Context: an optimization exercise on an open-source flow, tuned for small area and a short achievable clock period. The choices shown serve that exercise and are no tape-out recipe.
In this exercise RTL edits were held to simulation tests only and were not proved equivalent to the original.
Not every run is shown, and edits may drop behaviour that the tests do not exercise.
Power is estimated from default activity; no workload was simulated.

[flow/run.sh]
#!/bin/bash
# synth_recipe.tcl (not shown) runs the flow's synth.tcl, then flattens the netlist and writes it again
# the make line also repeats each setting of config.mk as NAME=value (left out here)
make -C /OpenROAD-flow-scripts/flow DESIGN_CONFIG=/design/flow/config.mk WORK_HOME=/design/flow/orfs CLKGATE_MAP_FILE= SYNTH_SCRIPT=/design/flow/synth_recipe.tcl finish
[flow/config.mk]
export PLATFORM = sky130hd
export DESIGN_NAME = ALU_DESIGN
export DESIGN_NICKNAME = ALU_DESIGN
export VERILOG_FILES = /design/flow/design.v
export SDC_FILE = /design/flow/constraint.sdc
export NUM_CORES = 4
export LEC_CHECK = 0
export CAP_MARGIN = 20
export CORE_MARGIN = 2
export CORE_UTILIZATION = 40
export SLEW_MARGIN = 20
[flow/constraint.sdc]
create_clock -name core_clock -period 5.0 [get_ports {CLK}]
set_input_delay 1.0000 -clock core_clock [delete_from_list [all_inputs] [get_ports {CLK}]]
set_output_delay 1.0000 -clock core_clock [all_outputs]
set_load 0.01 [all_outputs]
[flow/design.v]
module ALU_DESIGN #(parameter DW = 8, CW = 4)(INP_VALID,OPA,OPB,CIN,CLK,RST,CMD,CE,MODE,COUT,OFLOW,RES,G,E,L,ERR);
  input [DW-1:0] OPA,OPB;
  input CLK,RST,CE,MODE,CIN;
  input [CW-1:0] CMD;
  input [1:0] INP_VALID;
  output reg [DW+1:0] RES;
  output reg COUT;
  output reg OFLOW;
  output reg G;
  output reg E;
  output reg L;
  output reg ERR;
  reg [DW-1:0] OPA_1, OPB_1;
  reg [DW-1:0] oprd1, oprd2;
  reg [3:0] CMD_tmp;
  reg [DW-1:0] AU_out_tmp1,AU_out_tmp2 ;
  reg [4:0] wait_counter;
  reg oprd1_valid, oprd2_valid;
  wire timeout_err = !RST && (((INP_VALID==2'b01) && oprd2_valid && (wait_counter >= 16)) ||
                              ((INP_VALID==2'b10) && (wait_counter >= 16)));
  wire [DW:0] add_s  = oprd1 + oprd2;
  wire [DW:0] addc_s = oprd1 + oprd2 + CIN;
  always @ (posedge CLK) begin
      if(RST) begin
        oprd1<=0;
        oprd2<=0;
        CMD_tmp<=0;
        wait_counter<=0;
        oprd1_valid<=0;
        oprd2_valid<=0;
      end
      else if (INP_VALID==2'b01)  begin
        oprd1<=OPA;
        CMD_tmp<=CMD;
        oprd1_valid<=1;
        wait_counter<=0;
      end
      else if (INP_VALID==2'b10)  begin
        oprd2<=OPB;
        CMD_tmp<=CMD;
        oprd2_valid<=1;
        wait_counter<=0;
      end
      else if (INP_VALID==2'b11)  begin
        oprd1<=OPA;
        oprd2<=OPB;
        CMD_tmp<=CMD;
        oprd1_valid<=1;
        oprd2_valid<=1;
        wait_counter<=0;
      end
      else begin
        if((oprd1_valid && !oprd2_valid) || (!oprd1_valid && oprd2_valid)) begin
          if(wait_counter < 16) begin
            wait_counter <= wait_counter + 1;
          end else begin
            wait_counter <= 16;
          end
        end
      end
    end
  always @(*) begin
    if (CMD_tmp[0] == 1'b0) begin
      if(oprd2[0])
        OPA_1 = {oprd1[6:0], oprd1[7]};
      else
        OPA_1 = oprd1;
      if(oprd2[1])
        OPB_1 =  {OPA_1[5:0], OPA_1[7:6]};
      else
        OPB_1= OPA_1;
    end else begin
      if(oprd2[0])
        OPA_1 = {oprd1[0], oprd1[7:1]};
      else
        OPA_1 = oprd1;
      if(oprd2[1])
        OPB_1 =  {OPA_1[1:0], OPA_1[7:2]};
      else
        OPB_1= OPA_1;
    end
  end
    always@(posedge CLK)
      begin
       if(CE)
        begin
         if(RST)
          begin
            RES<=0;
            COUT<=0;
            OFLOW<=0;
            G<=0;
            E<=0;
            L<=0;
            ERR<=0;
            AU_out_tmp1<=0;
            AU_out_tmp2<=0;
          end
         else if(MODE && oprd1_valid && oprd2_valid)
         begin
           RES<=0;
           COUT<=0;
           OFLOW<=0;
           G<=0;
           E<=0;
           L<=0;
           ERR<=0;
          case(CMD_tmp)
    4'b0000:                   begin
              RES<=add_s;
              COUT<=add_s[DW];
            end
      4'b0001 :                begin
             OFLOW<=(oprd1<oprd2)?1:0;
             RES<=oprd1-oprd2;
            end
           4'h2:
            begin
             RES<=addc_s;
             COUT<=addc_s[DW];
            end
           4'b0011:
           begin
            OFLOW<=(oprd1<oprd2)?1:0;
            RES<=oprd1-oprd2-CIN;
           end
           4'b0100:RES<=oprd1;
           4'b0101:RES<=oprd1-1;
           4'b0110:RES<=oprd2-1;
           4'b0111:RES<=oprd2+1;
           4'b1000:
           begin
            RES<=0;
            if(oprd1==oprd2)
               E<=1'b1;
            else if(oprd1>oprd2)
               G<=1'b1;
            else
               L<=1'b1;
           end
     4'b1001: begin
                    AU_out_tmp1 <= oprd1 + 1;
                    AU_out_tmp2 <= oprd2 + 1;
                    RES <=AU_out_tmp1 * AU_out_tmp2;
                  end
           4'b1010: begin
                    AU_out_tmp1 <= oprd1 << 1;
                    AU_out_tmp2 <= oprd2;
                    RES <=AU_out_tmp1 - AU_out_tmp2;
                  end
           default:
            begin
            end
          endcase
         end
        else if(!MODE && oprd1_valid && oprd2_valid)
        begin
           RES<=0;
           COUT<=0;
           OFLOW<=0;
           G<=0;
           E<=0;
           L<=0;
           ERR<=0;
           case(CMD_tmp)
             4'b0000:RES<={1'b0,oprd1&oprd2};
             4'b0001:RES<={1'b0,~(oprd1&oprd2)};
             4'b0010:RES<={1'b0,oprd1&&oprd2};
             4'b0011:RES<={1'b0,~(oprd1|oprd2)};
             4'b0100:RES<={1'b0,oprd1^oprd2};
             4'b0101:RES<={1'b0,~(oprd1^oprd2)};
             4'b0110:RES<={1'b0,~oprd1};
             4'b0111:RES<={1'b0,~oprd2};
             4'b1000:RES<={1'b0,oprd1};
             4'b1001:RES<={1'b0,oprd1<<1};
             4'b1010:RES<={1'b0,oprd2<<1};
             4'b1011:RES<={1'b0,oprd2<<1};
             4'b1100:
             begin
               if(oprd2[2])
                 RES <=  {OPB_1[3:0], OPB_1[7:4]} ;
               else
                 RES <= OPB_1;
               if(oprd2[4] | oprd2[5] | oprd2[6] | oprd2[7])
                 ERR<=1'b1;
             end
             4'b1101:
             begin
               if(oprd2[2])
                 RES <=  {OPB_1[3:0], OPB_1[7:4]} ;
               else
                 RES <= OPB_1;
             end
             default:
               begin
               end
          endcase
     end
        if (timeout_err)
          ERR <= 1'b1;
    end
    else if (timeout_err)
      ERR <= 1'b1;
   end
endmodule
Run 1, supply voltage drop heat map:
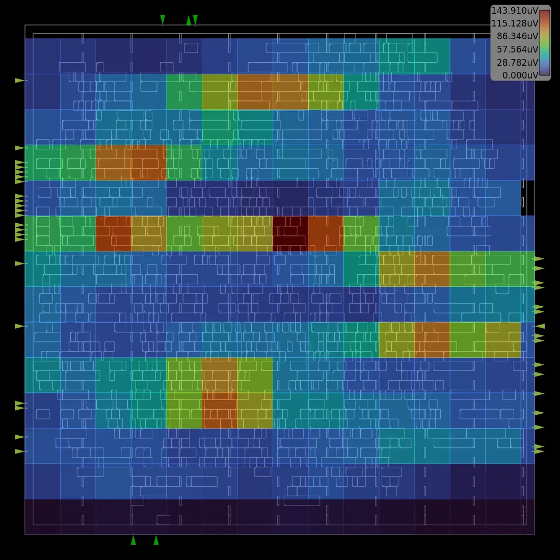
total power: 1.99 mW
Cell Pwr Density: 228 nW/um2
Switch Pwr: 744 uW

Run 1, finished layout with every layer on:
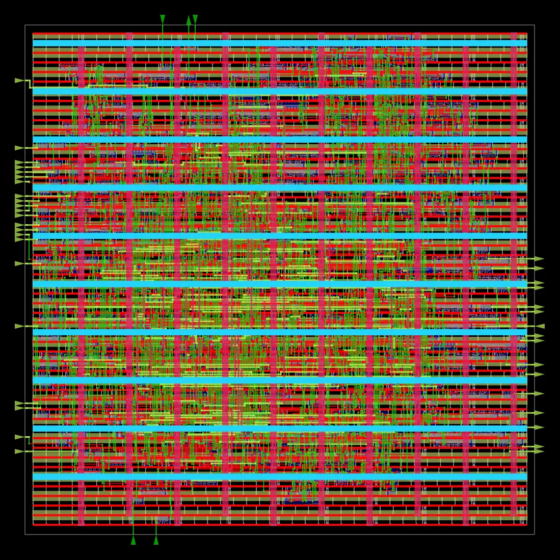
IO Count: 43
WL final: 25100 um

==> impl_metrics.ini, run 1 <==
[timing]
finalMaxSlewViolations = 0
worstMarginPinSlew_ns = 0.901
rsz0062_at_grt = false

[worst_setup_path]
critPathCaptureType = flip-flop
cp-startpoint = AU_out_tmp1[1]$_SDFFCE_PP0P_
crit_path_max_incr_delay_ns = 0.55
start_kind = flip-flop
cp.arrival_ns = 4.46
cpLargestDelayFamily = adder cells
critPathSlowestCell = fa_1
r2r_start = AU_out_tmp1[1]$_SDFFCE_PP0P_
crit_cells = 15
r2r_cells = 15

[finish]
fillers = 1970
multi_input_area_um2 = 5740
regArea_um2 = 1500
syn_to_final_growth_pct = 11.7

[synthesis]
syn_inst = 960
netlist_top_cells_area = edfxtp_1, ha_1, dfxtp_1

[clock_network]
cts_resized = 0
cts_tree = built
clk_latency_ns = 0.36
h-tree-depth = 3
ctsHoldBuffers = 0
cts_buffers = 9

[power]
power.internal_mw = 1.25
power.leakage_nw = 3.43
combPwrFrac_pct = 40.3

[status]
outcome = timing/DRC/antenna clean

[detailed_routing]
drc = 0
wl_per_cell_um = 20.2
drtPass1Iterations = 8

[worst_hold_path]
hold_start = wait_counter[1]$_SDFFE_PP0P_
hp-class = flip-flop to flip-flop

[floorplanning]
die_w_um = 144
core_um2 = 19300

[grt]
grt_max_degree = 49
Run 1, placement by cell class:
The bar under the picture is 50 um long.
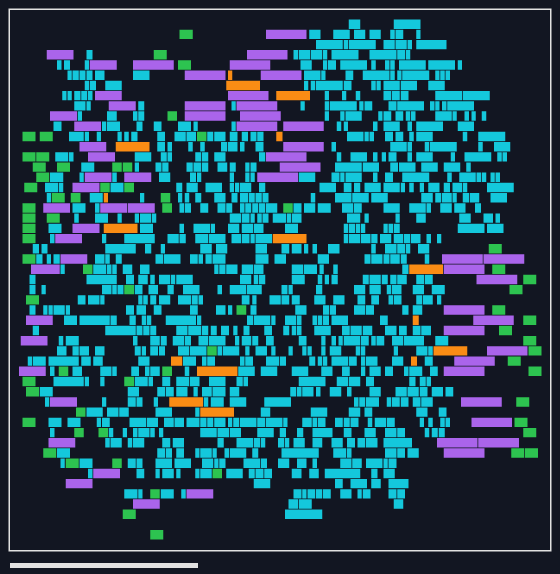
| class | color | cells |
|---|---|---|
| clock drivers and dummy loads | orange | 16 |
| sequential cells | purple | 59 |
| combinational and other logic | cyan | 839 |
| remaining buffers and delay cells | green | 65 |
Post-Layout Inst Area: 8740 um2
fin util: 45.2%
fraction of area in registers: 17.2%

[run 1: sequential cells by signal, summed over array words and instances, names as in the netlist]
signal / cells
RES: 10
CMD_tmp: 4
L: 1
E: 1
G: 1
wait_counter: 5
oprd2: 8
oprd2_valid: 1
AU_out_tmp1: 8
oprd1_valid: 1
COUT: 1
OFLOW: 1
AU_out_tmp2: 8
ERR: 1
oprd1: 8
[run 1: routing by layer]
layer / up-vias / GRT usage (%) / part of all wire [%]
li1: 3489 / - / -
met1: 3556 / 35.4 / 44
met2: 353 / 37.3 / 44
met3: 54 / 6.13 / 9.5
met4: 0 / 8.36 / 2.8
met5: - / 0 / 0
[run 1: metrics by stage]
| stage | std cells | cell area [um2] | setup slack (ns) | util, % | hold WS, ns |
|---|---|---|---|---|---|
| finish | 1244 | 8740 | 0.612 | 45.2 | 0.493 |
| global route | 1244 | 8740 | 0.351 | 45.2 | 0.539 |
| CTS | 1244 | 8740 | 0.585 | 45.2 | 0.490 |
| detailed placement | 1228 | 8450 | 0.589 | 43.7 | 0.482 |
| global placement | 1228 | 8450 | 0.701 | 43.7 | 0.480 |
| floorplan | 960 | 7820 | 0.901 | - | 0.458 |
[run 1: cells by family after synthesis]
| group | Yosys count | share of synthesized area (%) |
|---|---|---|
| AO/OA/AOI/OAI | 225 | 21.5 |
| XOR/XNOR | 56 | 6.44 |
| adder cells (fa/ha/maj) | 94 | 17.5 |
| buffers and inverters | 137 | 7.42 |
| flip-flops | 59 | 19.2 |
| multiplexers | 37 | 6.03 |
| AND/OR/NAND/NOR | 352 | 21.9 |
[run 1: layout make-up]
class	count	area share (%)
Tap cell	265	3.79
Timing Repair Buffer	65	6.79
Clock inverter	5	0.616
Clock buffer	11	2.66
Multi-Input combinational cell	764	65.7
Sequential cell	59	17.2
Inverter	75	3.22
[run 1: worst min-delay path, delay by kind of cell, from the launching register on]
family | cells | cell delay [ns]
compound gates | 1 | 0.05
flops | 1 | 0.32
simple gates | 1 | 0.07
[run 1: power by group through the flow]
stage,clock [mW],sequential (mW),combinational (mW)
2_1_floorplan,0,0.567,0.580
3_3_place_gp,0,0.576,0.784
5_1_grt,0.646,0.571,0.883
4_1_cts,0.628,0.567,0.793
3_5_place_dp,0,0.577,0.787
6_report,0.620,0.568,0.803
Run 1, clock wires, drivers and flops:
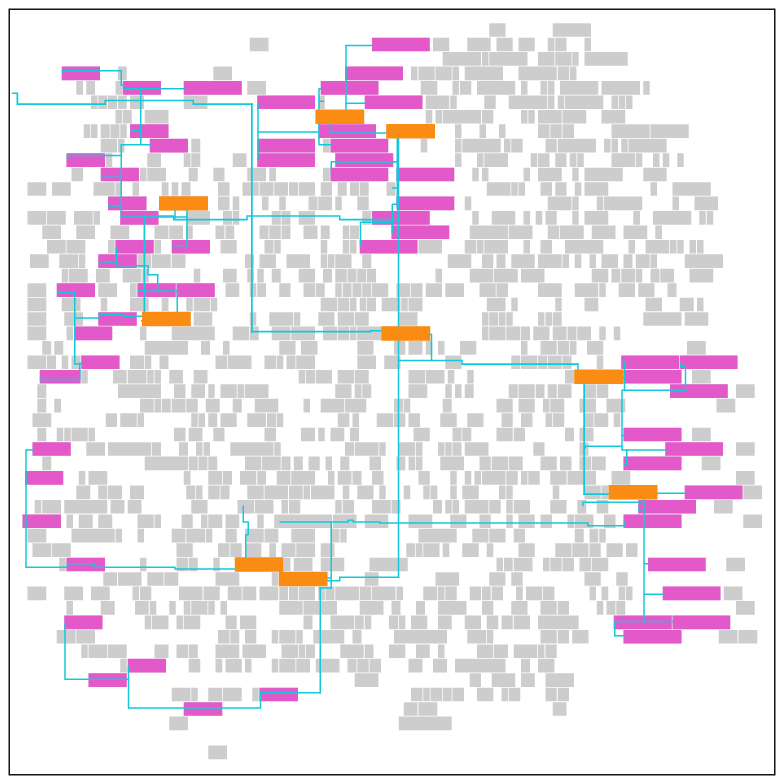

==> run 2: a larger rewrite; changed files in full <==
==> flow/design.v <==
module ALU_DESIGN #(parameter DW = 8, CW = 4)(INP_VALID,OPA,OPB,CIN,CLK,RST,CMD,CE,MODE,COUT,OFLOW,RES,G,E,L,ERR);
  input [DW-1:0] OPA,OPB;
  input CLK,RST,CE,MODE,CIN;
  input [CW-1:0] CMD;
  input [1:0] INP_VALID;
  output reg [DW+1:0] RES;
  output reg COUT;
  output reg OFLOW;
  output reg G;
  output reg E;
  output reg L;
  output reg ERR;
  reg [7:0] A, B;
  reg [3:0] C;
  reg [4:0] W;
  reg VA, VB;
  reg [7:0] P, Q;
  always @(posedge CLK) begin
    if (INP_VALID[0]) A <= OPA;
    if (INP_VALID[1]) B <= OPB;
    if (|INP_VALID) C <= CMD;
  end
  always @(posedge CLK) begin
    if (RST) begin
      VA <= 1'b0;
      VB <= 1'b0;
    end else begin
      if (INP_VALID[0]) VA <= 1'b1;
      if (INP_VALID[1]) VB <= 1'b1;
    end
  end
  always @(posedge CLK) begin
    if (|INP_VALID)
      W[3:0] <= 4'd0;
    else if ((VA ^ VB) && !W[4])
      W[3:0] <= W[3:0] + 4'd1;
  end
  always @(posedge CLK) begin
    if (RST || (|INP_VALID))
      W[4] <= 1'b0;
    else if ((VA ^ VB) && (&W[3:0]))
      W[4] <= 1'b1;
  end
  wire timeout_err = !RST && W[4] && (INP_VALID == 2'b10 || (INP_VALID == 2'b01 && VB));
  wire c0  = (C == 4'd0);
  wire c1  = (C == 4'd1);
  wire c2  = (C == 4'd2);
  wire c3  = (C == 4'd3);
  wire c4  = (C == 4'd4);
  wire c5  = (C == 4'd5);
  wire c6  = (C == 4'd6);
  wire c7  = (C == 4'd7);
  wire c8  = (C == 4'd8);
  wire c9  = (C == 4'd9);
  wire c10 = (C == 4'd10);
  wire c11 = (C == 4'd11);
  wire c12 = (C == 4'd12);
  wire c13 = (C == 4'd13);
  wire xa   = c0 | c1 | c2 | c3 | c4 | c5 | c8 | c9;
  wire xp   = c10;
  wire x1   = c6;
  wire yb   = c0 | c2 | c6 | c7;
  wire ybn  = c1 | c3 | c8;
  wire y1   = c5;
  wire yqn  = c10;
  wire ci   = c1 | c7 | c9 | c10 | (c2 & CIN) | (c3 & ~CIN);
  wire [7:0] xl = ({8{xa}} & A) | ({8{xp}} & P) | {8{x1}};
  wire [7:0] yl = ({8{yb}} & B) | ({8{ybn}} & ~B) | {8{y1}} | ({8{yqn}} & ~Q);
  wire xh = x1;
  wire yh = ybn | y1 | yqn;
  wire [10:0] sum_c = {xh, xh, xl, 1'b1} + {yh, yh, yl, ci};
  wire [9:0] sum = sum_c[10:1];
  wire allones = &sum[7:0];
  wire lt = sum[9] & ~(~ci & allones);
  wire [63:0] pp;
  genvar gi, gj;
  generate for (gi = 0; gi < 8; gi = gi + 1) begin : g_pp
    for (gj = 0; gj < 8; gj = gj + 1) begin : g_ppj
      assign pp[gi*8+gj] = P[gi] & Q[gj];
    end
  end endgenerate
  wire t1 = pp[6] ^ pp[13];
  wire t2 = pp[6] & pp[13];
  wire t3 = pp[7] ^ pp[14] ^ pp[21];
  wire t4 = (pp[7] & pp[14]) | (pp[7] & pp[21]) | (pp[14] & pp[21]);
  wire t5 = pp[28] ^ pp[35];
  wire t6 = pp[28] & pp[35];
  wire t7 = pp[15] ^ pp[22] ^ pp[29];
  wire t8 = (pp[15] & pp[22]) | (pp[15] & pp[29]) | (pp[22] & pp[29]);
  wire t9 = pp[36] ^ pp[43];
  wire t10 = pp[36] & pp[43];
  wire t11 = pp[23] ^ pp[30] ^ pp[37];
  wire t13 = pp[4] ^ pp[11];
  wire t14 = pp[4] & pp[11];
  wire t15 = pp[5] ^ pp[12] ^ pp[19];
  wire t16 = (pp[5] & pp[12]) | (pp[5] & pp[19]) | (pp[12] & pp[19]);
  wire t17 = pp[26] ^ pp[33];
  wire t18 = pp[26] & pp[33];
  wire t19 = pp[20] ^ pp[27] ^ pp[34];
  wire t20 = (pp[20] & pp[27]) | (pp[20] & pp[34]) | (pp[27] & pp[34]);
  wire t21 = pp[41] ^ pp[48] ^ t1;
  wire t22 = (pp[41] & pp[48]) | (pp[41] & t1) | (pp[48] & t1);
  wire t23 = pp[42] ^ pp[49] ^ pp[56];
  wire t24 = (pp[42] & pp[49]) | (pp[42] & pp[56]) | (pp[49] & pp[56]);
  wire t25 = t3 ^ t5 ^ t2;
  wire t26 = (t3 & t5) | (t3 & t2) | (t5 & t2);
  wire t27 = pp[50] ^ pp[57] ^ t7;
  wire t28 = (pp[50] & pp[57]) | (pp[50] & t7) | (pp[57] & t7);
  wire t29 = t9 ^ t4 ^ t6;
  wire t30 = (t9 & t4) | (t9 & t6) | (t4 & t6);
  wire t31 = pp[44] ^ pp[51] ^ pp[58];
  wire t33 = t11 ^ t8 ^ t10;
  wire t35 = pp[3] ^ pp[10];
  wire t36 = pp[3] & pp[10];
  wire t37 = pp[18] ^ pp[25] ^ pp[32];
  wire t38 = (pp[18] & pp[25]) | (pp[18] & pp[32]) | (pp[25] & pp[32]);
  wire t39 = pp[40] ^ t15 ^ t17;
  wire t40 = (pp[40] & t15) | (pp[40] & t17) | (t15 & t17);
  wire t41 = t19 ^ t21 ^ t16;
  wire t42 = (t19 & t21) | (t19 & t16) | (t21 & t16);
  wire t43 = t23 ^ t25 ^ t20;
  wire t44 = (t23 & t25) | (t23 & t20) | (t25 & t20);
  wire t45 = t27 ^ t29 ^ t24;
  wire t46 = (t27 & t29) | (t27 & t24) | (t29 & t24);
  wire t47 = t31 ^ t33 ^ t28;
  wire t49 = pp[2] ^ pp[9];
  wire t50 = pp[2] & pp[9];
  wire t51 = pp[17] ^ pp[24] ^ t35;
  wire t52 = (pp[17] & pp[24]) | (pp[17] & t35) | (pp[24] & t35);
  wire t53 = t13 ^ t37 ^ t36;
  wire t54 = (t13 & t37) | (t13 & t36) | (t37 & t36);
  wire t55 = t14 ^ t39 ^ t38;
  wire t56 = (t14 & t39) | (t14 & t38) | (t39 & t38);
  wire t57 = t18 ^ t41 ^ t40;
  wire t58 = (t18 & t41) | (t18 & t40) | (t41 & t40);
  wire t59 = t22 ^ t43 ^ t42;
  wire t60 = (t22 & t43) | (t22 & t42) | (t43 & t42);
  wire t61 = t26 ^ t45 ^ t44;
  wire t62 = (t26 & t45) | (t26 & t44) | (t45 & t44);
  wire t63 = t30 ^ t47 ^ t46;
  wire [9:0] mr1 = {t63, t61, t59, t57, t55, t53, t51, pp[16], pp[1], pp[0]};
  wire [9:0] mr2 = {t62, t60, t58, t56, t54, t52, t50, t49, pp[8], 1'b0};
  wire [9:0] prod = mr1 + mr2;
  wire [7:0] qinc = B + 8'd1;
  wire [7:0] lres =
      ({8{c0}}  & (A & B)) |
      ({8{c1}}  & ~(A & B)) |
      ({8{c3}}  & ~(A | B)) |
      ({8{c4}}  & (A ^ B)) |
      ({8{c5}}  & ~(A ^ B)) |
      ({8{c6}}  & ~A) |
      ({8{c7}}  & ~B) |
      ({8{c8}}  & A) |
      ({8{c9}}  & {A[6:0], 1'b0}) |
      ({8{c10 | c11}} & {B[6:0], 1'b0}) |
      {7'd0, c2 & (|A) & (|B)};
  wire s0 = B[0];
  wire s1 = B[1] ^ (C[0] & B[0]);
  wire s2 = B[2] ^ (C[0] & (B[1] | B[0]));
  wire [7:0] r1 = s0 ? {A[6:0], A[7]} : A;
  wire [7:0] r2 = s1 ? {r1[5:0], r1[7:6]} : r1;
  wire [7:0] r3 = s2 ? {r2[3:0], r2[7:4]} : r2;
  wire [7:0] lrot = (c12 | c13) ? r3 : 8'd0;
  wire [9:0] ares =
      ({10{c0 | c1 | c2 | c3 | c4 | c5 | c6 | c7 | c10}} & sum) |
      ({10{c9}} & prod);
  wire [9:0] res_n = MODE ? ares : {2'b00, lres | lrot};
  wire cout_n  = MODE & (c0 | c2) & sum[8];
  wire oflow_n = MODE & (c1 | c3) & lt;
  wire e_n     = MODE & c8 & allones;
  wire g_n     = MODE & c8 & ~sum[9];
  wire l_n     = MODE & c8 & sum[9] & ~allones;
  wire err_n   = ~MODE & c12 & (|B[7:4]);
  wire upd = CE & (RST | (VA & VB));
  always @(posedge CLK) begin
    if (upd) begin
      RES   <= RST ? 10'd0 : res_n;
      COUT  <= !RST & cout_n;
      OFLOW <= !RST & oflow_n;
      G     <= !RST & g_n;
      E     <= !RST & e_n;
      L     <= !RST & l_n;
    end
  end
  always @(posedge CLK) begin
    if (timeout_err)
      ERR <= 1'b1;
    else if (upd)
      ERR <= !RST & err_n;
  end
  wire pq_upd = CE & (RST | (VA & VB & MODE & (c9 | c10)));
  always @(posedge CLK) begin
    if (pq_upd) begin
      P <= RST ? 8'd0 : (c9 ? sum[7:0] : {A[6:0], 1'b0});
      Q <= RST ? 8'd0 : (c9 ? qinc : B);
    end
  end
endmodule
Run 2, clock wires, drivers and flops:
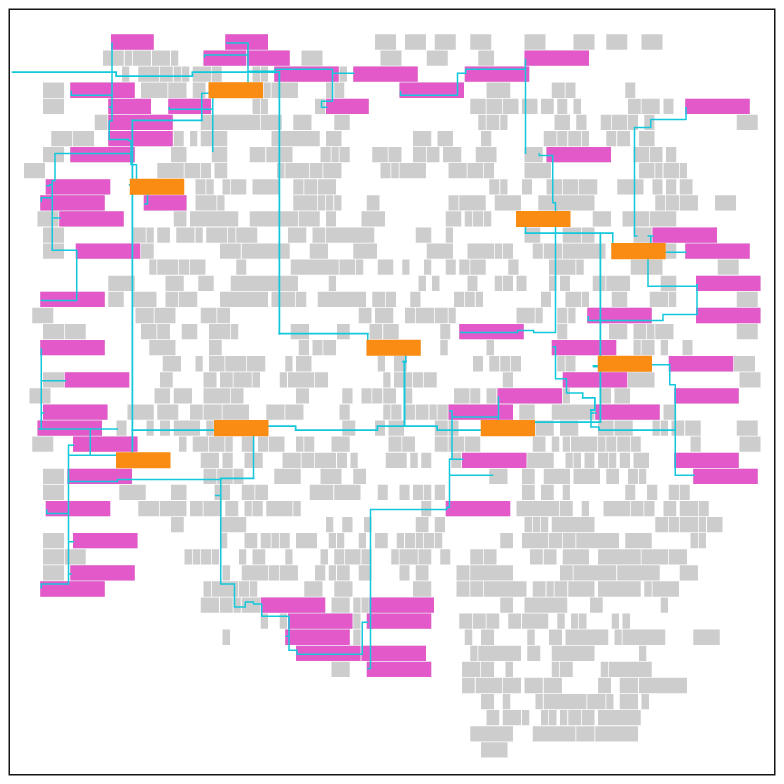
[flip-flops] magenta | count: 59
[clock wires] cyan | length: 1020 um
[clock drivers] orange | count: 9
flops lie: spread over the die
clock network power: 586 uW
Worst Skew: 0.00629 ns
Clock power frac: 27.6%
Clock Latency Late Sink: 0.34 ns

==> impl_metrics.ini, run 2 <==
[detailed_routing]
wl_per_cell_um = 21.0
drc = 0
totalWireLength_um = 19900

[clock_network]
ctsHoldBuffers = 0
cts_tree = built
h-tree-depth = 3
cts_buffers = 9
cts_resized = 0

[finish]
nClkBuffers = 9
nMultiInputCombCells = 546
seq_cell_count = 59
regArea_um2 = 1690
multi_input_area_share_pct = 58.2
num-nonclk-inverters = 50
multi_input_area_um2 = 4150
buffers = 61
dominant_cells = multi-input combinational cells
signal_buffer_area_fraction_pct = 7.89
largest_register_ffs = 10
clock_area_share_pct = 3.91

[status]
outcome = timing/DRC/antenna clean

[placement]
dpl_cell_area_um2 = 6860

[worst_setup_path]
cpLargestDelayFamily = adder cells
crit_cells = 14
cp-startpoint = P[0]$_SDFFCE_PP0P_
r2r_start = P[0]$_SDFFCE_PP0P_
cp.arrival_ns = 4.34

[timing]
worstMarginPinSlew_ns = 1.12
finalMaxSlewViolations = 0

[power]
power.leakage_nw = 2.79

[worst_hold_path]
hp-class = flip-flop to flip-flop

[floorplanning]
core_um2 = 15300
io_pins = 43
tap_cells = 211

[synthesis]
netlist_top_cells_area = edfxtp_1, ha_1, fa_1
Run 2, placement by cell class:
The bar under the picture is 50 um long.
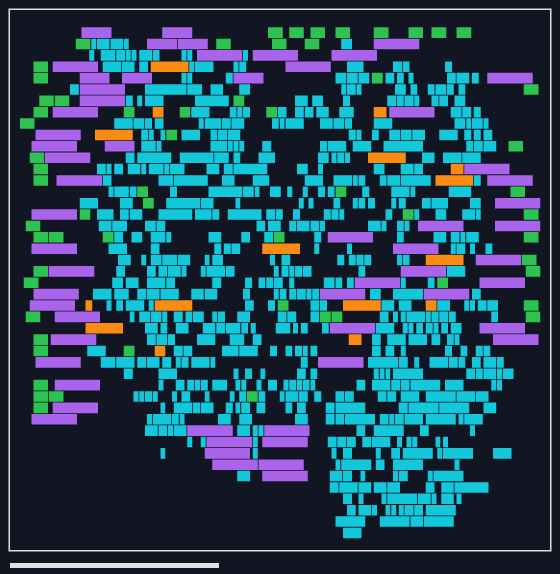
| class | color | cells |
|---|---|---|
| remaining buffers and delay cells | green | 61 |
| combinational and other logic | cyan | 596 |
| clock drivers and dummy loads | orange | 16 |
| sequential cells | purple | 59 |
Post-Layout Inst Area: 7140 um2
Rows: 45

run 2: cell types whose count changed in the layout (fill, tap and decap cells not counted), sizes merged, moves of 19 or more:
cell and delta:
dfxtp -19, edfxtp +19, ha -24, inv -23, nand2 -21, nor2 -72
run 2: tightest hold or removal path: cells and delay by family (launching register included):
kind             cells  cell delay [ns]
flip-flops           1             0.33
AND/OR/NAND/NOR      2             0.12
run 2: where the power goes:
group | internal, mW | total, mW | switching [mW]
clock network | 0.337 | 0.586 | 0.249
registers | 0.574 | 0.637 | 0.0628
logic | 0.387 | 0.904 | 0.517
total | 1.30 | 2.13 | 0.829
run 2: kinds of logic (layout without fill, tap and decap cells):
family	after synthesis	after routing	share of synthesized area (%)
AO/OA/AOI/OAI	184	184	19.4
XOR/XNOR	34	34	5.27
adder cells (fa/ha/maj)	66	66	15.8
buffers and inverters	101	127	6.73
flip-flops	59	59	27.0
multiplexers	31	31	6.89
AND/OR/NAND/NOR	231	231	18.9
run 2: routing by layer:
metal,global-route usage [%],routed length [um],up-vias
met5,0,0,-
met4,10.9,850,0
met3,4.13,1310,54
met2,39.9,9150,276
met1,32.3,8540,2756
li1,-,-,2603
run 2: how the worst min path moves through the flow:
| stage | start | endpoint | slack (ns) |
|---|---|---|---|
| floorplan | VA$_SDFFE_PP0P_ | VA$_SDFFE_PP0P_ | 0.44 |
| detailed placement | ERR$_SDFFE_PP1P_ | ERR$_SDFFE_PP1P_ | 0.47 |
| CTS | ERR$_SDFFE_PP1P_ | ERR$_SDFFE_PP1P_ | 0.49 |
| finish | VA$_SDFFE_PP0P_ | VA$_SDFFE_PP0P_ | 0.48 |
| global route | VA$_SDFFE_PP0P_ | VA$_SDFFE_PP0P_ | 0.52 |
| global placement | ERR$_SDFFE_PP1P_ | ERR$_SDFFE_PP1P_ | 0.45 |
run 2: per-stage QoR:
stage	utilization, %	cells	setup WS (ns)	power [mW]	hold slack (ns)
3_5_place_dp	45.0	927	0.712	1.53	0.474
6_report	46.8	943	0.733	2.13	0.483
2_1_floorplan	-	706	1.11	1.27	0.444
3_3_place_gp	45.0	927	0.753	1.52	0.450
5_1_grt	46.8	943	0.589	2.24	0.520
4_1_cts	46.8	943	0.746	2.12	0.487
Run 2, floorplan with the power grid:
The bar under the picture is 50 um long. Pins as bars on the die edge. Tap cells in gray.
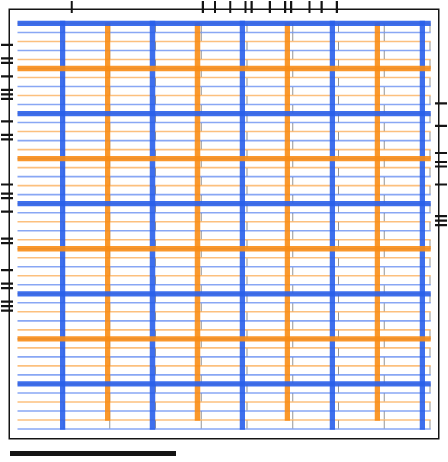

--- run 3 (diff from run 2) ---
==> flow/flow/run.sh (new file) <==
#!/bin/bash
# Layout flow: the standard ORFS flow (standard.sh), with two changes:
#  - synthesis is the standard script (synth_recipe.tcl, ORFS synth.tcl) except
#    that full/half-adder extraction is off (ADDER_MAP_FILE empty) and the
#    final ABC mapping runs flow/syn.abc instead of ORFS's speed script;
#    the registers are unchanged (same passes up to dfflibmap);
#  - the port buffers are sky130_fd_sc_hd__buf_2 cells instead of the
#    default delay cells.
set -uo pipefail
W=$(pwd)
{
  head -n 1 synth_recipe.tcl
  cat <<EOT
proc abc {args} {
  set i [lsearch \$args -script]
  lset args [expr {\$i + 1}] $W/flow/syn.abc
  puts "flow/run.sh: abc \$args"
  yosys abc {*}\$args
}
EOT
  tail -n +2 synth_recipe.tcl
} > my_synth.tcl
bash standard.sh SYNTH_SCRIPT=$W/my_synth.tcl ADDER_MAP_FILE= \
  "BUFFER_PORTS_ARGS=-buffer_cell sky130_fd_sc_hd__buf_2" finish > flow_standard.log 2>&1
rc=$?
cp -r orfs/logs flow_orfs_logs 2>/dev/null
exit $rc
==> flow/flow/syn.abc (new file) <==
strash
dch
map
topo
buffer -c
upsize -c
dnsize -c
stime -c
==> flow/standard.sh (new file) <==
#!/bin/bash
# synth_recipe.tcl (not shown) runs the flow's synth.tcl, then flattens the netlist and writes it again
# the make line also repeats each setting of config.mk as NAME=value (left out here)
make -C /OpenROAD-flow-scripts/flow DESIGN_CONFIG=/design/flow/config.mk WORK_HOME=/design/flow/orfs CLKGATE_MAP_FILE= SYNTH_SCRIPT=/design/flow/synth_recipe.tcl "${@:-finish}"
removed: flow/run.sh
Run 3, floorplan with the power grid:
The bar under the picture is 50 um long. Pins as bars on the die edge. Tap cells in gray.
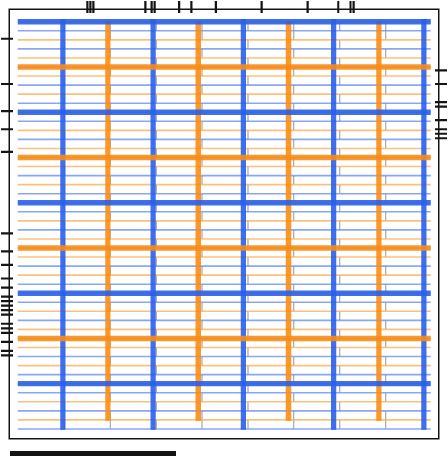
| net | color |
|---|---|
| VSS | blue |
| VDD | orange |
met1 rails: 46
met5 straps: 9
Core Region: 15200 um2
Die H: 129 um
Die W: 129 um
Worst IR Drop VDD: 219 uV

==> impl_metrics.ini, run 3 <==
[grt]
grt_pass1_vias = 6302
track_usage_pct = 24.4
grt_max_degree = 24

[synthesis]
synth_simple_gate_area_share_pct = 40.1
ys.flop_type = edfxtp_1
syn_nets = 995
synth_top_family_by_area = simple AND/OR/NAND/NOR gates
yosys.area_share.adder_pct = 0
netlist_top_cells_area = edfxtp_1, nand2_1, nand3_1
synth-seq-area-share_pct = 27.2
syn_inst = 968
synth.area.mux_share_pct = 0.644
synth-compound-area-share_pct = 20.7
synth-xor-area-share_pct = 1.49

[timing]
finClkSkew_ns = 0.00715
setup_viol = 0
worstMarginPinSlew_ns = 0.900
rsz0062_at_grt = false
finalMaxSlewViolations = 0
max_slew_margin_pct = 40.0
holdWs_ns = 0.485

[finish]
top_register = RES
largest_register_ffs = 10
fillers = 1632
syn_to_final_growth_pct = 10.0
multi_input_area_um2 = 3910
mostFrequentLayoutCells = nand2_1, inv_1, nand3_1, nor2_1, o21ai_0

[clock_network]
cts_tree = built
h-tree-depth = 3
cts_buffers = 9
clk_latency_ns = 0.35
ctsHoldBuffers = 0
cts_resized = 0

[worst_setup_path]
critPathCaptureType = flip-flop
start_kind = flip-flop
crit_path_max_fanout = 20
r2r_cells = 13
cp.arrival_ns = 3.37

[power]
combPwrFrac_pct = 37.0
p_per_area_nw_per_um2 = 297
power.leakage_nw = 3.13
switching_share_pct = 40.6
power_switching_uw = 825
power.share.clock_pct = 32.1
power_frac_seq_pct = 30.9
power.internal_mw = 1.21

[detailed_routing]
totalWireLength_um = 19700
wl_per_cell_um = 16.6
drtPass1Iterations = 5
drc = 0

[placement]
io_buffers = 42

[floorplanning]
io_pins = 43
rows = 45

[status]
outcome = timing/DRC/antenna clean

[worst_hold_path]
hp-class = flip-flop to flip-flop
Run 3, sequential cells colored by netlist name:
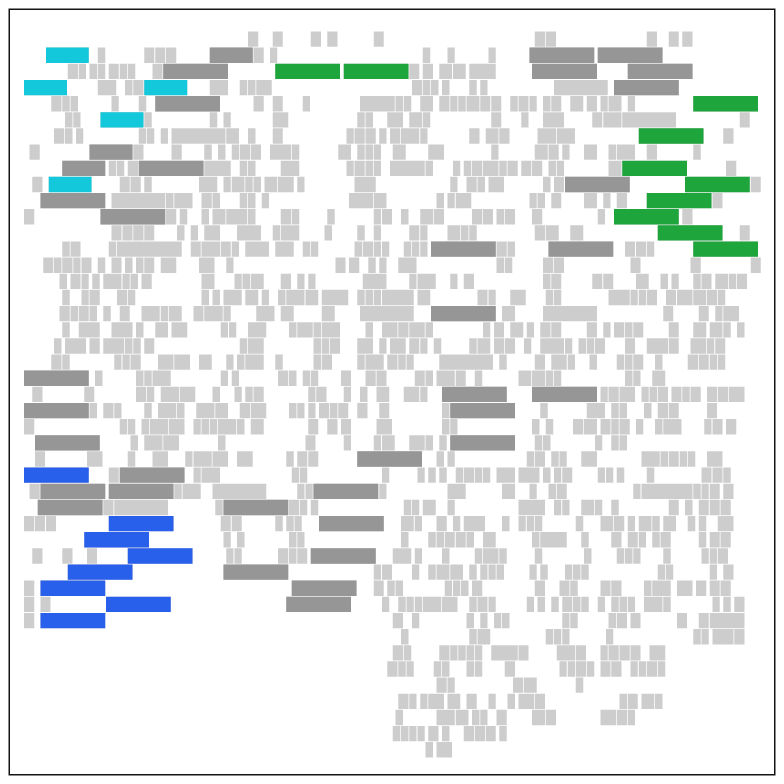
| signal | color | placed flops |
|---|---|---|
| W | cyan | 5 |
| RES | green | 10 |
| B | blue | 8 |
not colored: 36
P_seq: 628 uW
FF/Latch Area: 1690 um2
fraction of area in registers: 24.7%

-- run 3: cell count changes after synthesis, moves of 20 or more --
cell     before  now
a21oi_1      58   38
and2_1       38    5
fa_1         22    0
ha_1         44    0
inv_1        49  111
nand2_1      57  249
nand3_1      17  108
nand4_1       6   34
nor2_1       43   98
o21ai_0      24   52
xnor2_1      22    2
-- run 3: routing by layer --
layer	part of all wire [%]	wire [um]	track usage, %
met2	44	8760	38.5
met3	8.4	1650	6.03
met1	44	8630	31.6
met5	0	0	0
met4	3.5	681	11.1
-- run 3: power by group through the flow --
stage,sequential (mW),clock (mW),combinational [mW]
floorplan,0.603,0,0.573
global placement,0.638,0,0.739
detailed placement,0.638,0,0.736
CTS,0.627,0.658,0.739
global route,0.634,0.676,0.843
finish,0.628,0.651,0.751
-- run 3: kinds of logic after synthesis --
logic type | Yosys count
muxes | 4
and+or+nand+nor | 550
xor gates and xnor gates | 8
DFF | 59
buffers and inverters | 151
AOI/OAI and AO/OA | 196
-- run 3: worst max-delay path, cell delays in order, from the launching register on --
cell      delay (ns)
edfxtp_1        0.54
inv_6           0.14
nand2_1         0.12
nor2_1          0.12
buf_4           0.26
clkinv_1        0.50
nor3_1          0.47
nand2_1         0.12
nor2_1          0.17
nand2_1         0.09
nor2_1          0.18
nand2_1         0.11
o21ai_0         0.17
a21oi_1         0.05
-- run 3: layout make-up --
class,instances,area share (%)
clock buffer,9,3.29
clock inverter,7,1.23
inverter,120,6.66
multi-input combinational,758,57.1
sequential,59,24.7
tap,188,3.44
timing repair buffer,46,3.51
-- run 3: worst paths after layout --
| kind | start | endpoint | slack (ns) |
|---|---|---|---|
| min reg2reg | VA$_SDFFE_PP0P_ | VA$_SDFFE_PP0P_ | 0.48 |
| min | VA$_SDFFE_PP0P_ | VA$_SDFFE_PP0P_ | 0.48 |
| max reg2reg | C[1]$_DFFE_PP_ | Q[7]$_SDFFCE_PP0P_ | 1.73 |
| max | C[1]$_DFFE_PP_ | Q[7]$_SDFFCE_PP0P_ | 1.73 |
-- run 3: through the flow --
step	instances	util, %	setup slack (ns)	cell area (um2)	power, mW
floorplan	968	-	2.44	6220	1.18
global placement	1171	42.9	1.87	6530	1.38
detailed placement	1171	42.9	1.81	6530	1.37
CTS	1187	45.0	1.79	6840	2.02
global route	1187	45.0	1.35	6840	2.15
finish	1187	45.0	1.73	6840	2.03
Run 3, supply voltage drop heat map:
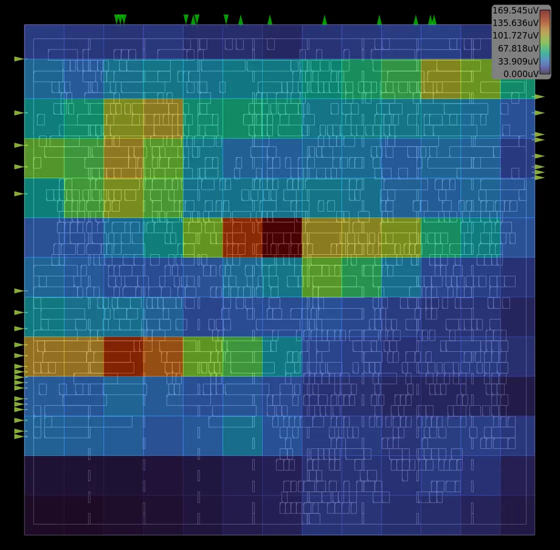

--- run 4 (diff from run 3) ---
--- a/flow/config.mk
+++ b/flow/config.mk
@@ -8,4 +8,5 @@
 export CAP_MARGIN = 20
 export CORE_MARGIN = 2
 export CORE_UTILIZATION = 40
+export SETUP_SLACK_MARGIN = 2.4
 export SLEW_MARGIN = 20
Run 4, supply voltage drop heat map:
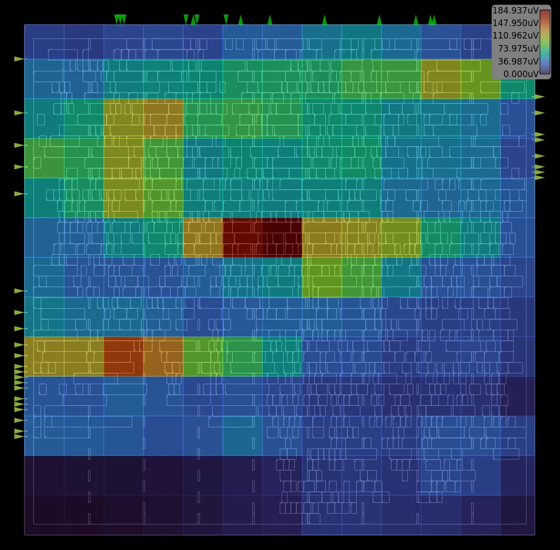
total power: 2.48 mW
Switch Pwr: 1.05 mW
Pint: 1.43 mW

Run 4, clock wires, drivers and flops:
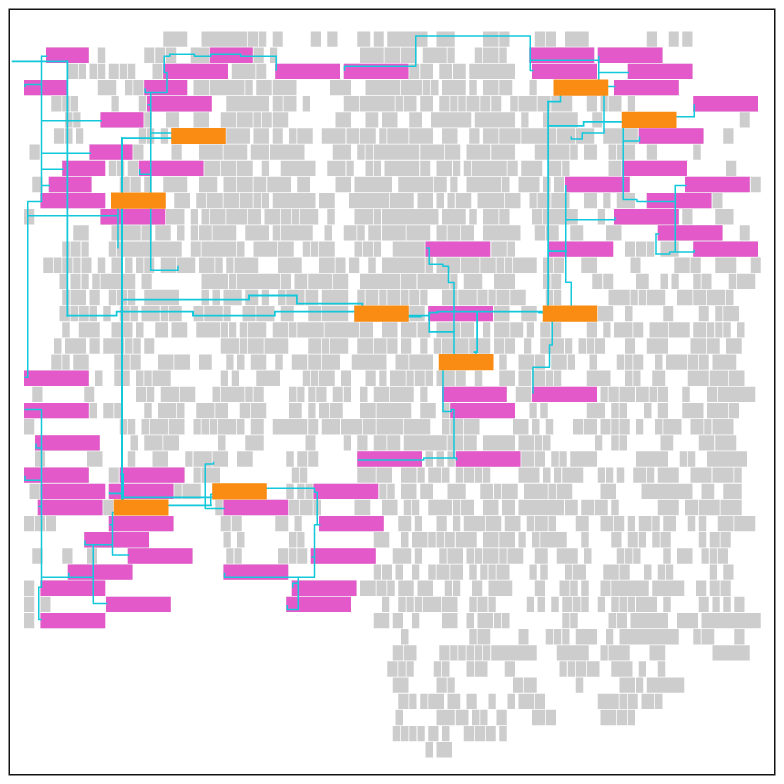
[clock drivers] orange | count: 9
[clock wires] cyan | length: 996 um
[flip-flops] magenta | count: 59
routed clock nets: 10
Clock power frac: 26.5%
Clock Latency Late Sink: 0.35 ns

==> impl_metrics.ini, run 4 <==
[worst_setup_path]
critPathCaptureType = flip-flop
start_kind = flip-flop
r2r_cells = 16
cp.arrival_ns = 2.93
r2r-end = OFLOW$_DFFE_PP_

[finish]
mostFrequentLayoutCells = nand2_1, inv_1, buf_4, nor2_1, nand3_1
fin_cells = 1304
syn_to_final_growth_pct = 42.9
top_register = RES
fin_area_um2 = 8880

[placement]
io_buffers = 42
dp.cells = 1171

[power]
p_per_area_nw_per_um2 = 279
switching_share_pct = 42.3
power.leakage_nw = 3.98
power_frac_seq_pct = 24.8

[worst_hold_path]
hold_start = VA$_SDFFE_PP0P_

[detailed_routing]
totalWireLength_um = 23300
drtPass1Iterations = 8

[floorplanning]
die_height_um = 129
io_pins = 43
core_um2 = 15200

[clock_network]
h-tree-depth = 3
ctsHoldBuffers = 0
cts_resized = 110

[synthesis]
synth-seq-area-share_pct = 27.2
netlist_top_cells_area = edfxtp_1, nand2_1, nand3_1
syn_nets = 995
ys.flop_type = edfxtp_1
syn_inst = 968

[timing]
setup_viol = 0
worstMarginPinSlew_ns = 0.727
finalMaxSlewViolations = 0

[grt]
track_usage_pct = 26.3
grt_pass1_vias = 6911
grt_max_degree = 24

[status]
outcome = timing/DRC/antenna clean
==> run 4: per-stage QoR <==
step	setup slack [ns]	util (%)
5_1_grt	2.02	58.4
4_1_cts	2.32	51.5
3_3_place_gp	1.87	42.9
2_1_floorplan	2.44	-
3_5_place_dp	1.81	42.9
6_report	2.16	58.4
==> run 4: critical path: stages (launching register included) <==
cell and delay [ns]:
edfxtp_1 0.41, buf_6 0.15, inv_8 0.07, nand4_1 0.13, buf_6 0.17, buf_6 0.13, buf_4 0.13, o211ai_1 0.19
buf_4 0.17, nand4_1 0.09, buf_6 0.15, nor3_4 0.18, nor2_1 0.06, nand2_1 0.10, nand2_2 0.08, nor3_2 0.20
a41oi_2 0.13
==> run 4: layer usage <==
layer  track usage, %  share of wire, %  vias up
met2             43.3                46      381
met4             12.9               5.4        0
met1             32.8                40     3510
met5                0                 0        -
li1                 -                 -     3659
met3             5.65               8.1      106
==> run 4: cells by family (layout without fill, tap and decap cells) <==
| group | Yosys count | in the layout | share of synthesized area (%) |
|---|---|---|---|
| simple gates | 550 | 550 | 40.1 |
| compound gates | 196 | 196 | 20.7 |
| buf+inv | 151 | 299 | 9.94 |
| flops | 59 | 59 | 27.2 |
| xor+xnor | 8 | 8 | 1.49 |
| mux | 4 | 4 | 0.644 |
==> run 4: how the worst max path moves through the flow <==
stage	start	to	slack, ns	depth (start not counted)
after floorplan	MODE	P[0]$_SDFFCE_PP0P_	2.44	3
after global placement	C[1]$_DFFE_PP_	Q[7]$_SDFFCE_PP0P_	1.87	13
after detailed placement	C[1]$_DFFE_PP_	Q[7]$_SDFFCE_PP0P_	1.81	13
after CTS	C[0]$_DFFE_PP_	OFLOW$_DFFE_PP_	2.32	16
after global routing	P[1]$_SDFFCE_PP0P_	RES[8]$_SDFFCE_PP0P_	2.02	15
final	C[2]$_DFFE_PP_	OFLOW$_DFFE_PP_	2.16	16
==> run 4: area by class of cell <==
type,count,area (um2)
Fill cell,1402,6320
Multi-Input combinational cell,758,4940
Sequential cell,59,1690
Timing Repair Buffer,163,1210
Inverter,120,493
Tap cell,188,235
Clock buffer,9,225
Clock inverter,7,83.8
==> run 4: power by group through the flow <==
stage	sequential (mW)	clock (mW)	combinational [mW]
2_1_floorplan	0.603	0	0.573
3_3_place_gp	0.638	0	0.739
3_5_place_dp	0.638	0	0.736
4_1_cts	0.612	0.658	0.911
5_1_grt	0.619	0.676	1.29
6_report	0.615	0.656	1.21
Run 4, finished layout with every layer on:
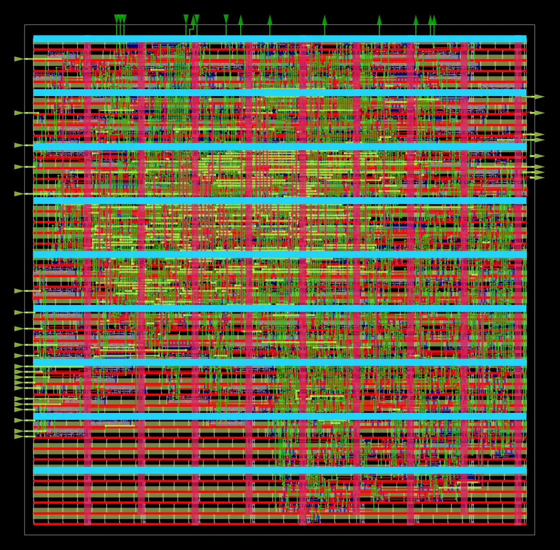

--- run 5 (diff from run 4) ---
==> flow/flow/syn.abc (replaced) <==
strash
&get -n
&st
&dch
&nf -a
&put
topo
stime -c
--- a/flow/config.mk
+++ b/flow/config.mk
@@ -8,5 +8,5 @@
 export CAP_MARGIN = 20
 export CORE_MARGIN = 2
 export CORE_UTILIZATION = 40
-export SETUP_SLACK_MARGIN = 2.4
+export SETUP_SLACK_MARGIN = 0
 export SLEW_MARGIN = 20
Run 5, finished layout with every layer on:
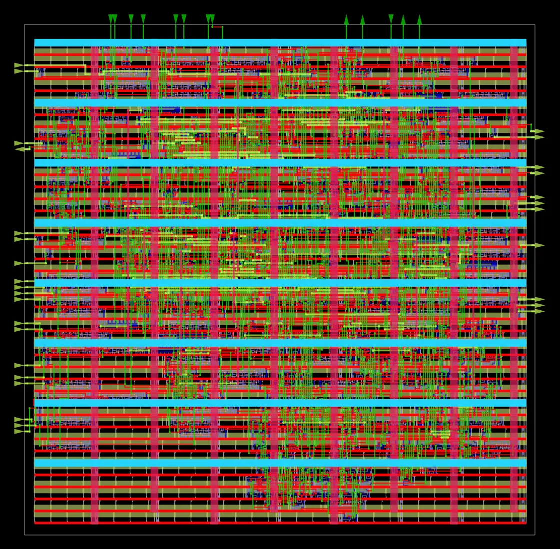
full die area: 13400 um2
WL final: 15100 um

Run 5, clock wires, drivers and flops:
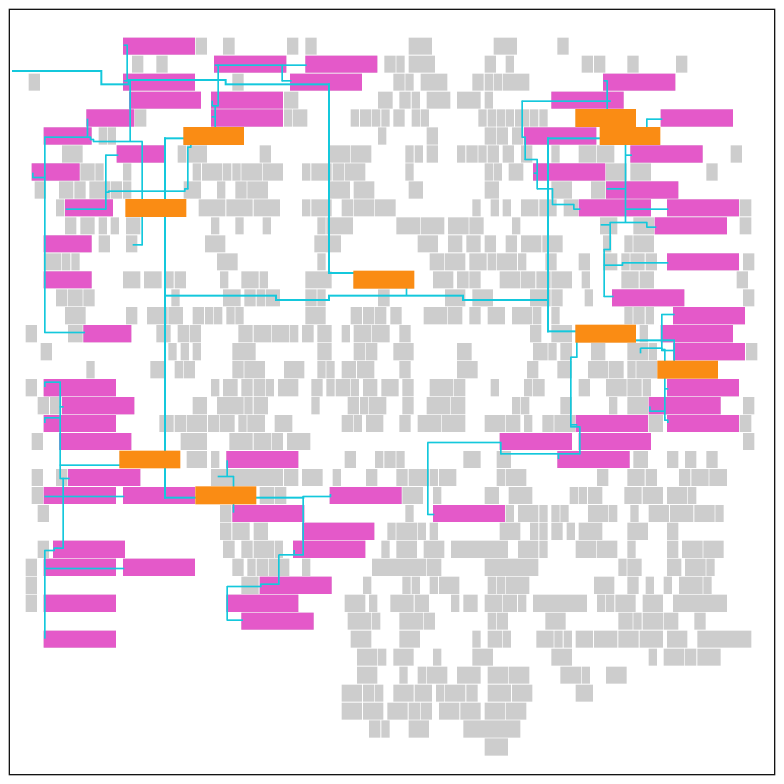
[clock drivers] orange | count: 9
[clock wires] cyan | length: 816 um
[flip-flops] magenta | count: 59
routed clock nets: 10
flops lie: spread over the die
Clock power frac: 32.3%
Worst Skew: 0.00701 ns
Clock Latency Late Sink: 0.34 ns
clock network power: 620 uW

==> impl_metrics.ini, run 5 <==
[clock_network]
cts_resized = 0
ctsHoldBuffers = 0

[worst_setup_path]
crit_path_max_fanout = 18
r2r_cells = 11
r2r_start = C[2]$_DFFE_PP_
ff2ff_setup_slack_ns = 0.93
critPathCaptureType = flip-flop
r2r-end = L$_DFFE_PP_
cp-startpoint = C[2]$_DFFE_PP_

[placement]
dp.cells = 792
io_buffers = 42

[detailed_routing]
drc = 0
drtPass1Iterations = 6
wl_per_cell_um = 18.7

[status]
outcome = timing/DRC/antenna clean

[finish]
fillers = 1198
top_register = RES
largest_register_ffs = 10
post-route-util_pct = 47.3
fin_area_um2 = 5730

[grt]
grt_max_degree = 33

[synthesis]
syn_nets = 606
ys.flop_type = edfxtp_1
syn_inst = 579
netlist_top_cells_area = edfxtp_1, xnor2_1, nand2_1

[timing]
worstMarginPinSlew_ns = 0.979
setup_ws_ns = 0.927
finalMaxSlewViolations = 0
rsz0062_at_grt = false
holdWs_ns = 0.475
setup_viol = 0

[worst_hold_path]
whs_endpoint = ERR$_SDFFE_PP1P_
hold_start = ERR$_SDFFE_PP1P_
hp-class = flip-flop to flip-flop

[power]
p_per_area_nw_per_um2 = 335
p_total_mw = 1.92

[floorplanning]
die_w_um = 116
-- run 5: changes by cell type after synthesis, sizes merged, moves of 19 or more --
| cell | before | now |
|---|---|---|
| buf | 19 | 0 |
| inv | 117 | 0 |
| nand3 | 113 | 13 |
| nand2 | 252 | 89 |
| xnor2 | 2 | 50 |
| nand4 | 38 | 6 |
| nor2 | 101 | 69 |
| o21ai | 69 | 31 |
-- run 5: final cells by class --
class,instances,area (um2),share of cell area [%]
clock inverter,7,76.3,1.33
tap,168,210,3.67
inverter,8,30.0,0.524
multi-input combinational,512,3270,57.0
clock buffer,9,225,3.93
sequential,59,1690,29.5
timing repair buffer,45,233,4.06
-- run 5: cells by family after synthesis --
logic type / share of synthesized area, %
mux: 1.48
fa+ha+maj: 2.61
simple gates: 24.2
flops: 33.9
buf+inv: 0.602
xor+xnor: 15.9
compound gates: 21.3
-- run 5: worst max-delay path by stage --
stage | to | slack, ns | cells past startpoint
after floorplan | L$_DFFE_PP_ | 0.71 | 12
after global placement | L$_DFFE_PP_ | 1.18 | 11
after detailed placement | L$_DFFE_PP_ | 0.98 | 11
after CTS | L$_DFFE_PP_ | 0.95 | 11
after global routing | L$_DFFE_PP_ | 0.54 | 10
final | L$_DFFE_PP_ | 0.93 | 11
-- run 5: routing by layer --
layer	wire length, um	up-vias	share of wire, %	GRT usage [%]
met2	7090	215	47	38.1
met3	1130	23	7.5	4.55
met5	0	-	0	0
met4	269	0	1.8	7.38
li1	-	2300	-	-
met1	6650	2286	44	31.7
-- run 5: power breakdown --
| group | total, mW | switching [mW] | internal (mW) | leakage, nW |
|---|---|---|---|---|
| Combinational | 0.654 | 0.381 | 0.273 | 1.31 |
| Sequential | 0.647 | 0.0733 | 0.574 | 0.565 |
| Clock | 0.620 | 0.232 | 0.388 | 0.142 |
-- run 5: critical path, stage by stage (launching register included) --
cell       delay (ns)
edfxtp_1         0.67
or4b_1           0.60
a21oi_1          0.12
a2111oi_0        0.65
xor2_1           0.32
nor4_1           0.12
a221oi_1         0.46
nor3_1           0.10
nor2_1           0.13
xor2_1           0.27
nand4_1          0.17
and3_1           0.21
Run 5, floorplan with the power grid:
The bar under the picture is 20 um long. Pins as bars on the die edge. Tap cells in gray.
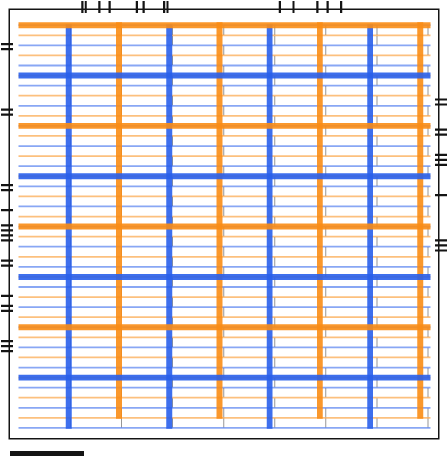

--- run 6 (diff from run 5) ---
--- a/flow/config.mk
+++ b/flow/config.mk
@@ -8,5 +8,5 @@
 export CAP_MARGIN = 20
 export CORE_MARGIN = 2
 export CORE_UTILIZATION = 40
-export SETUP_SLACK_MARGIN = 0
+export SETUP_SLACK_MARGIN = 1.8
 export SLEW_MARGIN = 20
Run 6, floorplan with the power grid:
The bar under the picture is 20 um long. Pins as bars on the die edge. Tap cells in gray.
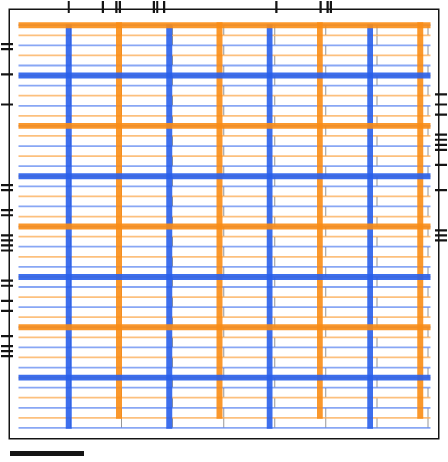
| net | color |
|---|---|
| VDD | orange |
| VSS | blue |
met1 rails: 41
met4 straps: 8
tap cells: 168
rows: 40
Die H: 116 um
Core Region: 12100 um2
Die W: 116 um
Worst IR Drop VDD: 210 uV

==> impl_metrics.ini, run 6 <==
[status]
outcome = timing/DRC/antenna clean

[clock_network]
h-tree-depth = 3
clk_latency_ns = 0.33

[grt]
gr-usage-met3_pct = 5.28
grtUsageMet2_pct = 42.9
grt_use_met1_pct = 34.1

[worst_setup_path]
cp.arrival_ns = 3.49
crit_path_max_fanout = 8

[power]
power_switching_uw = 783
power_frac_seq_pct = 28.8
power.internal_mw = 1.39
p_per_area_nw_per_um2 = 315

[placement]
dp.cells = 791
dpl_cell_area_um2 = 5460

[synthesis]
synth_top_family_by_area = simple AND/OR/NAND/NOR gates
synth-compound-area-share_pct = 21.3
synth-xor-area-share_pct = 15.9
netlist_top_cells_area = edfxtp_1, xnor2_1, nand2_1
synth.area.mux_share_pct = 1.48
synth-seq-area-share_pct = 33.9
syn_inst = 579

[detailed_routing]
wl_per_cell_um = 19.0

[finish]
mostFrequentLayoutCells = buf_4, nand2_1, nor2_1, edfxtp_1, buf_2
top_register = RES
fin_cells = 908

[timing]
finalMaxSlewViolations = 0
holdWs_ns = 0.475
setup_viol = 0
worstMarginPinSlew_ns = 0.925
rsz0062_at_grt = true

[floorplanning]
rows = 40
Run 6, sequential cells colored by netlist name:
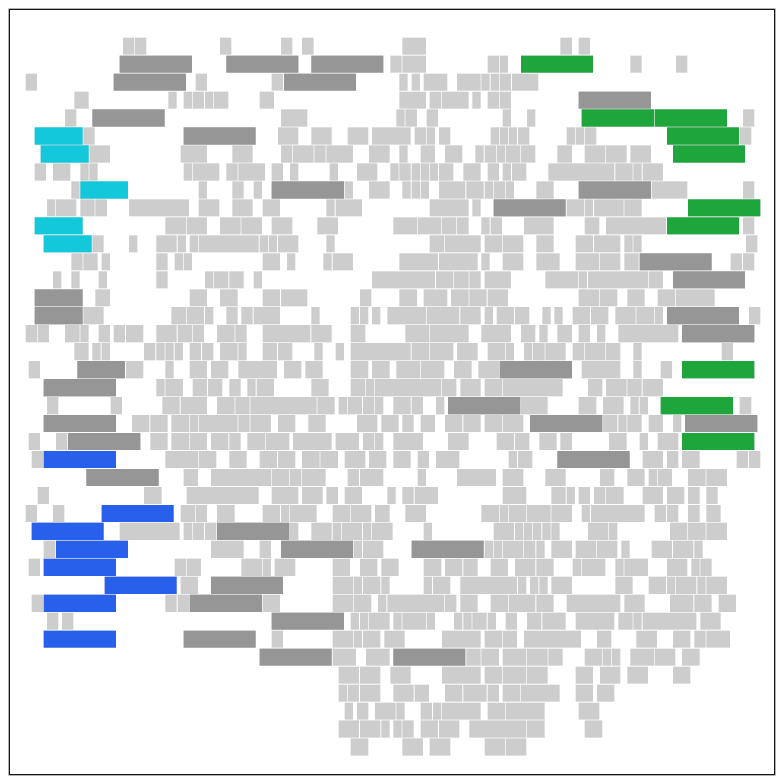
| signal | color | placed flops |
|---|---|---|
| RES | green | 10 |
| W | cyan | 5 |
| B | blue | 8 |
not colored: 36
P_seq: 627 uW
fraction of area in registers: 24.5%
fin util: 57.0%

run 6: power by group through the flow:
stage / combinational (mW) / sequential, mW / clock (mW)
6_report: 0.923 / 0.627 / 0.625
5_1_grt: 0.997 / 0.631 / 0.651
4_1_cts: 0.820 / 0.628 / 0.629
3_5_place_dp: 0.656 / 0.652 / 0
3_3_place_gp: 0.643 / 0.651 / 0
2_1_floorplan: 0.501 / 0.630 / 0
run 6: routing by layer:
metal	vias to the layer above	part of all wire, %
li1	2501	-
met1	2519	41
met2	222	48
met3	48	7.8
met4	0	3.3
met5	-	0
run 6: area by class of cell:
| class | instances | area share (%) |
|---|---|---|
| well taps | 168 | 3.04 |
| inverters | 8 | 0.507 |
| flip-flops and latches | 59 | 24.5 |
| repair buffers | 145 | 14.5 |
| multi-input cells | 512 | 53.1 |
| clock inverters | 7 | 1.10 |
| clock buffers | 9 | 3.26 |
run 6: cell families (layout without fill, tap and decap cells):
| logic type | count (synthesis) | after routing |
|---|---|---|
| muxes | 7 | 7 |
| xor gates and xnor gates | 79 | 79 |
| AOI/OAI and AO/OA | 154 | 154 |
| adders and majority gates | 13 | 13 |
| buffers and inverters | 8 | 169 |
| DFF | 59 | 59 |
| and+or+nand+nor | 259 | 259 |
run 6: worst paths after layout:
path | from | endpoint | slack (ns) | cells after the start
max reg2reg | C[2]$_DFFE_PP_ | OFLOW$_DFFE_PP_ | 1.59 | 13
max | C[2]$_DFFE_PP_ | OFLOW$_DFFE_PP_ | 1.59 | 13
min reg2reg | ERR$_SDFFE_PP1P_ | ERR$_SDFFE_PP1P_ | 0.47 | 2
min | ERR$_SDFFE_PP1P_ | ERR$_SDFFE_PP1P_ | 0.47 | 2
run 6: critical path, cell delays in order (launching register included):
cell and delay, ns:
edfxtp_1 0.52, buf_6 0.17, maj3_2 0.21, clkinvlp_4 0.16, a221o_1 0.41, xor2_2 0.20
nor4_2 0.35, a221oi_2 0.10, buf_4 0.17, nor3_2 0.15, nor2_1 0.08, xor2_1 0.24
nand4_1 0.18, o21a_1 0.23
run 6: repair_timing:
action / 4_1_cts / 5_1_grt
endpoints found under the setup margin: 19 / 17
resized for setup: 54 / 28
gates cloned: 0 / 0
pin swaps: 25 / 34
buffers inserted: 69 / 32
hold buffers: 0 / 0
Run 6, clock wires, drivers and flops:
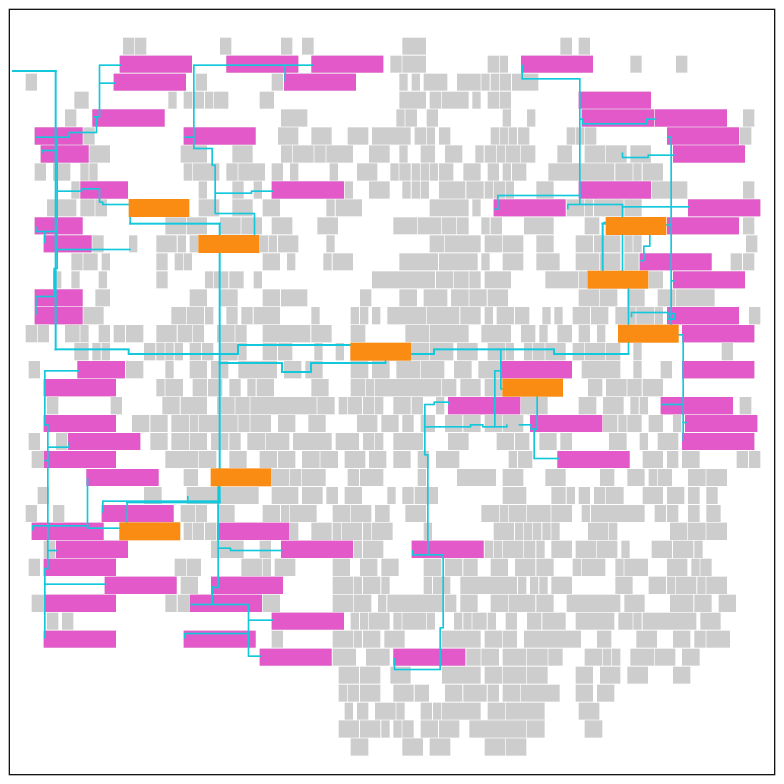

--- run 7 (diff from run 6) ---
==> flow/flow/syn.abc (replaced) <==
strash
dch
map
topo
buffer -c
upsize -c
dnsize -c
stime -c
--- a/flow/config.mk
+++ b/flow/config.mk
@@ -8,5 +8,5 @@
 export CAP_MARGIN = 20
 export CORE_MARGIN = 2
 export CORE_UTILIZATION = 40
-export SETUP_SLACK_MARGIN = 1.8
+export SETUP_SLACK_MARGIN = 1.9
 export SLEW_MARGIN = 20
Run 7, clock wires, drivers and flops:
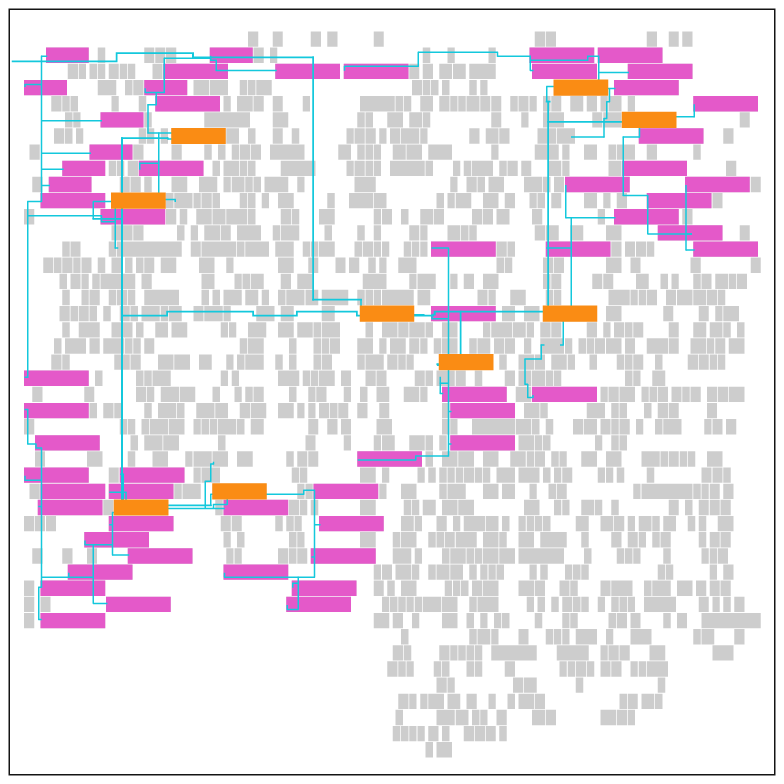
[clock drivers] orange | count: 9
[flip-flops] magenta | count: 59
[clock wires] cyan | length: 981 um
flops lie: spread over the die
clock network power: 653 uW
Clock power frac: 31.1%
Clock Latency Late Sink: 0.35 ns
Worst Skew: 0.00700 ns

==> impl_metrics.ini, run 7 <==
[finish]
fillers = 1600
multi_input_area_um2 = 4060
largest_register_ffs = 10
regArea_um2 = 1690

[synthesis]
syn_nets = 995
netlist_top_cells_area = edfxtp_1, nand2_1, nand3_1
synth-seq-area-share_pct = 27.2

[placement]
post-place-ws_ns = 1.81
io_buffers = 42

[worst_hold_path]
hold_start = VA$_SDFFE_PP0P_
hold_depth = 2

[worst_setup_path]
critPathCaptureType = flip-flop
start_kind = flip-flop
cp_cell_sequence = inv_2 -> nand4_4 -> nand2_2 -> inv_2 -> o21ai_2 -> nor2_1 -> nand2_1 -> nand2_1 -> o21ai_1 -> nand2_1 -> nand2_1 -> nand4_1 -> nand2_1 -> nand2_1 -> nand2_1 -> a41oi_1
ff2ff_setup_slack_ns = 2.05
critPathSlowestCell = edfxtp_1
r2r_cells = 16
crit_path_max_fanout = 10
cp.arrival_ns = 3.03
path_buf_inv = 2

[clock_network]
cts_tree = built
cts_buffers = 9
ctsHoldBuffers = 0
h-tree-depth = 3

[timing]
finalMaxSlewViolations = 0
setup_viol = 0
holdWs_ns = 0.484
max_slew_margin_pct = 40.1
setup_ws_ns = 2.05

[floorplanning]
io_pins = 43
core_um2 = 15200
die_height_um = 129
dieArea_um2 = 16600

[detailed_routing]
drc = 0
totalWireLength_um = 20400
drtPass1Iterations = 5

[grt]
grt_pass1_vias = 6322

[power]
p_total_mw = 2.10
power_switching_uw = 854
switching_share_pct = 40.6
ir_drop_uv = 224
power_frac_seq_pct = 29.3
p_per_area_nw_per_um2 = 284

[status]
outcome = timing/DRC/antenna clean
Run 7, sequential cells colored by netlist name:
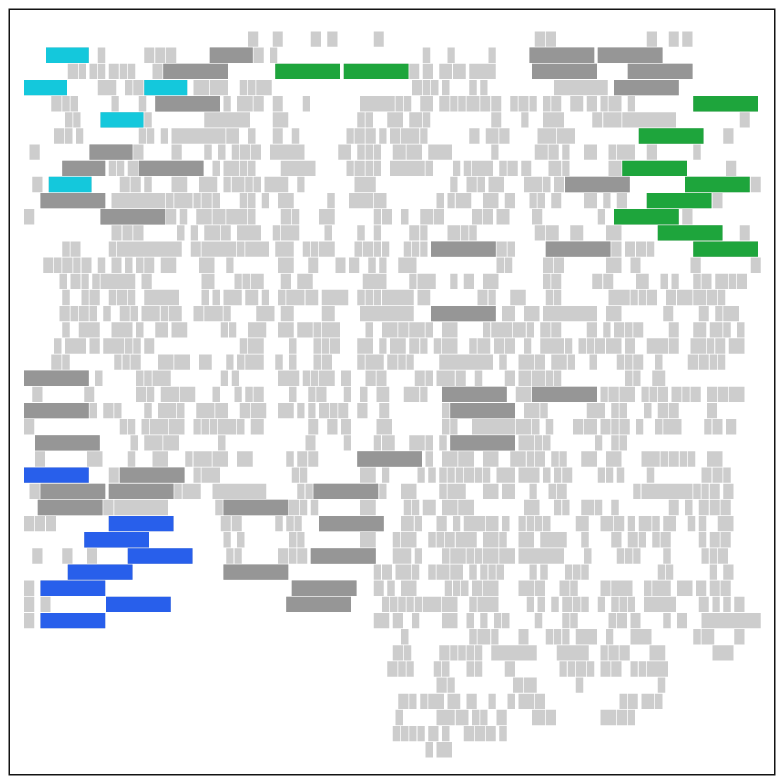
| signal | color | placed flops |
|---|---|---|
| B | blue | 8 |
| RES | green | 10 |
| W | cyan | 5 |
not colored: 36
fraction of area in registers: 22.8%
P_seq: 615 uW
fin util: 48.7%

run 7: layout make-up:
class | instances | share of cell area, %
Multi-Input combinational cell | 758 | 54.9
Sequential cell | 59 | 22.8
Timing Repair Buffer | 99 | 8.72
Inverter | 120 | 6.22
Tap cell | 188 | 3.18
Clock buffer | 9 | 3.04
Clock inverter | 7 | 1.13
run 7: stage by stage:
| step | cells | cell area (um2) | utilization [%] |
|---|---|---|---|
| finish | 1240 | 7410 | 48.7 |
| global route | 1240 | 7410 | 48.7 |
| CTS | 1190 | 6870 | 45.2 |
| global placement | 1171 | 6530 | 42.9 |
| floorplan | 968 | 6220 | - |
| detailed placement | 1171 | 6530 | 42.9 |
run 7: how the worst max path moves through the flow:
stage / to / slack, ns
2_1_floorplan: P[0]$_SDFFCE_PP0P_ / 2.44
3_3_place_gp: Q[7]$_SDFFCE_PP0P_ / 1.87
3_5_place_dp: Q[7]$_SDFFCE_PP0P_ / 1.81
4_1_cts: RES[9]$_SDFFCE_PP0P_ / 1.91
5_1_grt: L$_DFFE_PP_ / 1.84
6_report: OFLOW$_DFFE_PP_ / 2.05
run 7: power by group through the flow:
stage / registers [mW] / logic [mW] / clock network, mW
final: 0.615 / 0.833 / 0.653
after global routing: 0.619 / 0.928 / 0.676
after global placement: 0.638 / 0.739 / 0
after detailed placement: 0.638 / 0.736 / 0
after floorplan: 0.603 / 0.573 / 0
after CTS: 0.626 / 0.742 / 0.658
run 7: metal layers:
metal | routed length, um | part of all wire [%] | global-route usage [%] | vias to the layer above
met3 | 1710 | 8.4 | 5.86 | 62
met4 | 794 | 3.9 | 11.4 | 0
li1 | - | - | - | 3536
met2 | 9200 | 45 | 38.7 | 301
met5 | 0 | 0 | 0 | -
met1 | 8710 | 43 | 31.5 | 3216
run 7: cell families (layout without fill, tap and decap cells):
logic type / count (synthesis) / in the layout / synth area share [%]
compound gates: 196 / 196 / 20.7
xor+xnor: 8 / 8 / 1.49
buf+inv: 151 / 235 / 9.94
flops: 59 / 59 / 27.2
mux: 4 / 4 / 0.644
simple gates: 550 / 550 / 40.1
run 7: repair_timing:
| item | CTS | global route |
|---|---|---|
| pin swaps | 0 | 9 |
| endpoints found under the setup margin | 4 | 20 |
| gates resized for setup | 2 | 32 |
| buffers inserted | 3 | 50 |
| endpoints found under the hold margin | 0 | 0 |
Run 7, placement by cell class:
The bar under the picture is 50 um long.
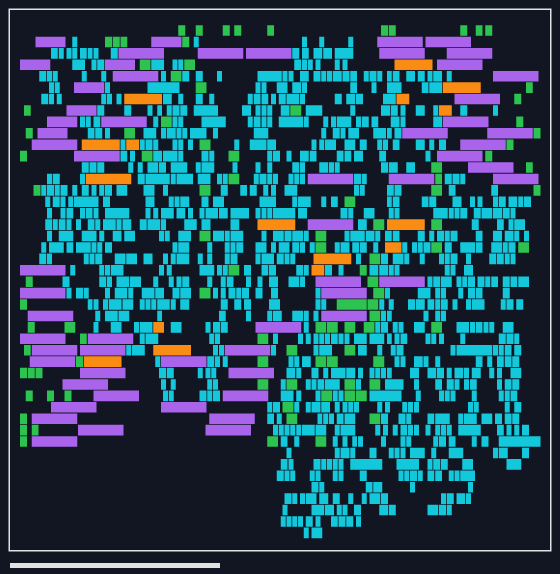

--- run 8 (diff from run 7) ---
--- a/flow/config.mk
+++ b/flow/config.mk
@@ -7,6 +7,7 @@
 export LEC_CHECK = 0
 export CAP_MARGIN = 20
 export CORE_MARGIN = 2
-export CORE_UTILIZATION = 40
+export CORE_UTILIZATION = 60
+export CTS_BUF_LIST = sky130_fd_sc_hd__clkbuf_4
 export SETUP_SLACK_MARGIN = 1.9
 export SLEW_MARGIN = 20
Run 8, placement by cell class:
The bar under the picture is 20 um long.
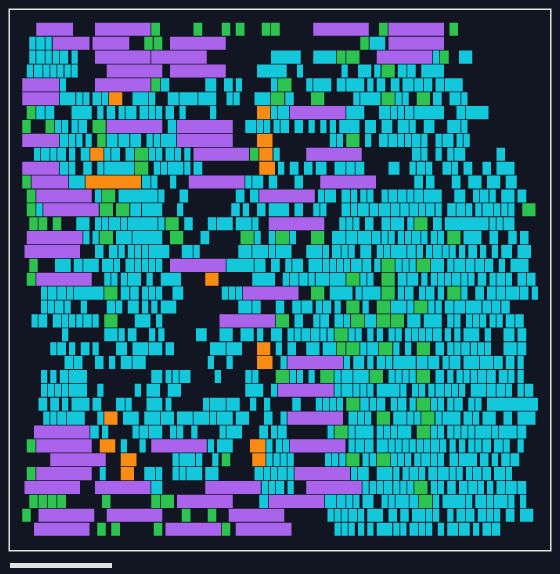
| class | color | cells |
|---|---|---|
| remaining buffers and delay cells | green | 102 |
| clock drivers and dummy loads | orange | 16 |
| combinational and other logic | cyan | 878 |
| sequential cells | purple | 59 |
Core Region: 10200 um2
Post-Layout Inst Area: 7210 um2
Rows: 37
fin util: 70.8%

==> impl_metrics.ini, run 8 <==
[clock_network]
h-tree-depth = 3
cts_buffers = 9
clk_latency_ns = 0.43
cts_tree = built

[synthesis]
synth-seq-area-share_pct = 27.2
syn_nets = 995
netlist_top_cells_area = edfxtp_1, nand2_1, nand3_1

[worst_setup_path]
cp_common_cell = nand2_1
r2r_cells = 17
crit_path_end = RES[9]$_SDFFCE_PP0P_
critPathCaptureType = flip-flop
critPathSlowestCell = edfxtp_1
start_kind = flip-flop
r2r_start = P[3]$_SDFFCE_PP0P_

[detailed_routing]
totalWireLength_um = 22400
drtPass1Iterations = 10

[floorplanning]
dieArea_um2 = 11200
io_pins = 43

[timing]
finalMaxSlewViolations = 0
worstMarginPinSlew_ns = 1.07
finClkSkew_ns = 0.0165

[power]
combPwrFrac_pct = 47.5
p_per_area_nw_per_um2 = 262
power.leakage_nw = 3.37
pg_comb_uw = 896
power_frac_seq_pct = 32.9

[finish]
multi_input_area_um2 = 4080
fillers = 831

[status]
outcome = timing/DRC/antenna clean

[placement]
io_buffers = 42

[grt]
grt_pass1_vias = 6836
Run 8, floorplan with the power grid:
The bar under the picture is 20 um long. Pins as bars on the die edge. Tap cells in gray.
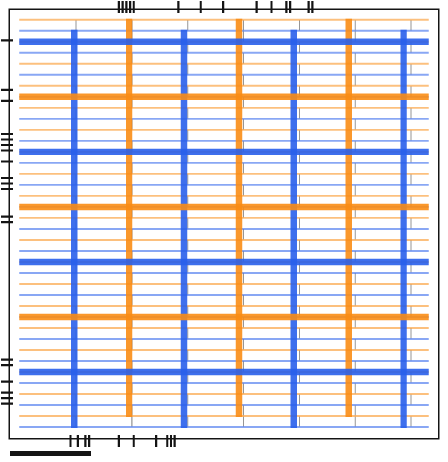
| net | color |
|---|---|
| VSS | blue |
| VDD | orange |
met5 straps: 7
rows: 37
Worst IR Drop VDD: 243 uV
Die W: 106 um

[run 8: cell counts after synthesis]
No cell type changed its count.
[run 8: area by class of cell]
type	count	area share, %
flip-flops and latches	59	23.5
multi-input cells	758	56.5
inverters	120	6.46
repair buffers	102	9.10
clock buffers	9	0.937
well taps	136	2.36
clock inverters	7	1.15
[run 8: how the worst min path moves through the flow]
stage                           end       startpoint  cells after the start  slack [ns]
floorplan           VA$_SDFFE_PP0P_  VA$_SDFFE_PP0P_                      2        0.45
global placement    VA$_SDFFE_PP0P_  VA$_SDFFE_PP0P_                      2        0.47
detailed placement  VA$_SDFFE_PP0P_  VA$_SDFFE_PP0P_                      2        0.48
CTS                 VA$_SDFFE_PP0P_  VA$_SDFFE_PP0P_                      2        0.50
global route        VA$_SDFFE_PP0P_  VA$_SDFFE_PP0P_                      2        0.54
finish              VA$_SDFFE_PP0P_  VA$_SDFFE_PP0P_                      2        0.50
[run 8: logic make-up after synthesis]
| logic type | after synthesis | synth area share (%) |
|---|---|---|
| AND/OR/NAND/NOR | 550 | 40.1 |
| AO/OA/AOI/OAI | 196 | 20.7 |
| buffers and inverters | 151 | 9.94 |
| flip-flops | 59 | 27.2 |
| XOR/XNOR | 8 | 1.49 |
| multiplexers | 4 | 0.644 |
[run 8: per-stage QoR]
step	hold slack (ns)	cells	cell area (um2)	total power, mW
4_1_cts	0.503	1141	6670	1.75
5_1_grt	0.538	1191	7210	1.99
3_5_place_dp	0.485	1118	6460	1.38
2_1_floorplan	0.451	968	6220	1.18
6_report	0.505	1191	7210	1.89
3_3_place_gp	0.466	1118	6460	1.37
[run 8: critical path: cells and delay by family, from the launching register on]
| kind | cells | cell delay, ns |
|---|---|---|
| buffers and inverters | 1 | 0.24 |
| DFF | 1 | 0.56 |
| AOI/OAI and AO/OA | 2 | 0.36 |
| and+or+nand+nor | 14 | 1.78 |
[run 8: timing repair]
action,CTS,global route
gates resized for setup,3,36
endpoints found under the hold margin,0,0
hold buffers,0,0
setup buffers,7,50
pin swaps,1,16
setup endpoints to repair,8,18
[run 8: layer usage]
layer  up-vias  global-route usage, %  share of wire, %
met3       161                   9.03                12
met5         -                      0                 0
met1      3540                   46.6                37
met4         0                   20.0               6.2
met2       657                   60.1                45
li1       3540                      -                 -
Run 8, sequential cells colored by netlist name:
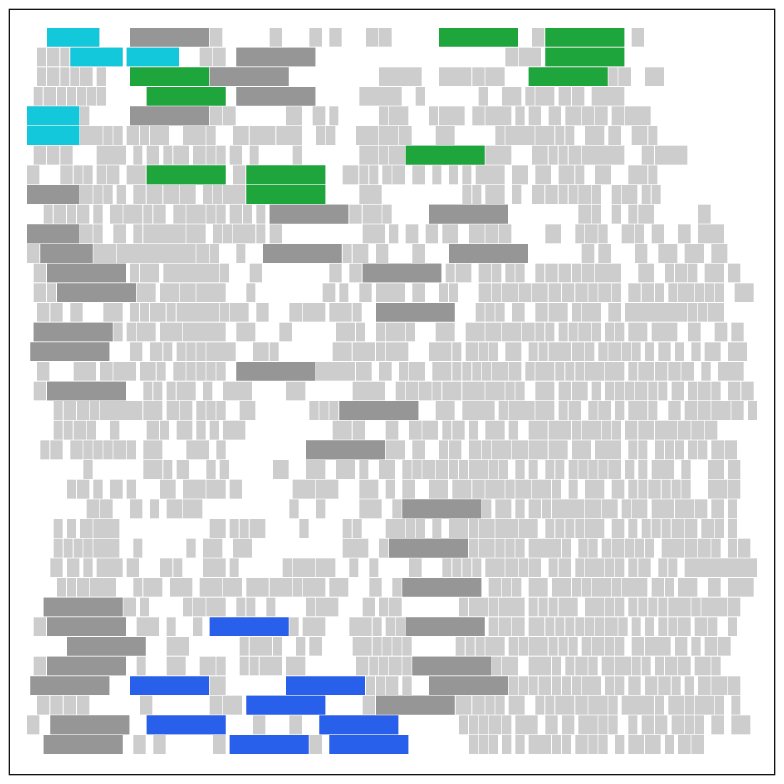

--- run 9 (diff from run 8) ---
==> flow/flow/syn.abc (replaced) <==
strash
dch
map -D 2000
topo
buffer -c
upsize -c -D 2000
dnsize -c -D 2000
stime -c
Run 9, sequential cells colored by netlist name:
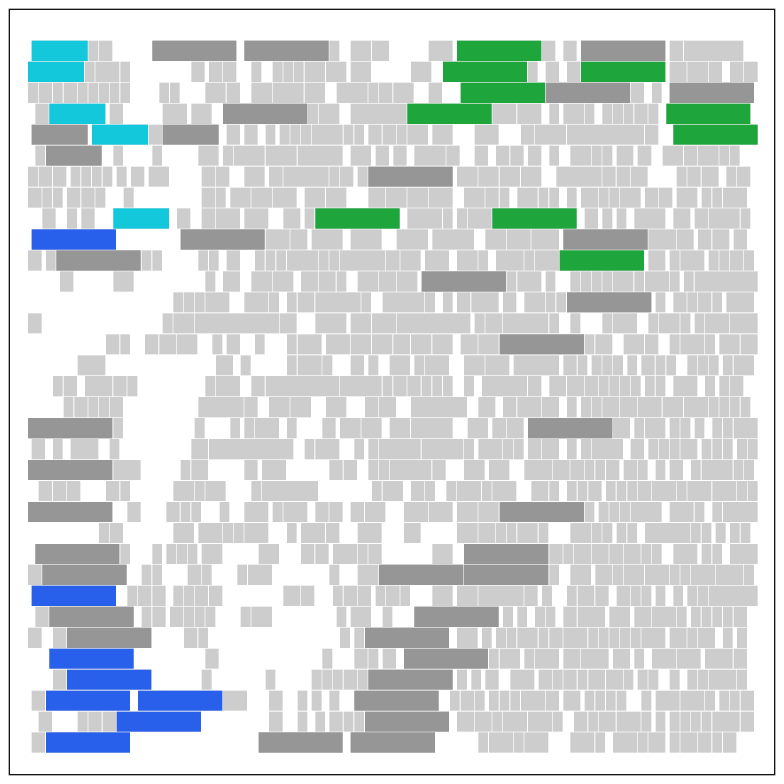
| signal | color | placed flops |
|---|---|---|
| RES | green | 10 |
| B | blue | 8 |
| W | cyan | 5 |
not colored: 36
fraction of area in registers: 24.8%
fin util: 77.7%
P_seq: 616 uW

Run 9, placement by cell class:
The bar under the picture is 20 um long.
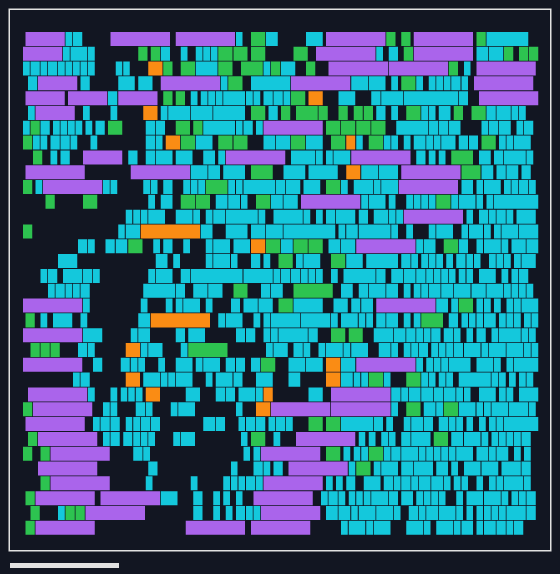
| class | color | cells |
|---|---|---|
| remaining buffers and delay cells | green | 107 |
| sequential cells | purple | 59 |
| clock drivers and dummy loads | orange | 16 |
| combinational and other logic | cyan | 723 |
Post-Layout Inst Area: 6810 um2
Core Region: 8760 um2
Rows: 34

==> impl_metrics.ini, run 9 <==
[power]
power.share.clock_pct = 20.9
switching_share_pct = 42.5
power_switching_uw = 843
power_frac_seq_pct = 31.1
ir_drop_uv = 180
p_per_area_nw_per_um2 = 291
power.leakage_nw = 3.10
combPwrFrac_pct = 48.0

[floorplanning]
die_height_um = 99.1
die_w_um = 99.1
io_pins = 43

[worst_setup_path]
cp_common_cell = buf_4
crit_path_max_incr_delay_ns = 0.43

[detailed_routing]
drtPass1Iterations = 11
highest-signal-layer = met4
drc = 0

[synthesis]
synth.area.mux_share_pct = 0.737
netlist_top_cells_area = edfxtp_1, nand2_1, nor2_1
syn_inst = 803
synth-xor-area-share_pct = 6.54
synth-seq-area-share_pct = 31.1
synth-compound-area-share_pct = 21.1
synth_simple_gate_area_share_pct = 31.7

[clock_network]
clk_latency_ns = 0.46
h-tree-depth = 3
ctsHoldBuffers = 0

[timing]
max_slew_margin_pct = 51.7
setup_viol = 0
setup_ws_ns = 1.75

[finish]
fin_cells = 1013
mostFrequentLayoutCells = nand2_1, nor2_1, inv_1, buf_4, edfxtp_1
largest_register_ffs = 10
regArea_um2 = 1690
multi_input_area_um2 = 3670

[placement]
post-place-ws_ns = 1.52
dpl_cell_area_um2 = 5720
io_buffers = 42

[grt]
grt_pass1_vias = 5826

[status]
outcome = timing/DRC/antenna clean
run 9: cell count changes after synthesis, moves of 12 or more:
cell,delta
nand4_1,-24
xnor2_1,+12
nand3_1,-66
nand2_1,-48
xor2_1,+20
inv_1,-23
run 9: final cells by class:
class	count	share of cell area, %
Tap cell	108	1.98
Clock inverter	5	1.14
Multi-Input combinational cell	621	54.0
Sequential cell	59	24.8
Inverter	102	5.86
Clock buffer	11	1.21
Timing Repair Buffer	107	11.0
run 9: worst max-delay path: cells and delay by family (launching register included):
kind,cells,cell delay (ns)
simple gates,7,0.96
buf+inv,5,0.65
xor+xnor,1,0.26
compound gates,4,0.75
flops,1,0.43
run 9: path summary, 6_finish.rpt:
kind	slack, ns	to	from	cells after the start
worst max-delay path	1.75	RES[5]$_SDFFCE_PP0P_	C[2]$_DFFE_PP_	17
worst min-delay path	0.51	W[3]$_SDFFE_PP0P_	W[3]$_SDFFE_PP0P_	2
worst max register to register	1.75	RES[5]$_SDFFCE_PP0P_	C[2]$_DFFE_PP_	17
worst min register to register	0.51	W[3]$_SDFFE_PP0P_	W[3]$_SDFFE_PP0P_	2
run 9: power by group through the flow:
stage | combinational, mW | sequential [mW] | clock (mW)
4_1_cts | 0.730 | 0.614 | 0.404
2_1_floorplan | 0.527 | 0.605 | 0
3_5_place_dp | 0.684 | 0.631 | 0
5_1_grt | 1.01 | 0.619 | 0.429
3_3_place_gp | 0.664 | 0.630 | 0
6_report | 0.952 | 0.616 | 0.414
run 9: repair_timing:
item                       4_1_cts  5_1_grt
pin swaps                        5       40
setup buffers                   22       38
gates resized for setup         19      100
setup endpoints to repair       16       18
run 9: per-layer routing:
layer | vias to the layer above | GRT usage [%]
li1 | 2929 | -
met1 | 2951 | 44.6
met5 | - | 0
met3 | 201 | 8.01
met2 | 548 | 66.0
met4 | 0 | 20.4
run 9: logic make-up (layout without fill, tap and decap cells):
logic type | Yosys count | in the layout
and+or+nand+nor | 407 | 407
AOI/OAI and AO/OA | 171 | 171
buffers and inverters | 123 | 225
DFF | 59 | 59
xor gates and xnor gates | 39 | 39
muxes | 4 | 4
Run 9, finished layout with every layer on:
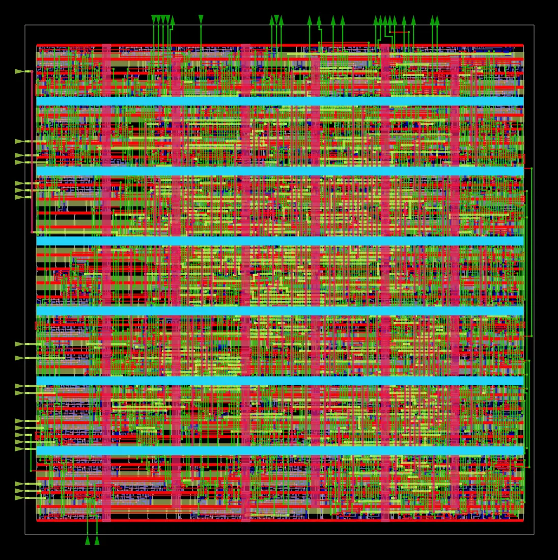

--- run 10 (diff from run 9) ---
--- a/flow/design.v
+++ b/flow/design.v
@@ -56,22 +56,21 @@
   wire c11 = (C == 4'd11);
   wire c12 = (C == 4'd12);
   wire c13 = (C == 4'd13);
-  wire xa   = c0 | c1 | c2 | c3 | c4 | c5 | c8 | c9;
-  wire xp   = c10;
-  wire x1   = c6;
-  wire yb   = c0 | c2 | c6 | c7;
-  wire ybn  = c1 | c3 | c8;
-  wire y1   = c5;
-  wire yqn  = c10;
-  wire ci   = c1 | c7 | c9 | c10 | (c2 & CIN) | (c3 & ~CIN);
+  wire xa    = C[3] ? C[0] : ~(C[2] & C[1]);
+  wire x1    = ~C[3] & C[2] & C[1] & ~C[0];
+  wire xp    = C[3] & C[1] & ~C[0];
+  wire ybsel = ~C[3] & ~(C[2] & ~C[1]);
+  wire yinv  = ~C[2] & C[0];
+  wire y1    = ~C[3] & C[2] & ~C[1] & C[0];
+  wire ci    = c1 | c7 | c9 | c10 | (c2 & CIN) | (c3 & ~CIN);
   wire [7:0] xl = ({8{xa}} & A) | ({8{xp}} & P) | {8{x1}};
-  wire [7:0] yl = ({8{yb}} & B) | ({8{ybn}} & ~B) | {8{y1}} | ({8{yqn}} & ~Q);
+  wire [7:0] yl = ({8{ybsel}} & (B ^ {8{yinv}})) | {8{y1}} | ({8{xp}} & ~Q);
   wire xh = x1;
-  wire yh = ybn | y1 | yqn;
+  wire yh = (ybsel & yinv) | y1 | xp;
   wire [10:0] sum_c = {xh, xh, xl, 1'b1} + {yh, yh, yl, ci};
   wire [9:0] sum = sum_c[10:1];
-  wire allones = &sum[7:0];
-  wire lt = sum[9] & ~(~ci & allones);
+  wire a_lt_b = A < B;
+  wire a_eq_b = A == B;
   wire [63:0] pp;
   genvar gi, gj;
   generate for (gi = 0; gi < 8; gi = gi + 1) begin : g_pp
@@ -141,16 +140,21 @@
   wire [9:0] mr1 = {t63, t61, t59, t57, t55, t53, t51, pp[16], pp[1], pp[0]};
   wire [9:0] mr2 = {t62, t60, t58, t56, t54, t52, t50, t49, pp[8], 1'b0};
   wire [9:0] prod = mr1 + mr2;
-  wire [7:0] qinc = B + 8'd1;
-  wire [7:0] lres =
-      ({8{c0}}  & (A & B)) |
-      ({8{c1}}  & ~(A & B)) |
-      ({8{c3}}  & ~(A | B)) |
-      ({8{c4}}  & (A ^ B)) |
-      ({8{c5}}  & ~(A ^ B)) |
-      ({8{c6}}  & ~A) |
-      ({8{c7}}  & ~B) |
-      ({8{c8}}  & A) |
+  wire [7:0] qinc;
+  genvar gq;
+  generate for (gq = 0; gq < 8; gq = gq + 1) begin : g_qinc
+    if (gq == 0) begin : g0
+      assign qinc[0] = ~B[0];
+    end else begin : gn
+      assign qinc[gq] = B[gq] ^ (&B[gq-1:0]);
+    end
+  end endgenerate
+  wire lt0 = c1 | c3 | c5 | c6 | c7;
+  wire lt1 = c1 | c4 | c6;
+  wire lt2 = c1 | c4 | c7 | c8;
+  wire lt3 = c0 | c5 | c8;
+  wire [7:0] lfun = (A & B & {8{lt3}}) | (A & ~B & {8{lt2}}) | (~A & B & {8{lt1}}) | (~A & ~B & {8{lt0}});
+  wire [7:0] lres = lfun |
       ({8{c9}}  & {A[6:0], 1'b0}) |
       ({8{c10 | c11}} & {B[6:0], 1'b0}) |
       {7'd0, c2 & (|A) & (|B)};
@@ -162,14 +166,14 @@
   wire [7:0] r3 = s2 ? {r2[3:0], r2[7:4]} : r2;
   wire [7:0] lrot = (c12 | c13) ? r3 : 8'd0;
   wire [9:0] ares =
-      ({10{c0 | c1 | c2 | c3 | c4 | c5 | c6 | c7 | c10}} & sum) |
+      ({10{~C[3] | c10}} & sum) |
       ({10{c9}} & prod);
   wire [9:0] res_n = MODE ? ares : {2'b00, lres | lrot};
   wire cout_n  = MODE & (c0 | c2) & sum[8];
-  wire oflow_n = MODE & (c1 | c3) & lt;
-  wire e_n     = MODE & c8 & allones;
-  wire g_n     = MODE & c8 & ~sum[9];
-  wire l_n     = MODE & c8 & sum[9] & ~allones;
+  wire oflow_n = MODE & (c1 | c3) & a_lt_b;
+  wire e_n     = MODE & c8 & a_eq_b;
+  wire g_n     = MODE & c8 & ~a_lt_b & ~a_eq_b;
+  wire l_n     = MODE & c8 & a_lt_b;
   wire err_n   = ~MODE & c12 & (|B[7:4]);
   wire upd = CE & (RST | (VA & VB));
   always @(posedge CLK) begin
==> flow/flow/syn.abc (replaced) <==
strash
dch
map
topo
buffer -c
upsize -c
dnsize -c
stime -c
--- a/flow/config.mk
+++ b/flow/config.mk
@@ -7,7 +7,6 @@
 export LEC_CHECK = 0
 export CAP_MARGIN = 20
 export CORE_MARGIN = 2
-export CORE_UTILIZATION = 60
-export CTS_BUF_LIST = sky130_fd_sc_hd__clkbuf_4
+export CORE_UTILIZATION = 40
 export SETUP_SLACK_MARGIN = 1.9
 export SLEW_MARGIN = 20
Run 10, finished layout with every layer on:
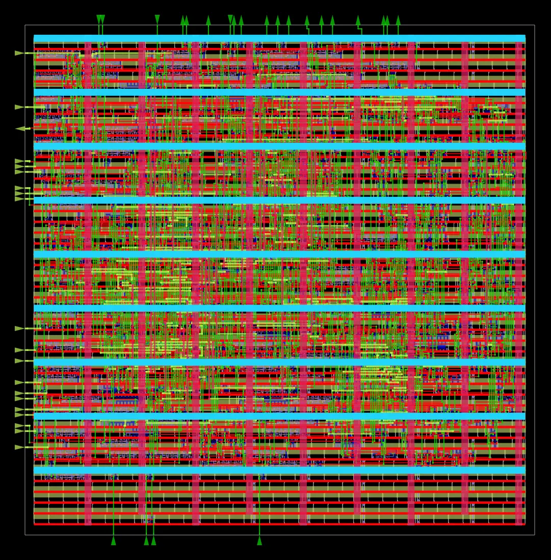
Post-Layout Inst Area: 7210 um2
full die area: 16500 um2

Run 10, placement by cell class:
The bar under the picture is 50 um long.
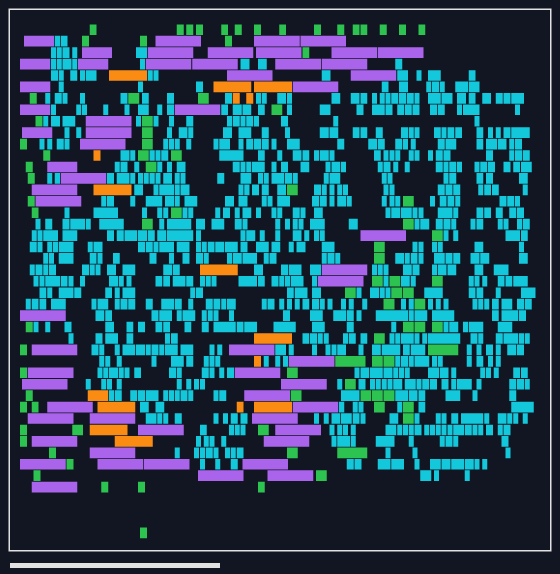
| class | color | cells |
|---|---|---|
| clock drivers and dummy loads | orange | 16 |
| remaining buffers and delay cells | green | 89 |
| sequential cells | purple | 59 |
| combinational and other logic | cyan | 847 |
fraction of area in registers: 23.5%
Rows: 45

==> impl_metrics.ini, run 10 <==
[status]
outcome = timing/DRC/antenna clean

[detailed_routing]
drtPass1Iterations = 6
drc = 0

[floorplanning]
die_height_um = 128
die_w_um = 128

[clock_network]
clk_latency_ns = 0.33
cts_tree = built
cts_buffers = 9
ctsHoldBuffers = 0
h-tree-depth = 3

[timing]
worstMarginPinSlew_ns = 0.720
finClkSkew_ns = 0.00676
holdWs_ns = 0.480
rsz0062_at_grt = true
max_slew_margin_pct = 51.6
setup_viol = 0
finalMaxSlewViolations = 0

[worst_setup_path]
r2r-end = RES[9]$_SDFFCE_PP0P_
ff2ff_setup_slack_ns = 2.06
r2r_cells = 15
cp_cell_sequence = buf_4 -> nand2_1 -> nand3_1 -> a32oi_1 -> o22ai_1 -> nand3_2 -> o2bb2ai_2 -> nand3_1 -> nand3_1 -> nand3_1 -> nand2_1 -> nand4_1 -> o2bb2ai_1 -> nand3_1 -> a21oi_1
cp.arrival_ns = 3.03
start_kind = flip-flop
cp_common_cell = nand3_1
crit_path_max_incr_delay_ns = 0.54

[finish]
top_register = RES
fin_cells = 1199
mostFrequentLayoutCells = nand2_1, nand3_1, inv_1, nor2_1, edfxtp_1
multi_input_area_um2 = 4020

[placement]
io_buffers = 42
dp.cells = 1139

[grt]
track_usage_pct = 25.4
grt_pass1_vias = 6234

[synthesis]
synth-seq-area-share_pct = 27.3
syn_nets = 963
ys.flop_type = edfxtp_1
syn_inst = 936

[power]
ir_drop_uv = 211

[worst_hold_path]
whs_endpoint = ERR$_SDFFE_PP1P_
hold_start = ERR$_SDFFE_PP1P_
[run 10: cell count changes after synthesis, moves of 13 or more]
cell and change:
xor2_1 -16, nand2_1 +21, nand3_2 +13, nand4_1 +28, nor2_1 -16, nand3_1 +75
[run 10: cell type report]
| cell class | count | share of cell area [%] |
|---|---|---|
| Clock buffer | 11 | 3.66 |
| Clock inverter | 5 | 0.347 |
| Inverter | 101 | 5.26 |
| Multi-Input combinational cell | 746 | 55.7 |
| Sequential cell | 59 | 23.5 |
| Tap cell | 188 | 3.26 |
| Timing Repair Buffer | 89 | 8.33 |
[run 10: kinds of logic after synthesis]
family          count (synthesis)  synth area share [%]
buf+inv                       132                  9.13
xor+xnor                       12                  1.70
mux                             8                  1.29
simple gates                  542                  41.4
flops                          59                  27.3
compound gates                183                  19.2
[run 10: per-layer routing]
layer / track usage, % / wire (um)
met4: 12.0 / 969
met1: 33.0 / 8860
met5: 0 / 0
met2: 41.7 / 9700
met3: 3.58 / 1490
[run 10: repair_timing]
action / CTS / global route
endpoints found under the setup margin: 1 / 12
gates resized for setup: 0 / 14
setup buffers: 7 / 36
cloned: 0 / 1
[run 10: worst max path at each step]
stage / startpoint / end / slack [ns] / cells after the start
5_1_grt: P[5]$_SDFFCE_PP0P_ / RES[9]$_SDFFCE_PP0P_ / 1.80 / 14
3_3_place_gp: Q[4]$_SDFFCE_PP0P_ / RES[9]$_SDFFCE_PP0P_ / 1.91 / 15
6_report: Q[3]$_SDFFCE_PP0P_ / RES[9]$_SDFFCE_PP0P_ / 2.06 / 15
3_5_place_dp: P[1]$_SDFFCE_PP0P_ / RES[9]$_SDFFCE_PP0P_ / 1.89 / 15
4_1_cts: Q[2]$_SDFFCE_PP0P_ / RES[9]$_SDFFCE_PP0P_ / 1.95 / 14
2_1_floorplan: RST / P[0]$_SDFFCE_PP0P_ / 2.25 / 4
[run 10: worst max-delay path, delay by kind of cell (launching register included)]
family,cells,cell delay [ns]
DFF,1,0.54
buffers and inverters,1,0.22
and+or+nand+nor,9,1.12
AOI/OAI and AO/OA,5,0.81
[run 10: power breakdown]
part | internal [mW] | switching (mW)
sequential | 0.574 | 0.0453
clock | 0.374 | 0.218
combinational | 0.262 | 0.522
Run 10, sequential cells colored by netlist name:
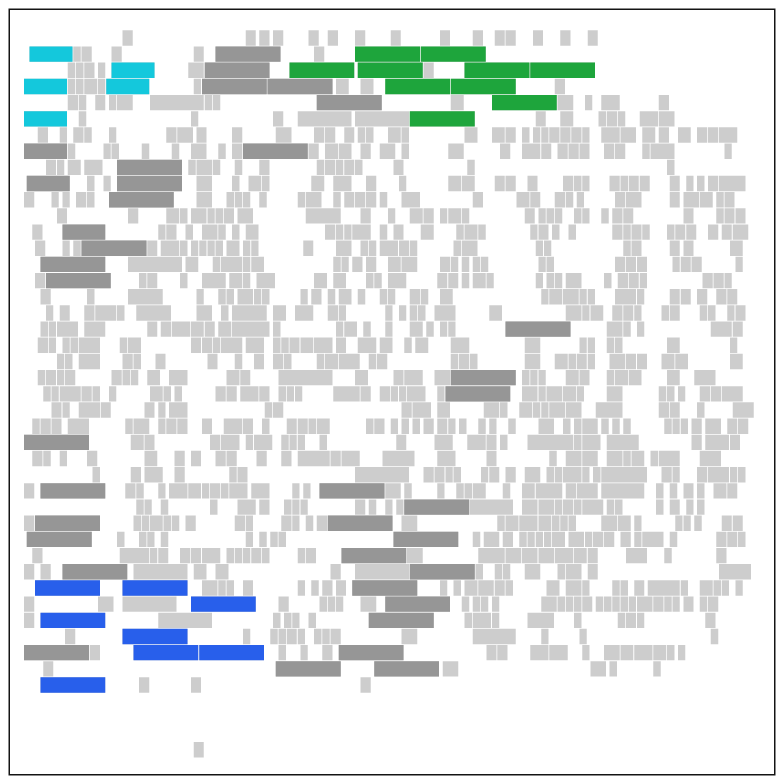

--- run 11 (diff from run 10) ---
--- a/flow/config.mk
+++ b/flow/config.mk
@@ -8,5 +8,5 @@
 export CAP_MARGIN = 20
 export CORE_MARGIN = 2
 export CORE_UTILIZATION = 40
-export SETUP_SLACK_MARGIN = 1.9
+export SETUP_SLACK_MARGIN = 1.5
 export SLEW_MARGIN = 20
Run 11, sequential cells colored by netlist name:
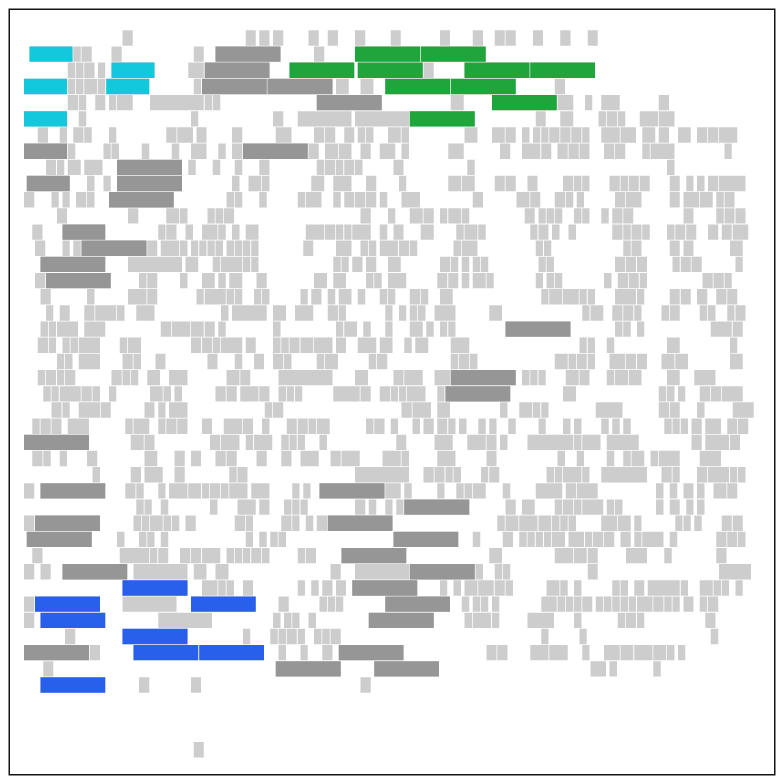
| signal | color | placed flops | where |
|---|---|---|---|
| B | blue | 8 | south-west |
| W | cyan | 5 | north-west |
| RES | green | 10 | north |
fraction of area in registers: 25.0%
P_seq: 637 uW

==> impl_metrics.ini, run 11 <==
[clock_network]
ctsHoldBuffers = 0
cts_tree = built
h-tree-depth = 3
cts_resized = 0
post_cts_buffers = 0
cts_buffers = 9

[floorplanning]
core_um2 = 15100
rows = 45
die_height_um = 128
dieArea_um2 = 16500

[power]
p_total_mw = 1.95
switching_share_pct = 39.5
power.internal_mw = 1.18
p_per_area_nw_per_um2 = 288
combPwrFrac_pct = 36.9
power_frac_seq_pct = 32.7

[timing]
setup_viol = 0
finalMaxSlewViolations = 0
setup_ws_ns = 1.79
holdWs_ns = 0.480
rsz0062_at_grt = false
worstMarginPinSlew_ns = 0.699
max_slew_margin_pct = 53.0

[finish]
top_register = RES
multi_input_area_um2 = 3940
fin_cells = 1155
regArea_um2 = 1690
post-route-util_pct = 44.7
syn_to_final_growth_pct = 9.33
largest_register_ffs = 10
fillers = 1590
mostFrequentLayoutCells = nand2_1, nand3_1, inv_1, nor2_1, edfxtp_1

[synthesis]
netlist_top_cells_area = edfxtp_1, nand2_1, nand3_1
syn_inst = 936
syn_nets = 963
synth-seq-area-share_pct = 27.3
ys.flop_type = edfxtp_1

[worst_setup_path]
cp.arrival_ns = 3.27
crit_path_max_fanout = 22
start_kind = flip-flop
critPathCaptureType = flip-flop

[grt]
track_usage_pct = 25.3
grt_max_degree = 23

[placement]
dpl_cell_area_um2 = 6480
post-place-ws_ns = 1.89
dp.cells = 1139

[detailed_routing]
drc = 0
wl_per_cell_um = 17.6
totalWireLength_um = 20400

[worst_hold_path]
hp-class = flip-flop to flip-flop

[status]
outcome = timing/DRC/antenna clean
Run 11, clock wires, drivers and flops:
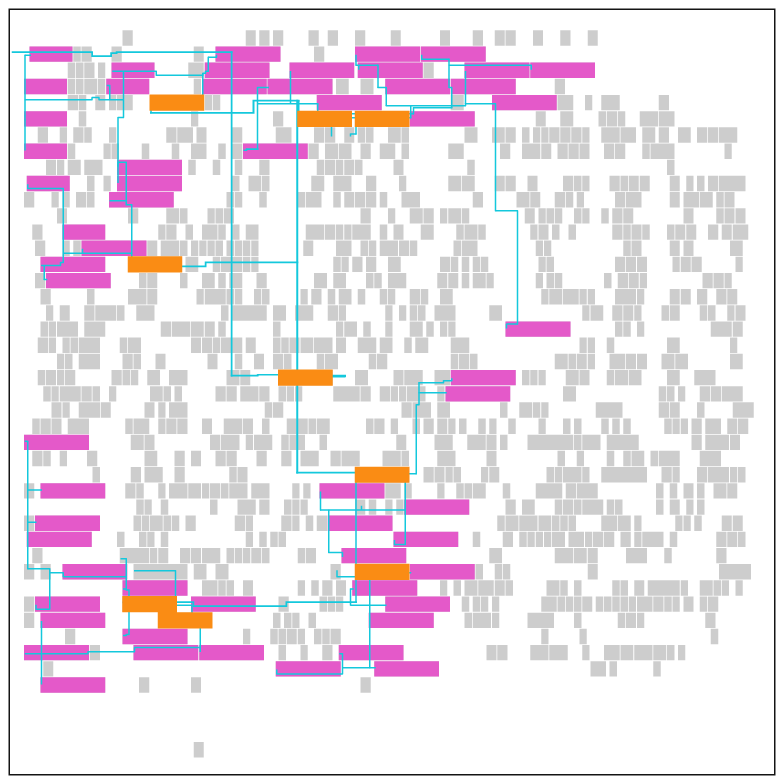
[flip-flops] magenta | count: 59
[clock wires] cyan | length: 915 um
[clock drivers] orange | count: 9
routed clock nets: 10
Worst Skew: 0.00532 ns
clock network power: 593 uW
Clock power frac: 30.4%

-- run 11: cell counts after synthesis --
Identical to the previous run, type by type.
-- run 11: final cells by class --
class / count / area share (%)
clock buffers: 11 / 3.90
well taps: 188 / 3.47
multi-input cells: 745 / 58.1
flip-flops and latches: 59 / 25.0
repair buffers: 46 / 3.55
inverters: 101 / 5.60
clock inverters: 5 / 0.369
-- run 11: cells by family (layout without fill, tap and decap cells) --
logic type	after synthesis	in the layout	synth area share (%)
and+or+nand+nor	542	542	41.4
xor gates and xnor gates	12	12	1.70
DFF	59	59	27.3
muxes	8	8	1.29
AOI/OAI and AO/OA	183	183	19.2
buffers and inverters	132	163	9.13
-- run 11: layer usage --
| layer | up-vias | part of all wire, % | track usage [%] | wire length, um |
|---|---|---|---|---|
| li1 | 3357 | - | - | - |
| met1 | 3204 | 43 | 32.9 | 8840 |
| met2 | 292 | 45 | 41.1 | 9250 |
| met3 | 67 | 6.2 | 3.70 | 1260 |
| met4 | 0 | 4.9 | 12.5 | 1000 |
| met5 | - | 0 | 0 | 0 |
-- run 11: power groups by stage --
stage / logic (mW) / registers, mW / clock network, mW
after detailed placement: 0.699 / 0.646 / 0
after floorplan: 0.553 / 0.604 / 0
after CTS: 0.702 / 0.636 / 0.601
after global routing: 0.794 / 0.643 / 0.621
final: 0.718 / 0.637 / 0.593
after global placement: 0.701 / 0.646 / 0
-- run 11: worst max-delay path, stage by stage, from the launching register on --
cell	delay (ns)
edfxtp_1	0.68
o21ai_0	0.39
a21oi_1	0.09
a21oi_2	0.47
mux2i_1	0.31
nand2_1	0.07
nand3_1	0.14
o2111ai_1	0.19
o21ai_0	0.52
a31oi_1	0.07
-- run 11: worst paths after layout --
check | startpoint | end | slack, ns | depth (start not counted)
max | B[0]$_DFFE_PP_ | RES[7]$_SDFFCE_PP0P_ | 1.79 | 9
min | ERR$_SDFFE_PP1P_ | ERR$_SDFFE_PP1P_ | 0.48 | 2
max reg2reg | B[0]$_DFFE_PP_ | RES[7]$_SDFFCE_PP0P_ | 1.79 | 9
min reg2reg | ERR$_SDFFE_PP1P_ | ERR$_SDFFE_PP1P_ | 0.48 | 2
Run 11, finished layout with every layer on:
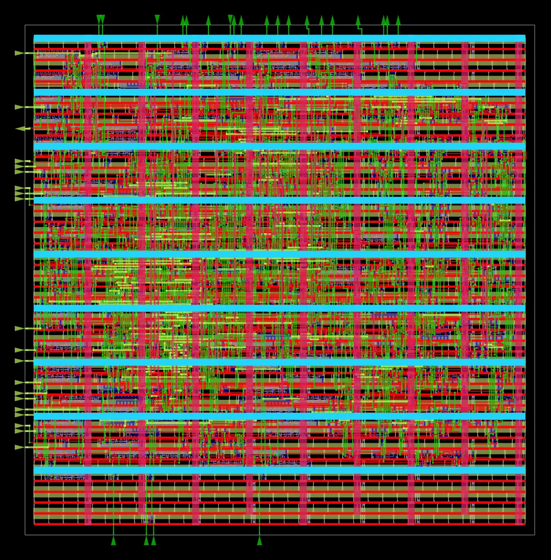

--- run 12 (diff from run 11) ---
--- a/flow/config.mk
+++ b/flow/config.mk
@@ -8,5 +8,5 @@
 export CAP_MARGIN = 20
 export CORE_MARGIN = 2
 export CORE_UTILIZATION = 40
-export SETUP_SLACK_MARGIN = 1.5
+export SETUP_SLACK_MARGIN = 2.2
 export SLEW_MARGIN = 20
Run 12, finished layout with every layer on:
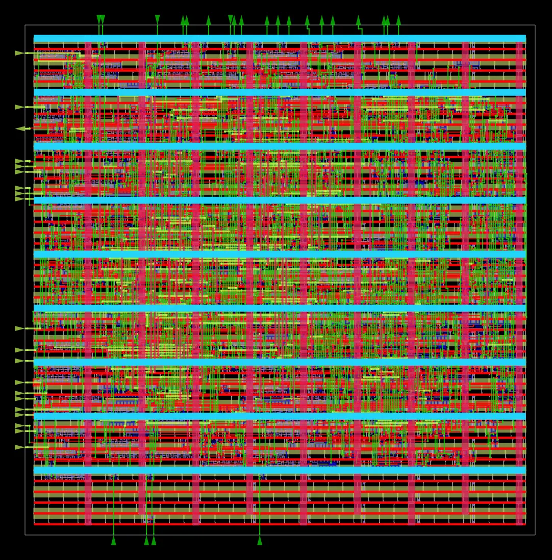
Post-Layout Inst Area: 8020 um2
non-filler instance count after layout: 1231
Die W: 128 um
Die H: 128 um
WL final: 22200 um

Run 12, supply voltage drop heat map:
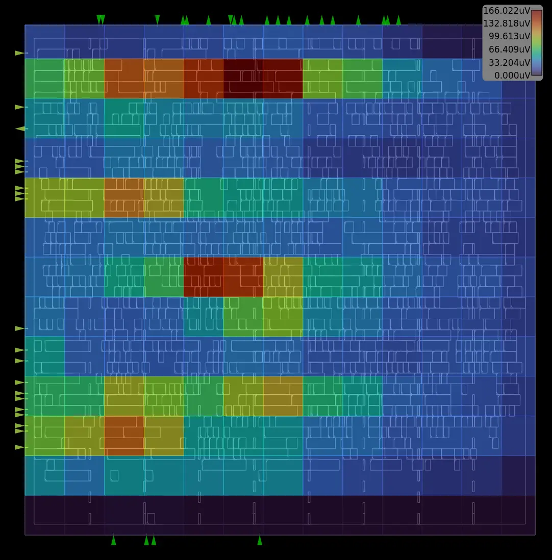
Pint: 1.27 mW
total power: 2.11 mW

==> impl_metrics.ini, run 12 <==
[status]
outcome = timing/DRC/antenna clean

[worst_setup_path]
r2r_start = P[4]$_SDFFCE_PP0P_
crit_path_max_fanout = 5
critPathCaptureType = flip-flop
start_kind = flip-flop
r2r-end = RES[8]$_SDFFCE_PP0P_

[power]
power.leakage_nw = 3.57
power_frac_seq_pct = 29.0
ir_drop_uv = 209
pg_seq_uw = 610
power_leader = combinational logic
combPwrFrac_pct = 43.0
power.share.clock_pct = 28.0
pg_comb_uw = 907

[grt]
grt_use_met1_pct = 33.9
grt_pass1_vias = 6520
gr-usage-met3_pct = 3.28
grt_max_degree = 23

[worst_hold_path]
hold_depth = 2
hold_start = ERR$_SDFFE_PP1P_
hp-class = flip-flop to flip-flop

[timing]
setup_viol = 0
rsz0062_at_grt = true
max_slew_margin_pct = 48.6
worstMarginPinSlew_ns = 0.764
finClkSkew_ns = 0.00553
finalMaxSlewViolations = 0

[detailed_routing]
drtPass1Iterations = 5
highest-signal-layer = met4
wl_per_cell_um = 18.0
drc = 0
wl_met2_um = 10500
wl_met3_um = 1490

[clock_network]
h-tree-depth = 3

[floorplanning]
dieArea_um2 = 16500

[finish]
mostFrequentLayoutCells = nand2_1, inv_1, nand3_1, nor2_1, buf_4
top_register = RES

[synthesis]
synth-seq-area-share_pct = 27.3
ys.flop_type = edfxtp_1
run 12: cell count changes in the layout (fill, tap and decap cells not counted), sizes merged:
| cell | previous run | this run |
|---|---|---|
| clkbuf | 11 | 12 |
| nor3 | 26 | 27 |
| buf | 46 | 120 |
run 12: per-stage QoR:
stage | instances | power (mW) | hold WS, ns
floorplan | 936 | 1.16 | 0.438
global placement | 1139 | 1.35 | 0.463
detailed placement | 1139 | 1.34 | 0.468
CTS | 1190 | 1.98 | 0.480
global route | 1231 | 2.22 | 0.513
finish | 1231 | 2.11 | 0.479
run 12: area by class of cell:
| cell class | instances | area [um2] |
|---|---|---|
| flip-flops and latches | 59 | 1690 |
| well taps | 188 | 235 |
| clock inverters | 5 | 25.0 |
| clock buffers | 11 | 264 |
| multi-input cells | 746 | 4480 |
| repair buffers | 121 | 935 |
| inverters | 101 | 387 |
| fillers | 1489 | 7130 |
run 12: how the worst max path moves through the flow:
stage,slack [ns],start,cells past startpoint,end
global route,2.10,Q[7]$_SDFFCE_PP0P_,16,RES[8]$_SDFFCE_PP0P_
global placement,1.91,Q[4]$_SDFFCE_PP0P_,15,RES[9]$_SDFFCE_PP0P_
CTS,2.16,P[5]$_SDFFCE_PP0P_,14,RES[9]$_SDFFCE_PP0P_
finish,2.23,P[4]$_SDFFCE_PP0P_,15,RES[8]$_SDFFCE_PP0P_
detailed placement,1.89,P[1]$_SDFFCE_PP0P_,15,RES[9]$_SDFFCE_PP0P_
floorplan,2.25,RST,4,P[0]$_SDFFCE_PP0P_
run 12: logic make-up (layout without fill, tap and decap cells):
logic type | after synthesis | count (layout) | share of synthesized area [%]
flops | 59 | 59 | 27.3
mux | 8 | 8 | 1.29
compound gates | 183 | 183 | 19.2
xor+xnor | 12 | 12 | 1.70
simple gates | 542 | 543 | 41.4
buf+inv | 132 | 238 | 9.13
run 12: critical path, cell delays in order (launching register included):
cell,delay (ns)
edfxtp_1,0.51
buf_4,0.19
a22o_1,0.22
nand2_2,0.08
nand3_4,0.12
o2bb2ai_4,0.19
nand3_4,0.11
buf_6,0.10
a21boi_4,0.20
nand3_2,0.13
nand3_2,0.09
nand2_2,0.09
nand4_1,0.14
buf_4,0.13
nand4_1,0.11
o22ai_1,0.20
run 12: repair_timing:
action,in CTS,in global routing
gates resized for setup,14,107
hold buffers,0,0
gates cloned,1,1
endpoints found under the setup margin,11,20
buffers inserted,34,40
pin swaps,1,31
Run 12, clock wires, drivers and flops:
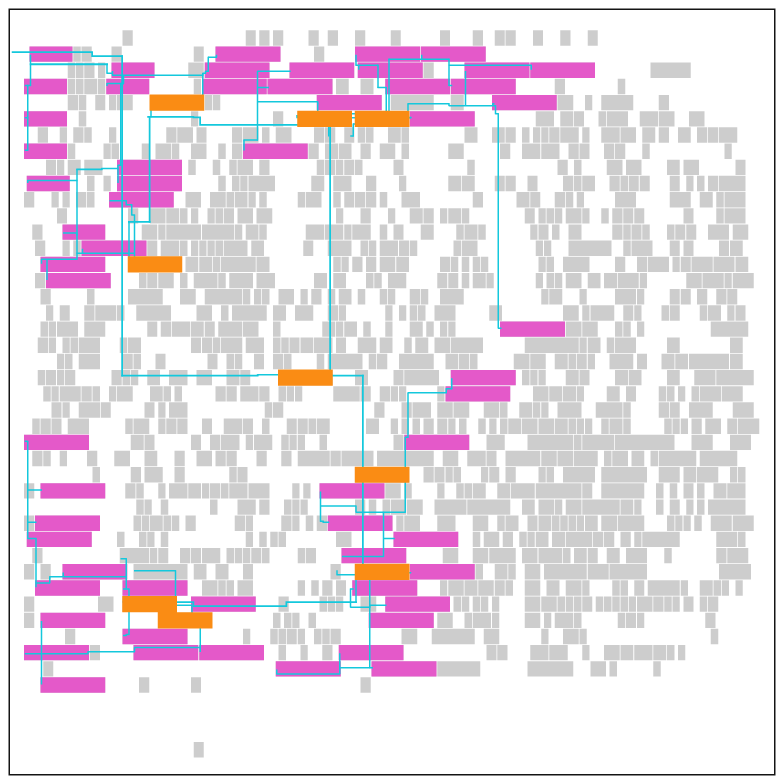

--- run 13 (diff from run 12) ---
==> flow/flow/syn.abc (replaced) <==
strash
dch
map -D 1700
topo
buffer -c
upsize -c -D 1700
dnsize -c -D 1700
stime -c
--- a/flow/config.mk
+++ b/flow/config.mk
@@ -8,5 +8,5 @@
 export CAP_MARGIN = 20
 export CORE_MARGIN = 2
 export CORE_UTILIZATION = 40
-export SETUP_SLACK_MARGIN = 2.2
+export SETUP_SLACK_MARGIN = 1.9
 export SLEW_MARGIN = 20
Run 13, clock wires, drivers and flops:
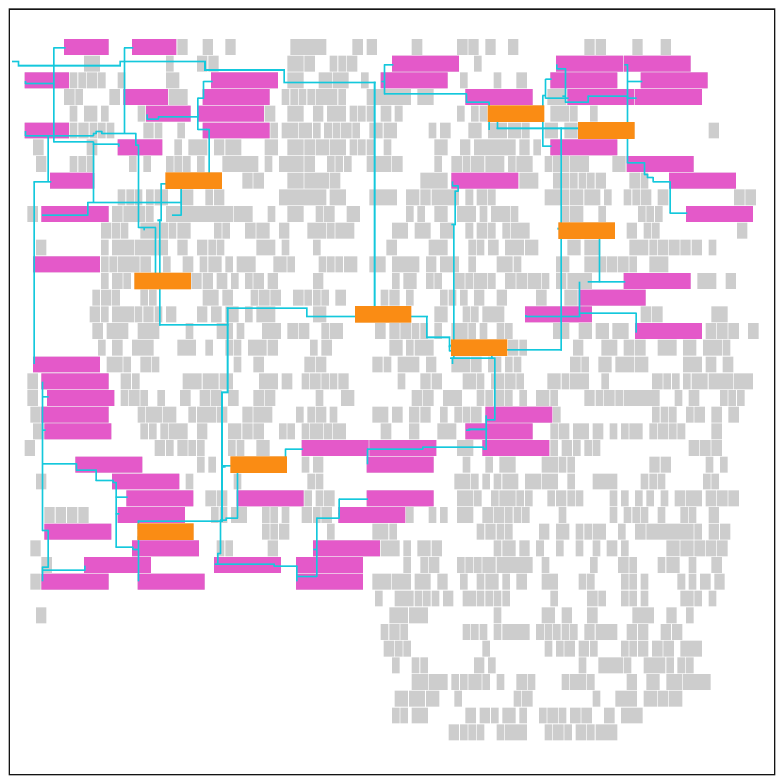
[clock wires] cyan | length: 918 um
[clock drivers] orange | count: 9
[flip-flops] magenta | count: 59
routed clock nets: 10
flops lie: spread over the die
Clock power frac: 32.0%
Worst Skew: 0.00748 ns
clock network power: 647 uW
Clock Latency Late Sink: 0.34 ns

Run 13, placement by cell class:
The bar under the picture is 20 um long.
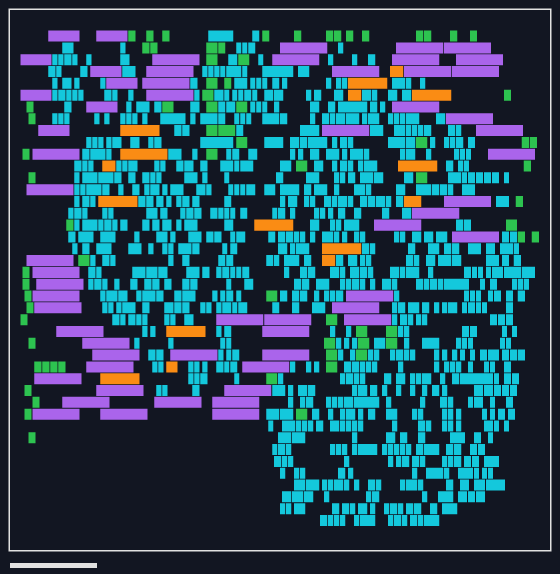
| class | color | cells |
|---|---|---|
| sequential cells | purple | 59 |
| combinational and other logic | cyan | 811 |
| remaining buffers and delay cells | green | 72 |
| clock drivers and dummy loads | orange | 16 |
fin util: 48.8%
Post-Layout Inst Area: 6830 um2
Rows: 43
fraction of area in registers: 24.8%
Core Region: 14000 um2

==> impl_metrics.ini, run 13 <==
[worst_setup_path]
crit_path_max_incr_delay_ns = 0.57
crit_path_max_fanout = 8
r2r_start = C[1]$_DFFE_PP_
path_buf_inv = 2
ff2ff_setup_slack_ns = 2.00
start_kind = flip-flop
critPathSlowestCell = edfxtp_1
cp.arrival_ns = 3.07

[power]
ir_drop_uv = 165
power.leakage_nw = 3.10

[timing]
max_slew_margin_pct = 49.0
rsz0062_at_grt = true
finalMaxSlewViolations = 0

[detailed_routing]
drc = 0
highest-signal-layer = met4
totalWireLength_um = 18600
met1_length_um = 8210
wl_met2_um = 8270
drtPass1Iterations = 8

[grt]
grt_use_met1_pct = 32.1
grt.busiest_layer = met2
gr-usage-met3_pct = 3.95
grt_max_degree = 23
grtUsageMet2_pct = 37.5
track_usage_pct = 23.4

[worst_hold_path]
hold_start = VA$_SDFFE_PP0P_
hp-class = flip-flop to flip-flop
whs_endpoint = VA$_SDFFE_PP0P_

[finish]
fin_cells = 1138
top_register = RES
fillers = 1468
multi_input_area_um2 = 3710
syn_to_final_growth_pct = 17.9

[placement]
io_buffers = 42
post-place-ws_ns = 1.83
dpl_cell_area_um2 = 6170

[synthesis]
synth-seq-area-share_pct = 29.2
syn_inst = 889

[floorplanning]
io_pins = 43
die_w_um = 124
die_height_um = 124

[clock_network]
ctsHoldBuffers = 0
cts_tree = built
h-tree-depth = 3

[status]
outcome = timing/DRC/antenna clean
[run 13: changes by cell type after synthesis, moves of 4 or more]
cell | previous run | this run
a21oi_1 | 48 | 53
nand2_2 | 2 | 6
buf_2 | 8 | 2
nand4_1 | 38 | 16
o21ai_0 | 39 | 52
buf_6 | 5 | 1
inv_1 | 95 | 109
nand3_1 | 117 | 92
nand3_2 | 13 | 5
nor2_1 | 91 | 104
nand2_1 | 222 | 200
[run 13: report_power, final]
group | internal (mW) | total, mW | leakage [nW] | switching (mW)
clock network | 0.395 | 0.647 | 0.149 | 0.252
registers | 0.574 | 0.617 | 0.561 | 0.0435
logic | 0.256 | 0.759 | 2.39 | 0.503
[run 13: logic make-up after synthesis]
logic type | Yosys count | share of synthesized area, %
flops | 59 | 29.2
mux | 8 | 1.38
simple gates | 479 | 37.4
compound gates | 191 | 20.5
xor+xnor | 15 | 2.27
buf+inv | 137 | 9.33
[run 13: worst max-delay path by stage]
stage | start | endpoint | slack (ns) | cells past startpoint
6_report | C[1]$_DFFE_PP_ | RES[8]$_SDFFCE_PP0P_ | 2.00 | 12
5_1_grt | C[1]$_DFFE_PP_ | RES[6]$_SDFFCE_PP0P_ | 1.76 | 16
4_1_cts | C[1]$_DFFE_PP_ | RES[8]$_SDFFCE_PP0P_ | 1.87 | 10
3_5_place_dp | C[2]$_DFFE_PP_ | RES[8]$_SDFFCE_PP0P_ | 1.83 | 10
3_3_place_gp | C[2]$_DFFE_PP_ | RES[8]$_SDFFCE_PP0P_ | 1.90 | 10
2_1_floorplan | RST | P[0]$_SDFFCE_PP0P_ | 2.22 | 4
[run 13: repair_timing]
action,4_1_cts,5_1_grt
setup buffers,0,27
pin swaps,0,5
endpoints found under the setup margin,7,14
gates resized for setup,2,39
[run 13: cell type report]
cell class | instances | share of cell area [%]
clock inverter | 7 | 1.23
inverter | 118 | 6.67
sequential | 59 | 24.8
multi-input combinational | 693 | 54.3
timing repair buffer | 72 | 6.39
clock buffer | 9 | 3.30
tap | 180 | 3.30

==> gallery <==
Floorplan with the power grid.
shot_01.png
The bar under the picture is 50 um long. Pins as bars on the die edge. Tap cells in gray.
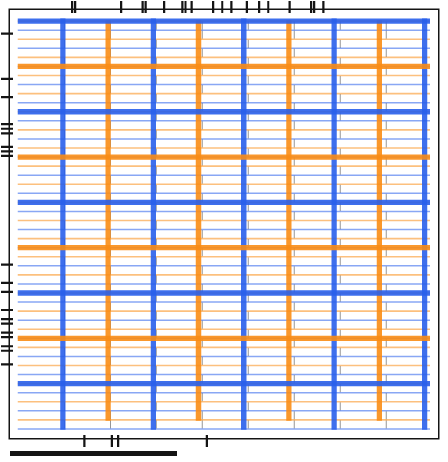
shot_02.png
The bar under the picture is 20 um long. Pins as bars on the die edge. Tap cells in gray.
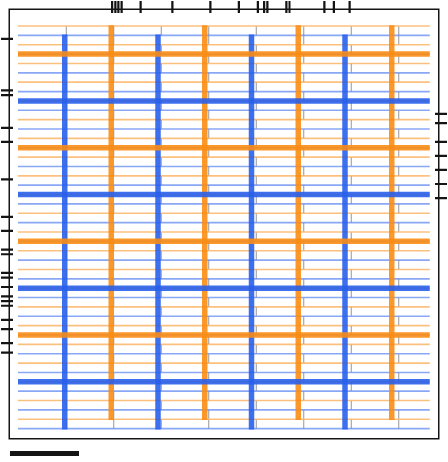
shot_03.png
The bar under the picture is 50 um long. Pins as bars on the die edge. Tap cells in gray.
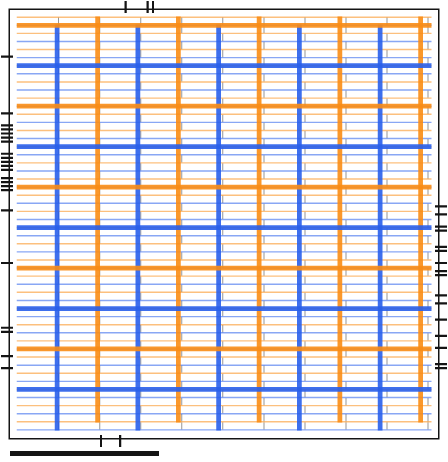
run 13 -> shot_02.png
run 12 -> shot_01.png
run 1 -> shot_03.png
The one with the largest die is shot_03.png.


==> gallery <==
Placement by cell class.
picture 1
The bar under the picture is 50 um long.
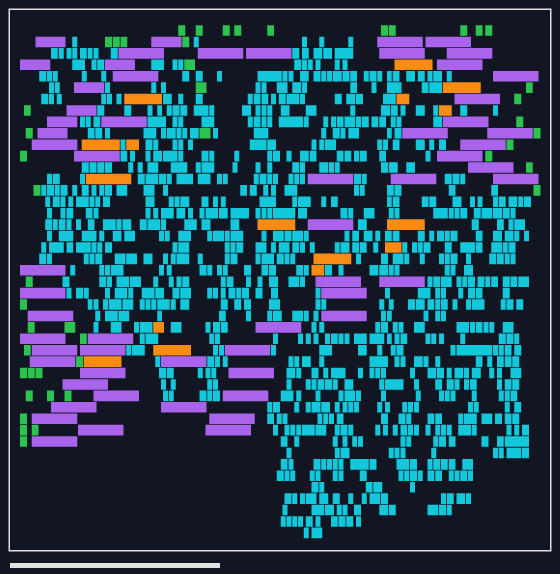
picture 2
The bar under the picture is 50 um long.
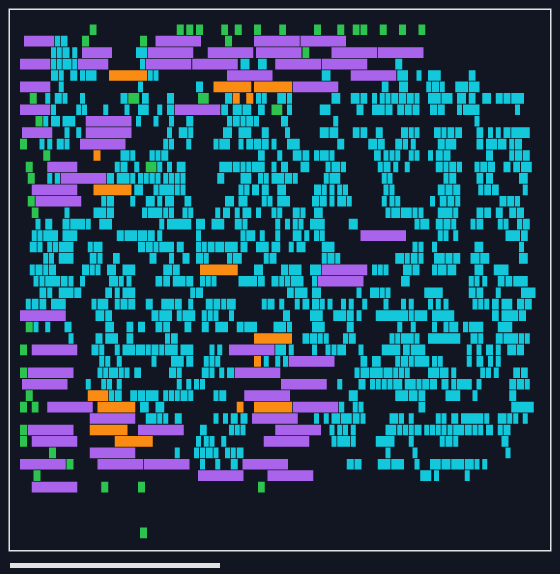
picture 3
The bar under the picture is 20 um long.
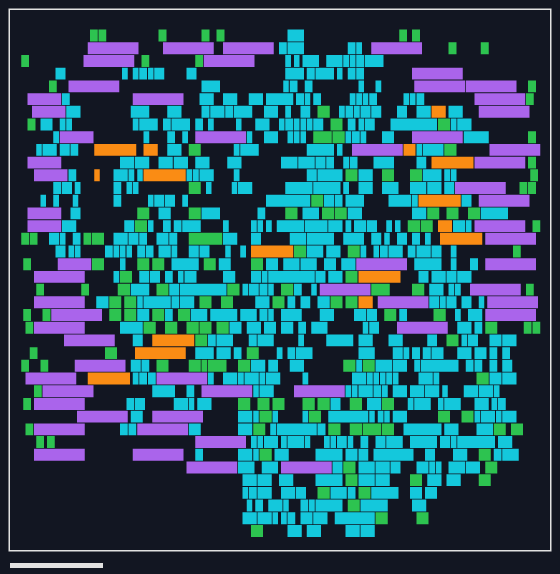
- run 6 = picture 3
- run 3 = picture 1
- run 11 = picture 2
Of these, highest utilization: picture 3

Key to picture 1:
| class | color | cells |
|---|---|---|
| remaining buffers and delay cells | green | 46 |
| combinational and other logic | cyan | 878 |
| sequential cells | purple | 59 |
| clock drivers and dummy loads | orange | 16 |

## re-timing with driven ports
How much do the figures lean on ideal ports? The routed layouts below were timed once more, with nothing changed but the port constraints. Step 1 sets driving cells, clkbuf_16 on the clock port and buf_2 on the other inputs (assumed; they add their load-dependent delay and slew). Step 2 moves the port delays by t, midway between the first and last clock arrival at a register: inputs arrive t later, outputs are due t later. That takes back most of the time a late clock gives input paths. Three values: no drivers, after step 1, after step 2; two values: the first two.
run | t, ns | setup slack, ns | latest minus earliest clock arrival (ns) | worst slew at a driven data input, ns | cell pins on the clock port's net
run 1 | 0.393 | 0.612 / 0.612 / 0.612 | 0.016 / 0.016 | 0.03 | 1
run 2 | 0.383 | 0.733 / 0.733 / 0.641 | 0.006 / 0.006 | 0.03 | 1
run 3 | 0.383 | 1.726 / 1.726 / 1.726 | 0.007 / 0.007 | 0.03 | 1
run 4 | 0.386 | 2.157 / 2.157 / 2.127 | 0.006 / 0.006 | 0.03 | 1
run 5 | 0.369 | 0.927 / 0.927 / 0.927 | 0.007 / 0.007 | 0.03 | 1
run 6 | 0.369 | 1.594 / 1.594 / 1.594 | 0.009 / 0.009 | 0.03 | 1
run 7 | 0.383 | 2.049 / 2.049 / 2.033 | 0.007 / 0.007 | 0.03 | 1
run 8 | 0.454 | 1.820 / 1.820 / 1.820 | 0.016 / 0.017 | 0.03 | 1
run 9 | 0.474 | 1.746 / 1.746 / 1.746 | 0.026 / 0.026 | 0.03 | 1
run 10 | 0.368 | 2.056 / 2.056 / 2.056 | 0.007 / 0.007 | 0.04 | 1
run 11 | 0.369 | 1.787 / 1.787 / 1.787 | 0.005 / 0.005 | 0.03 | 1
run 12 | 0.368 | 2.225 / 2.225 / 2.225 | 0.005 / 0.006 | 0.04 | 1
run 13 | 0.379 | 2.000 / 2.000 / 2.000 | 0.008 / 0.007 | 0.03 | 1
After both steps setup and hold are still met in every run listed. For run 2, which loses most, drivers alone change the setup slack by 0.000 ns; drivers and shift together by -0.092 ns.
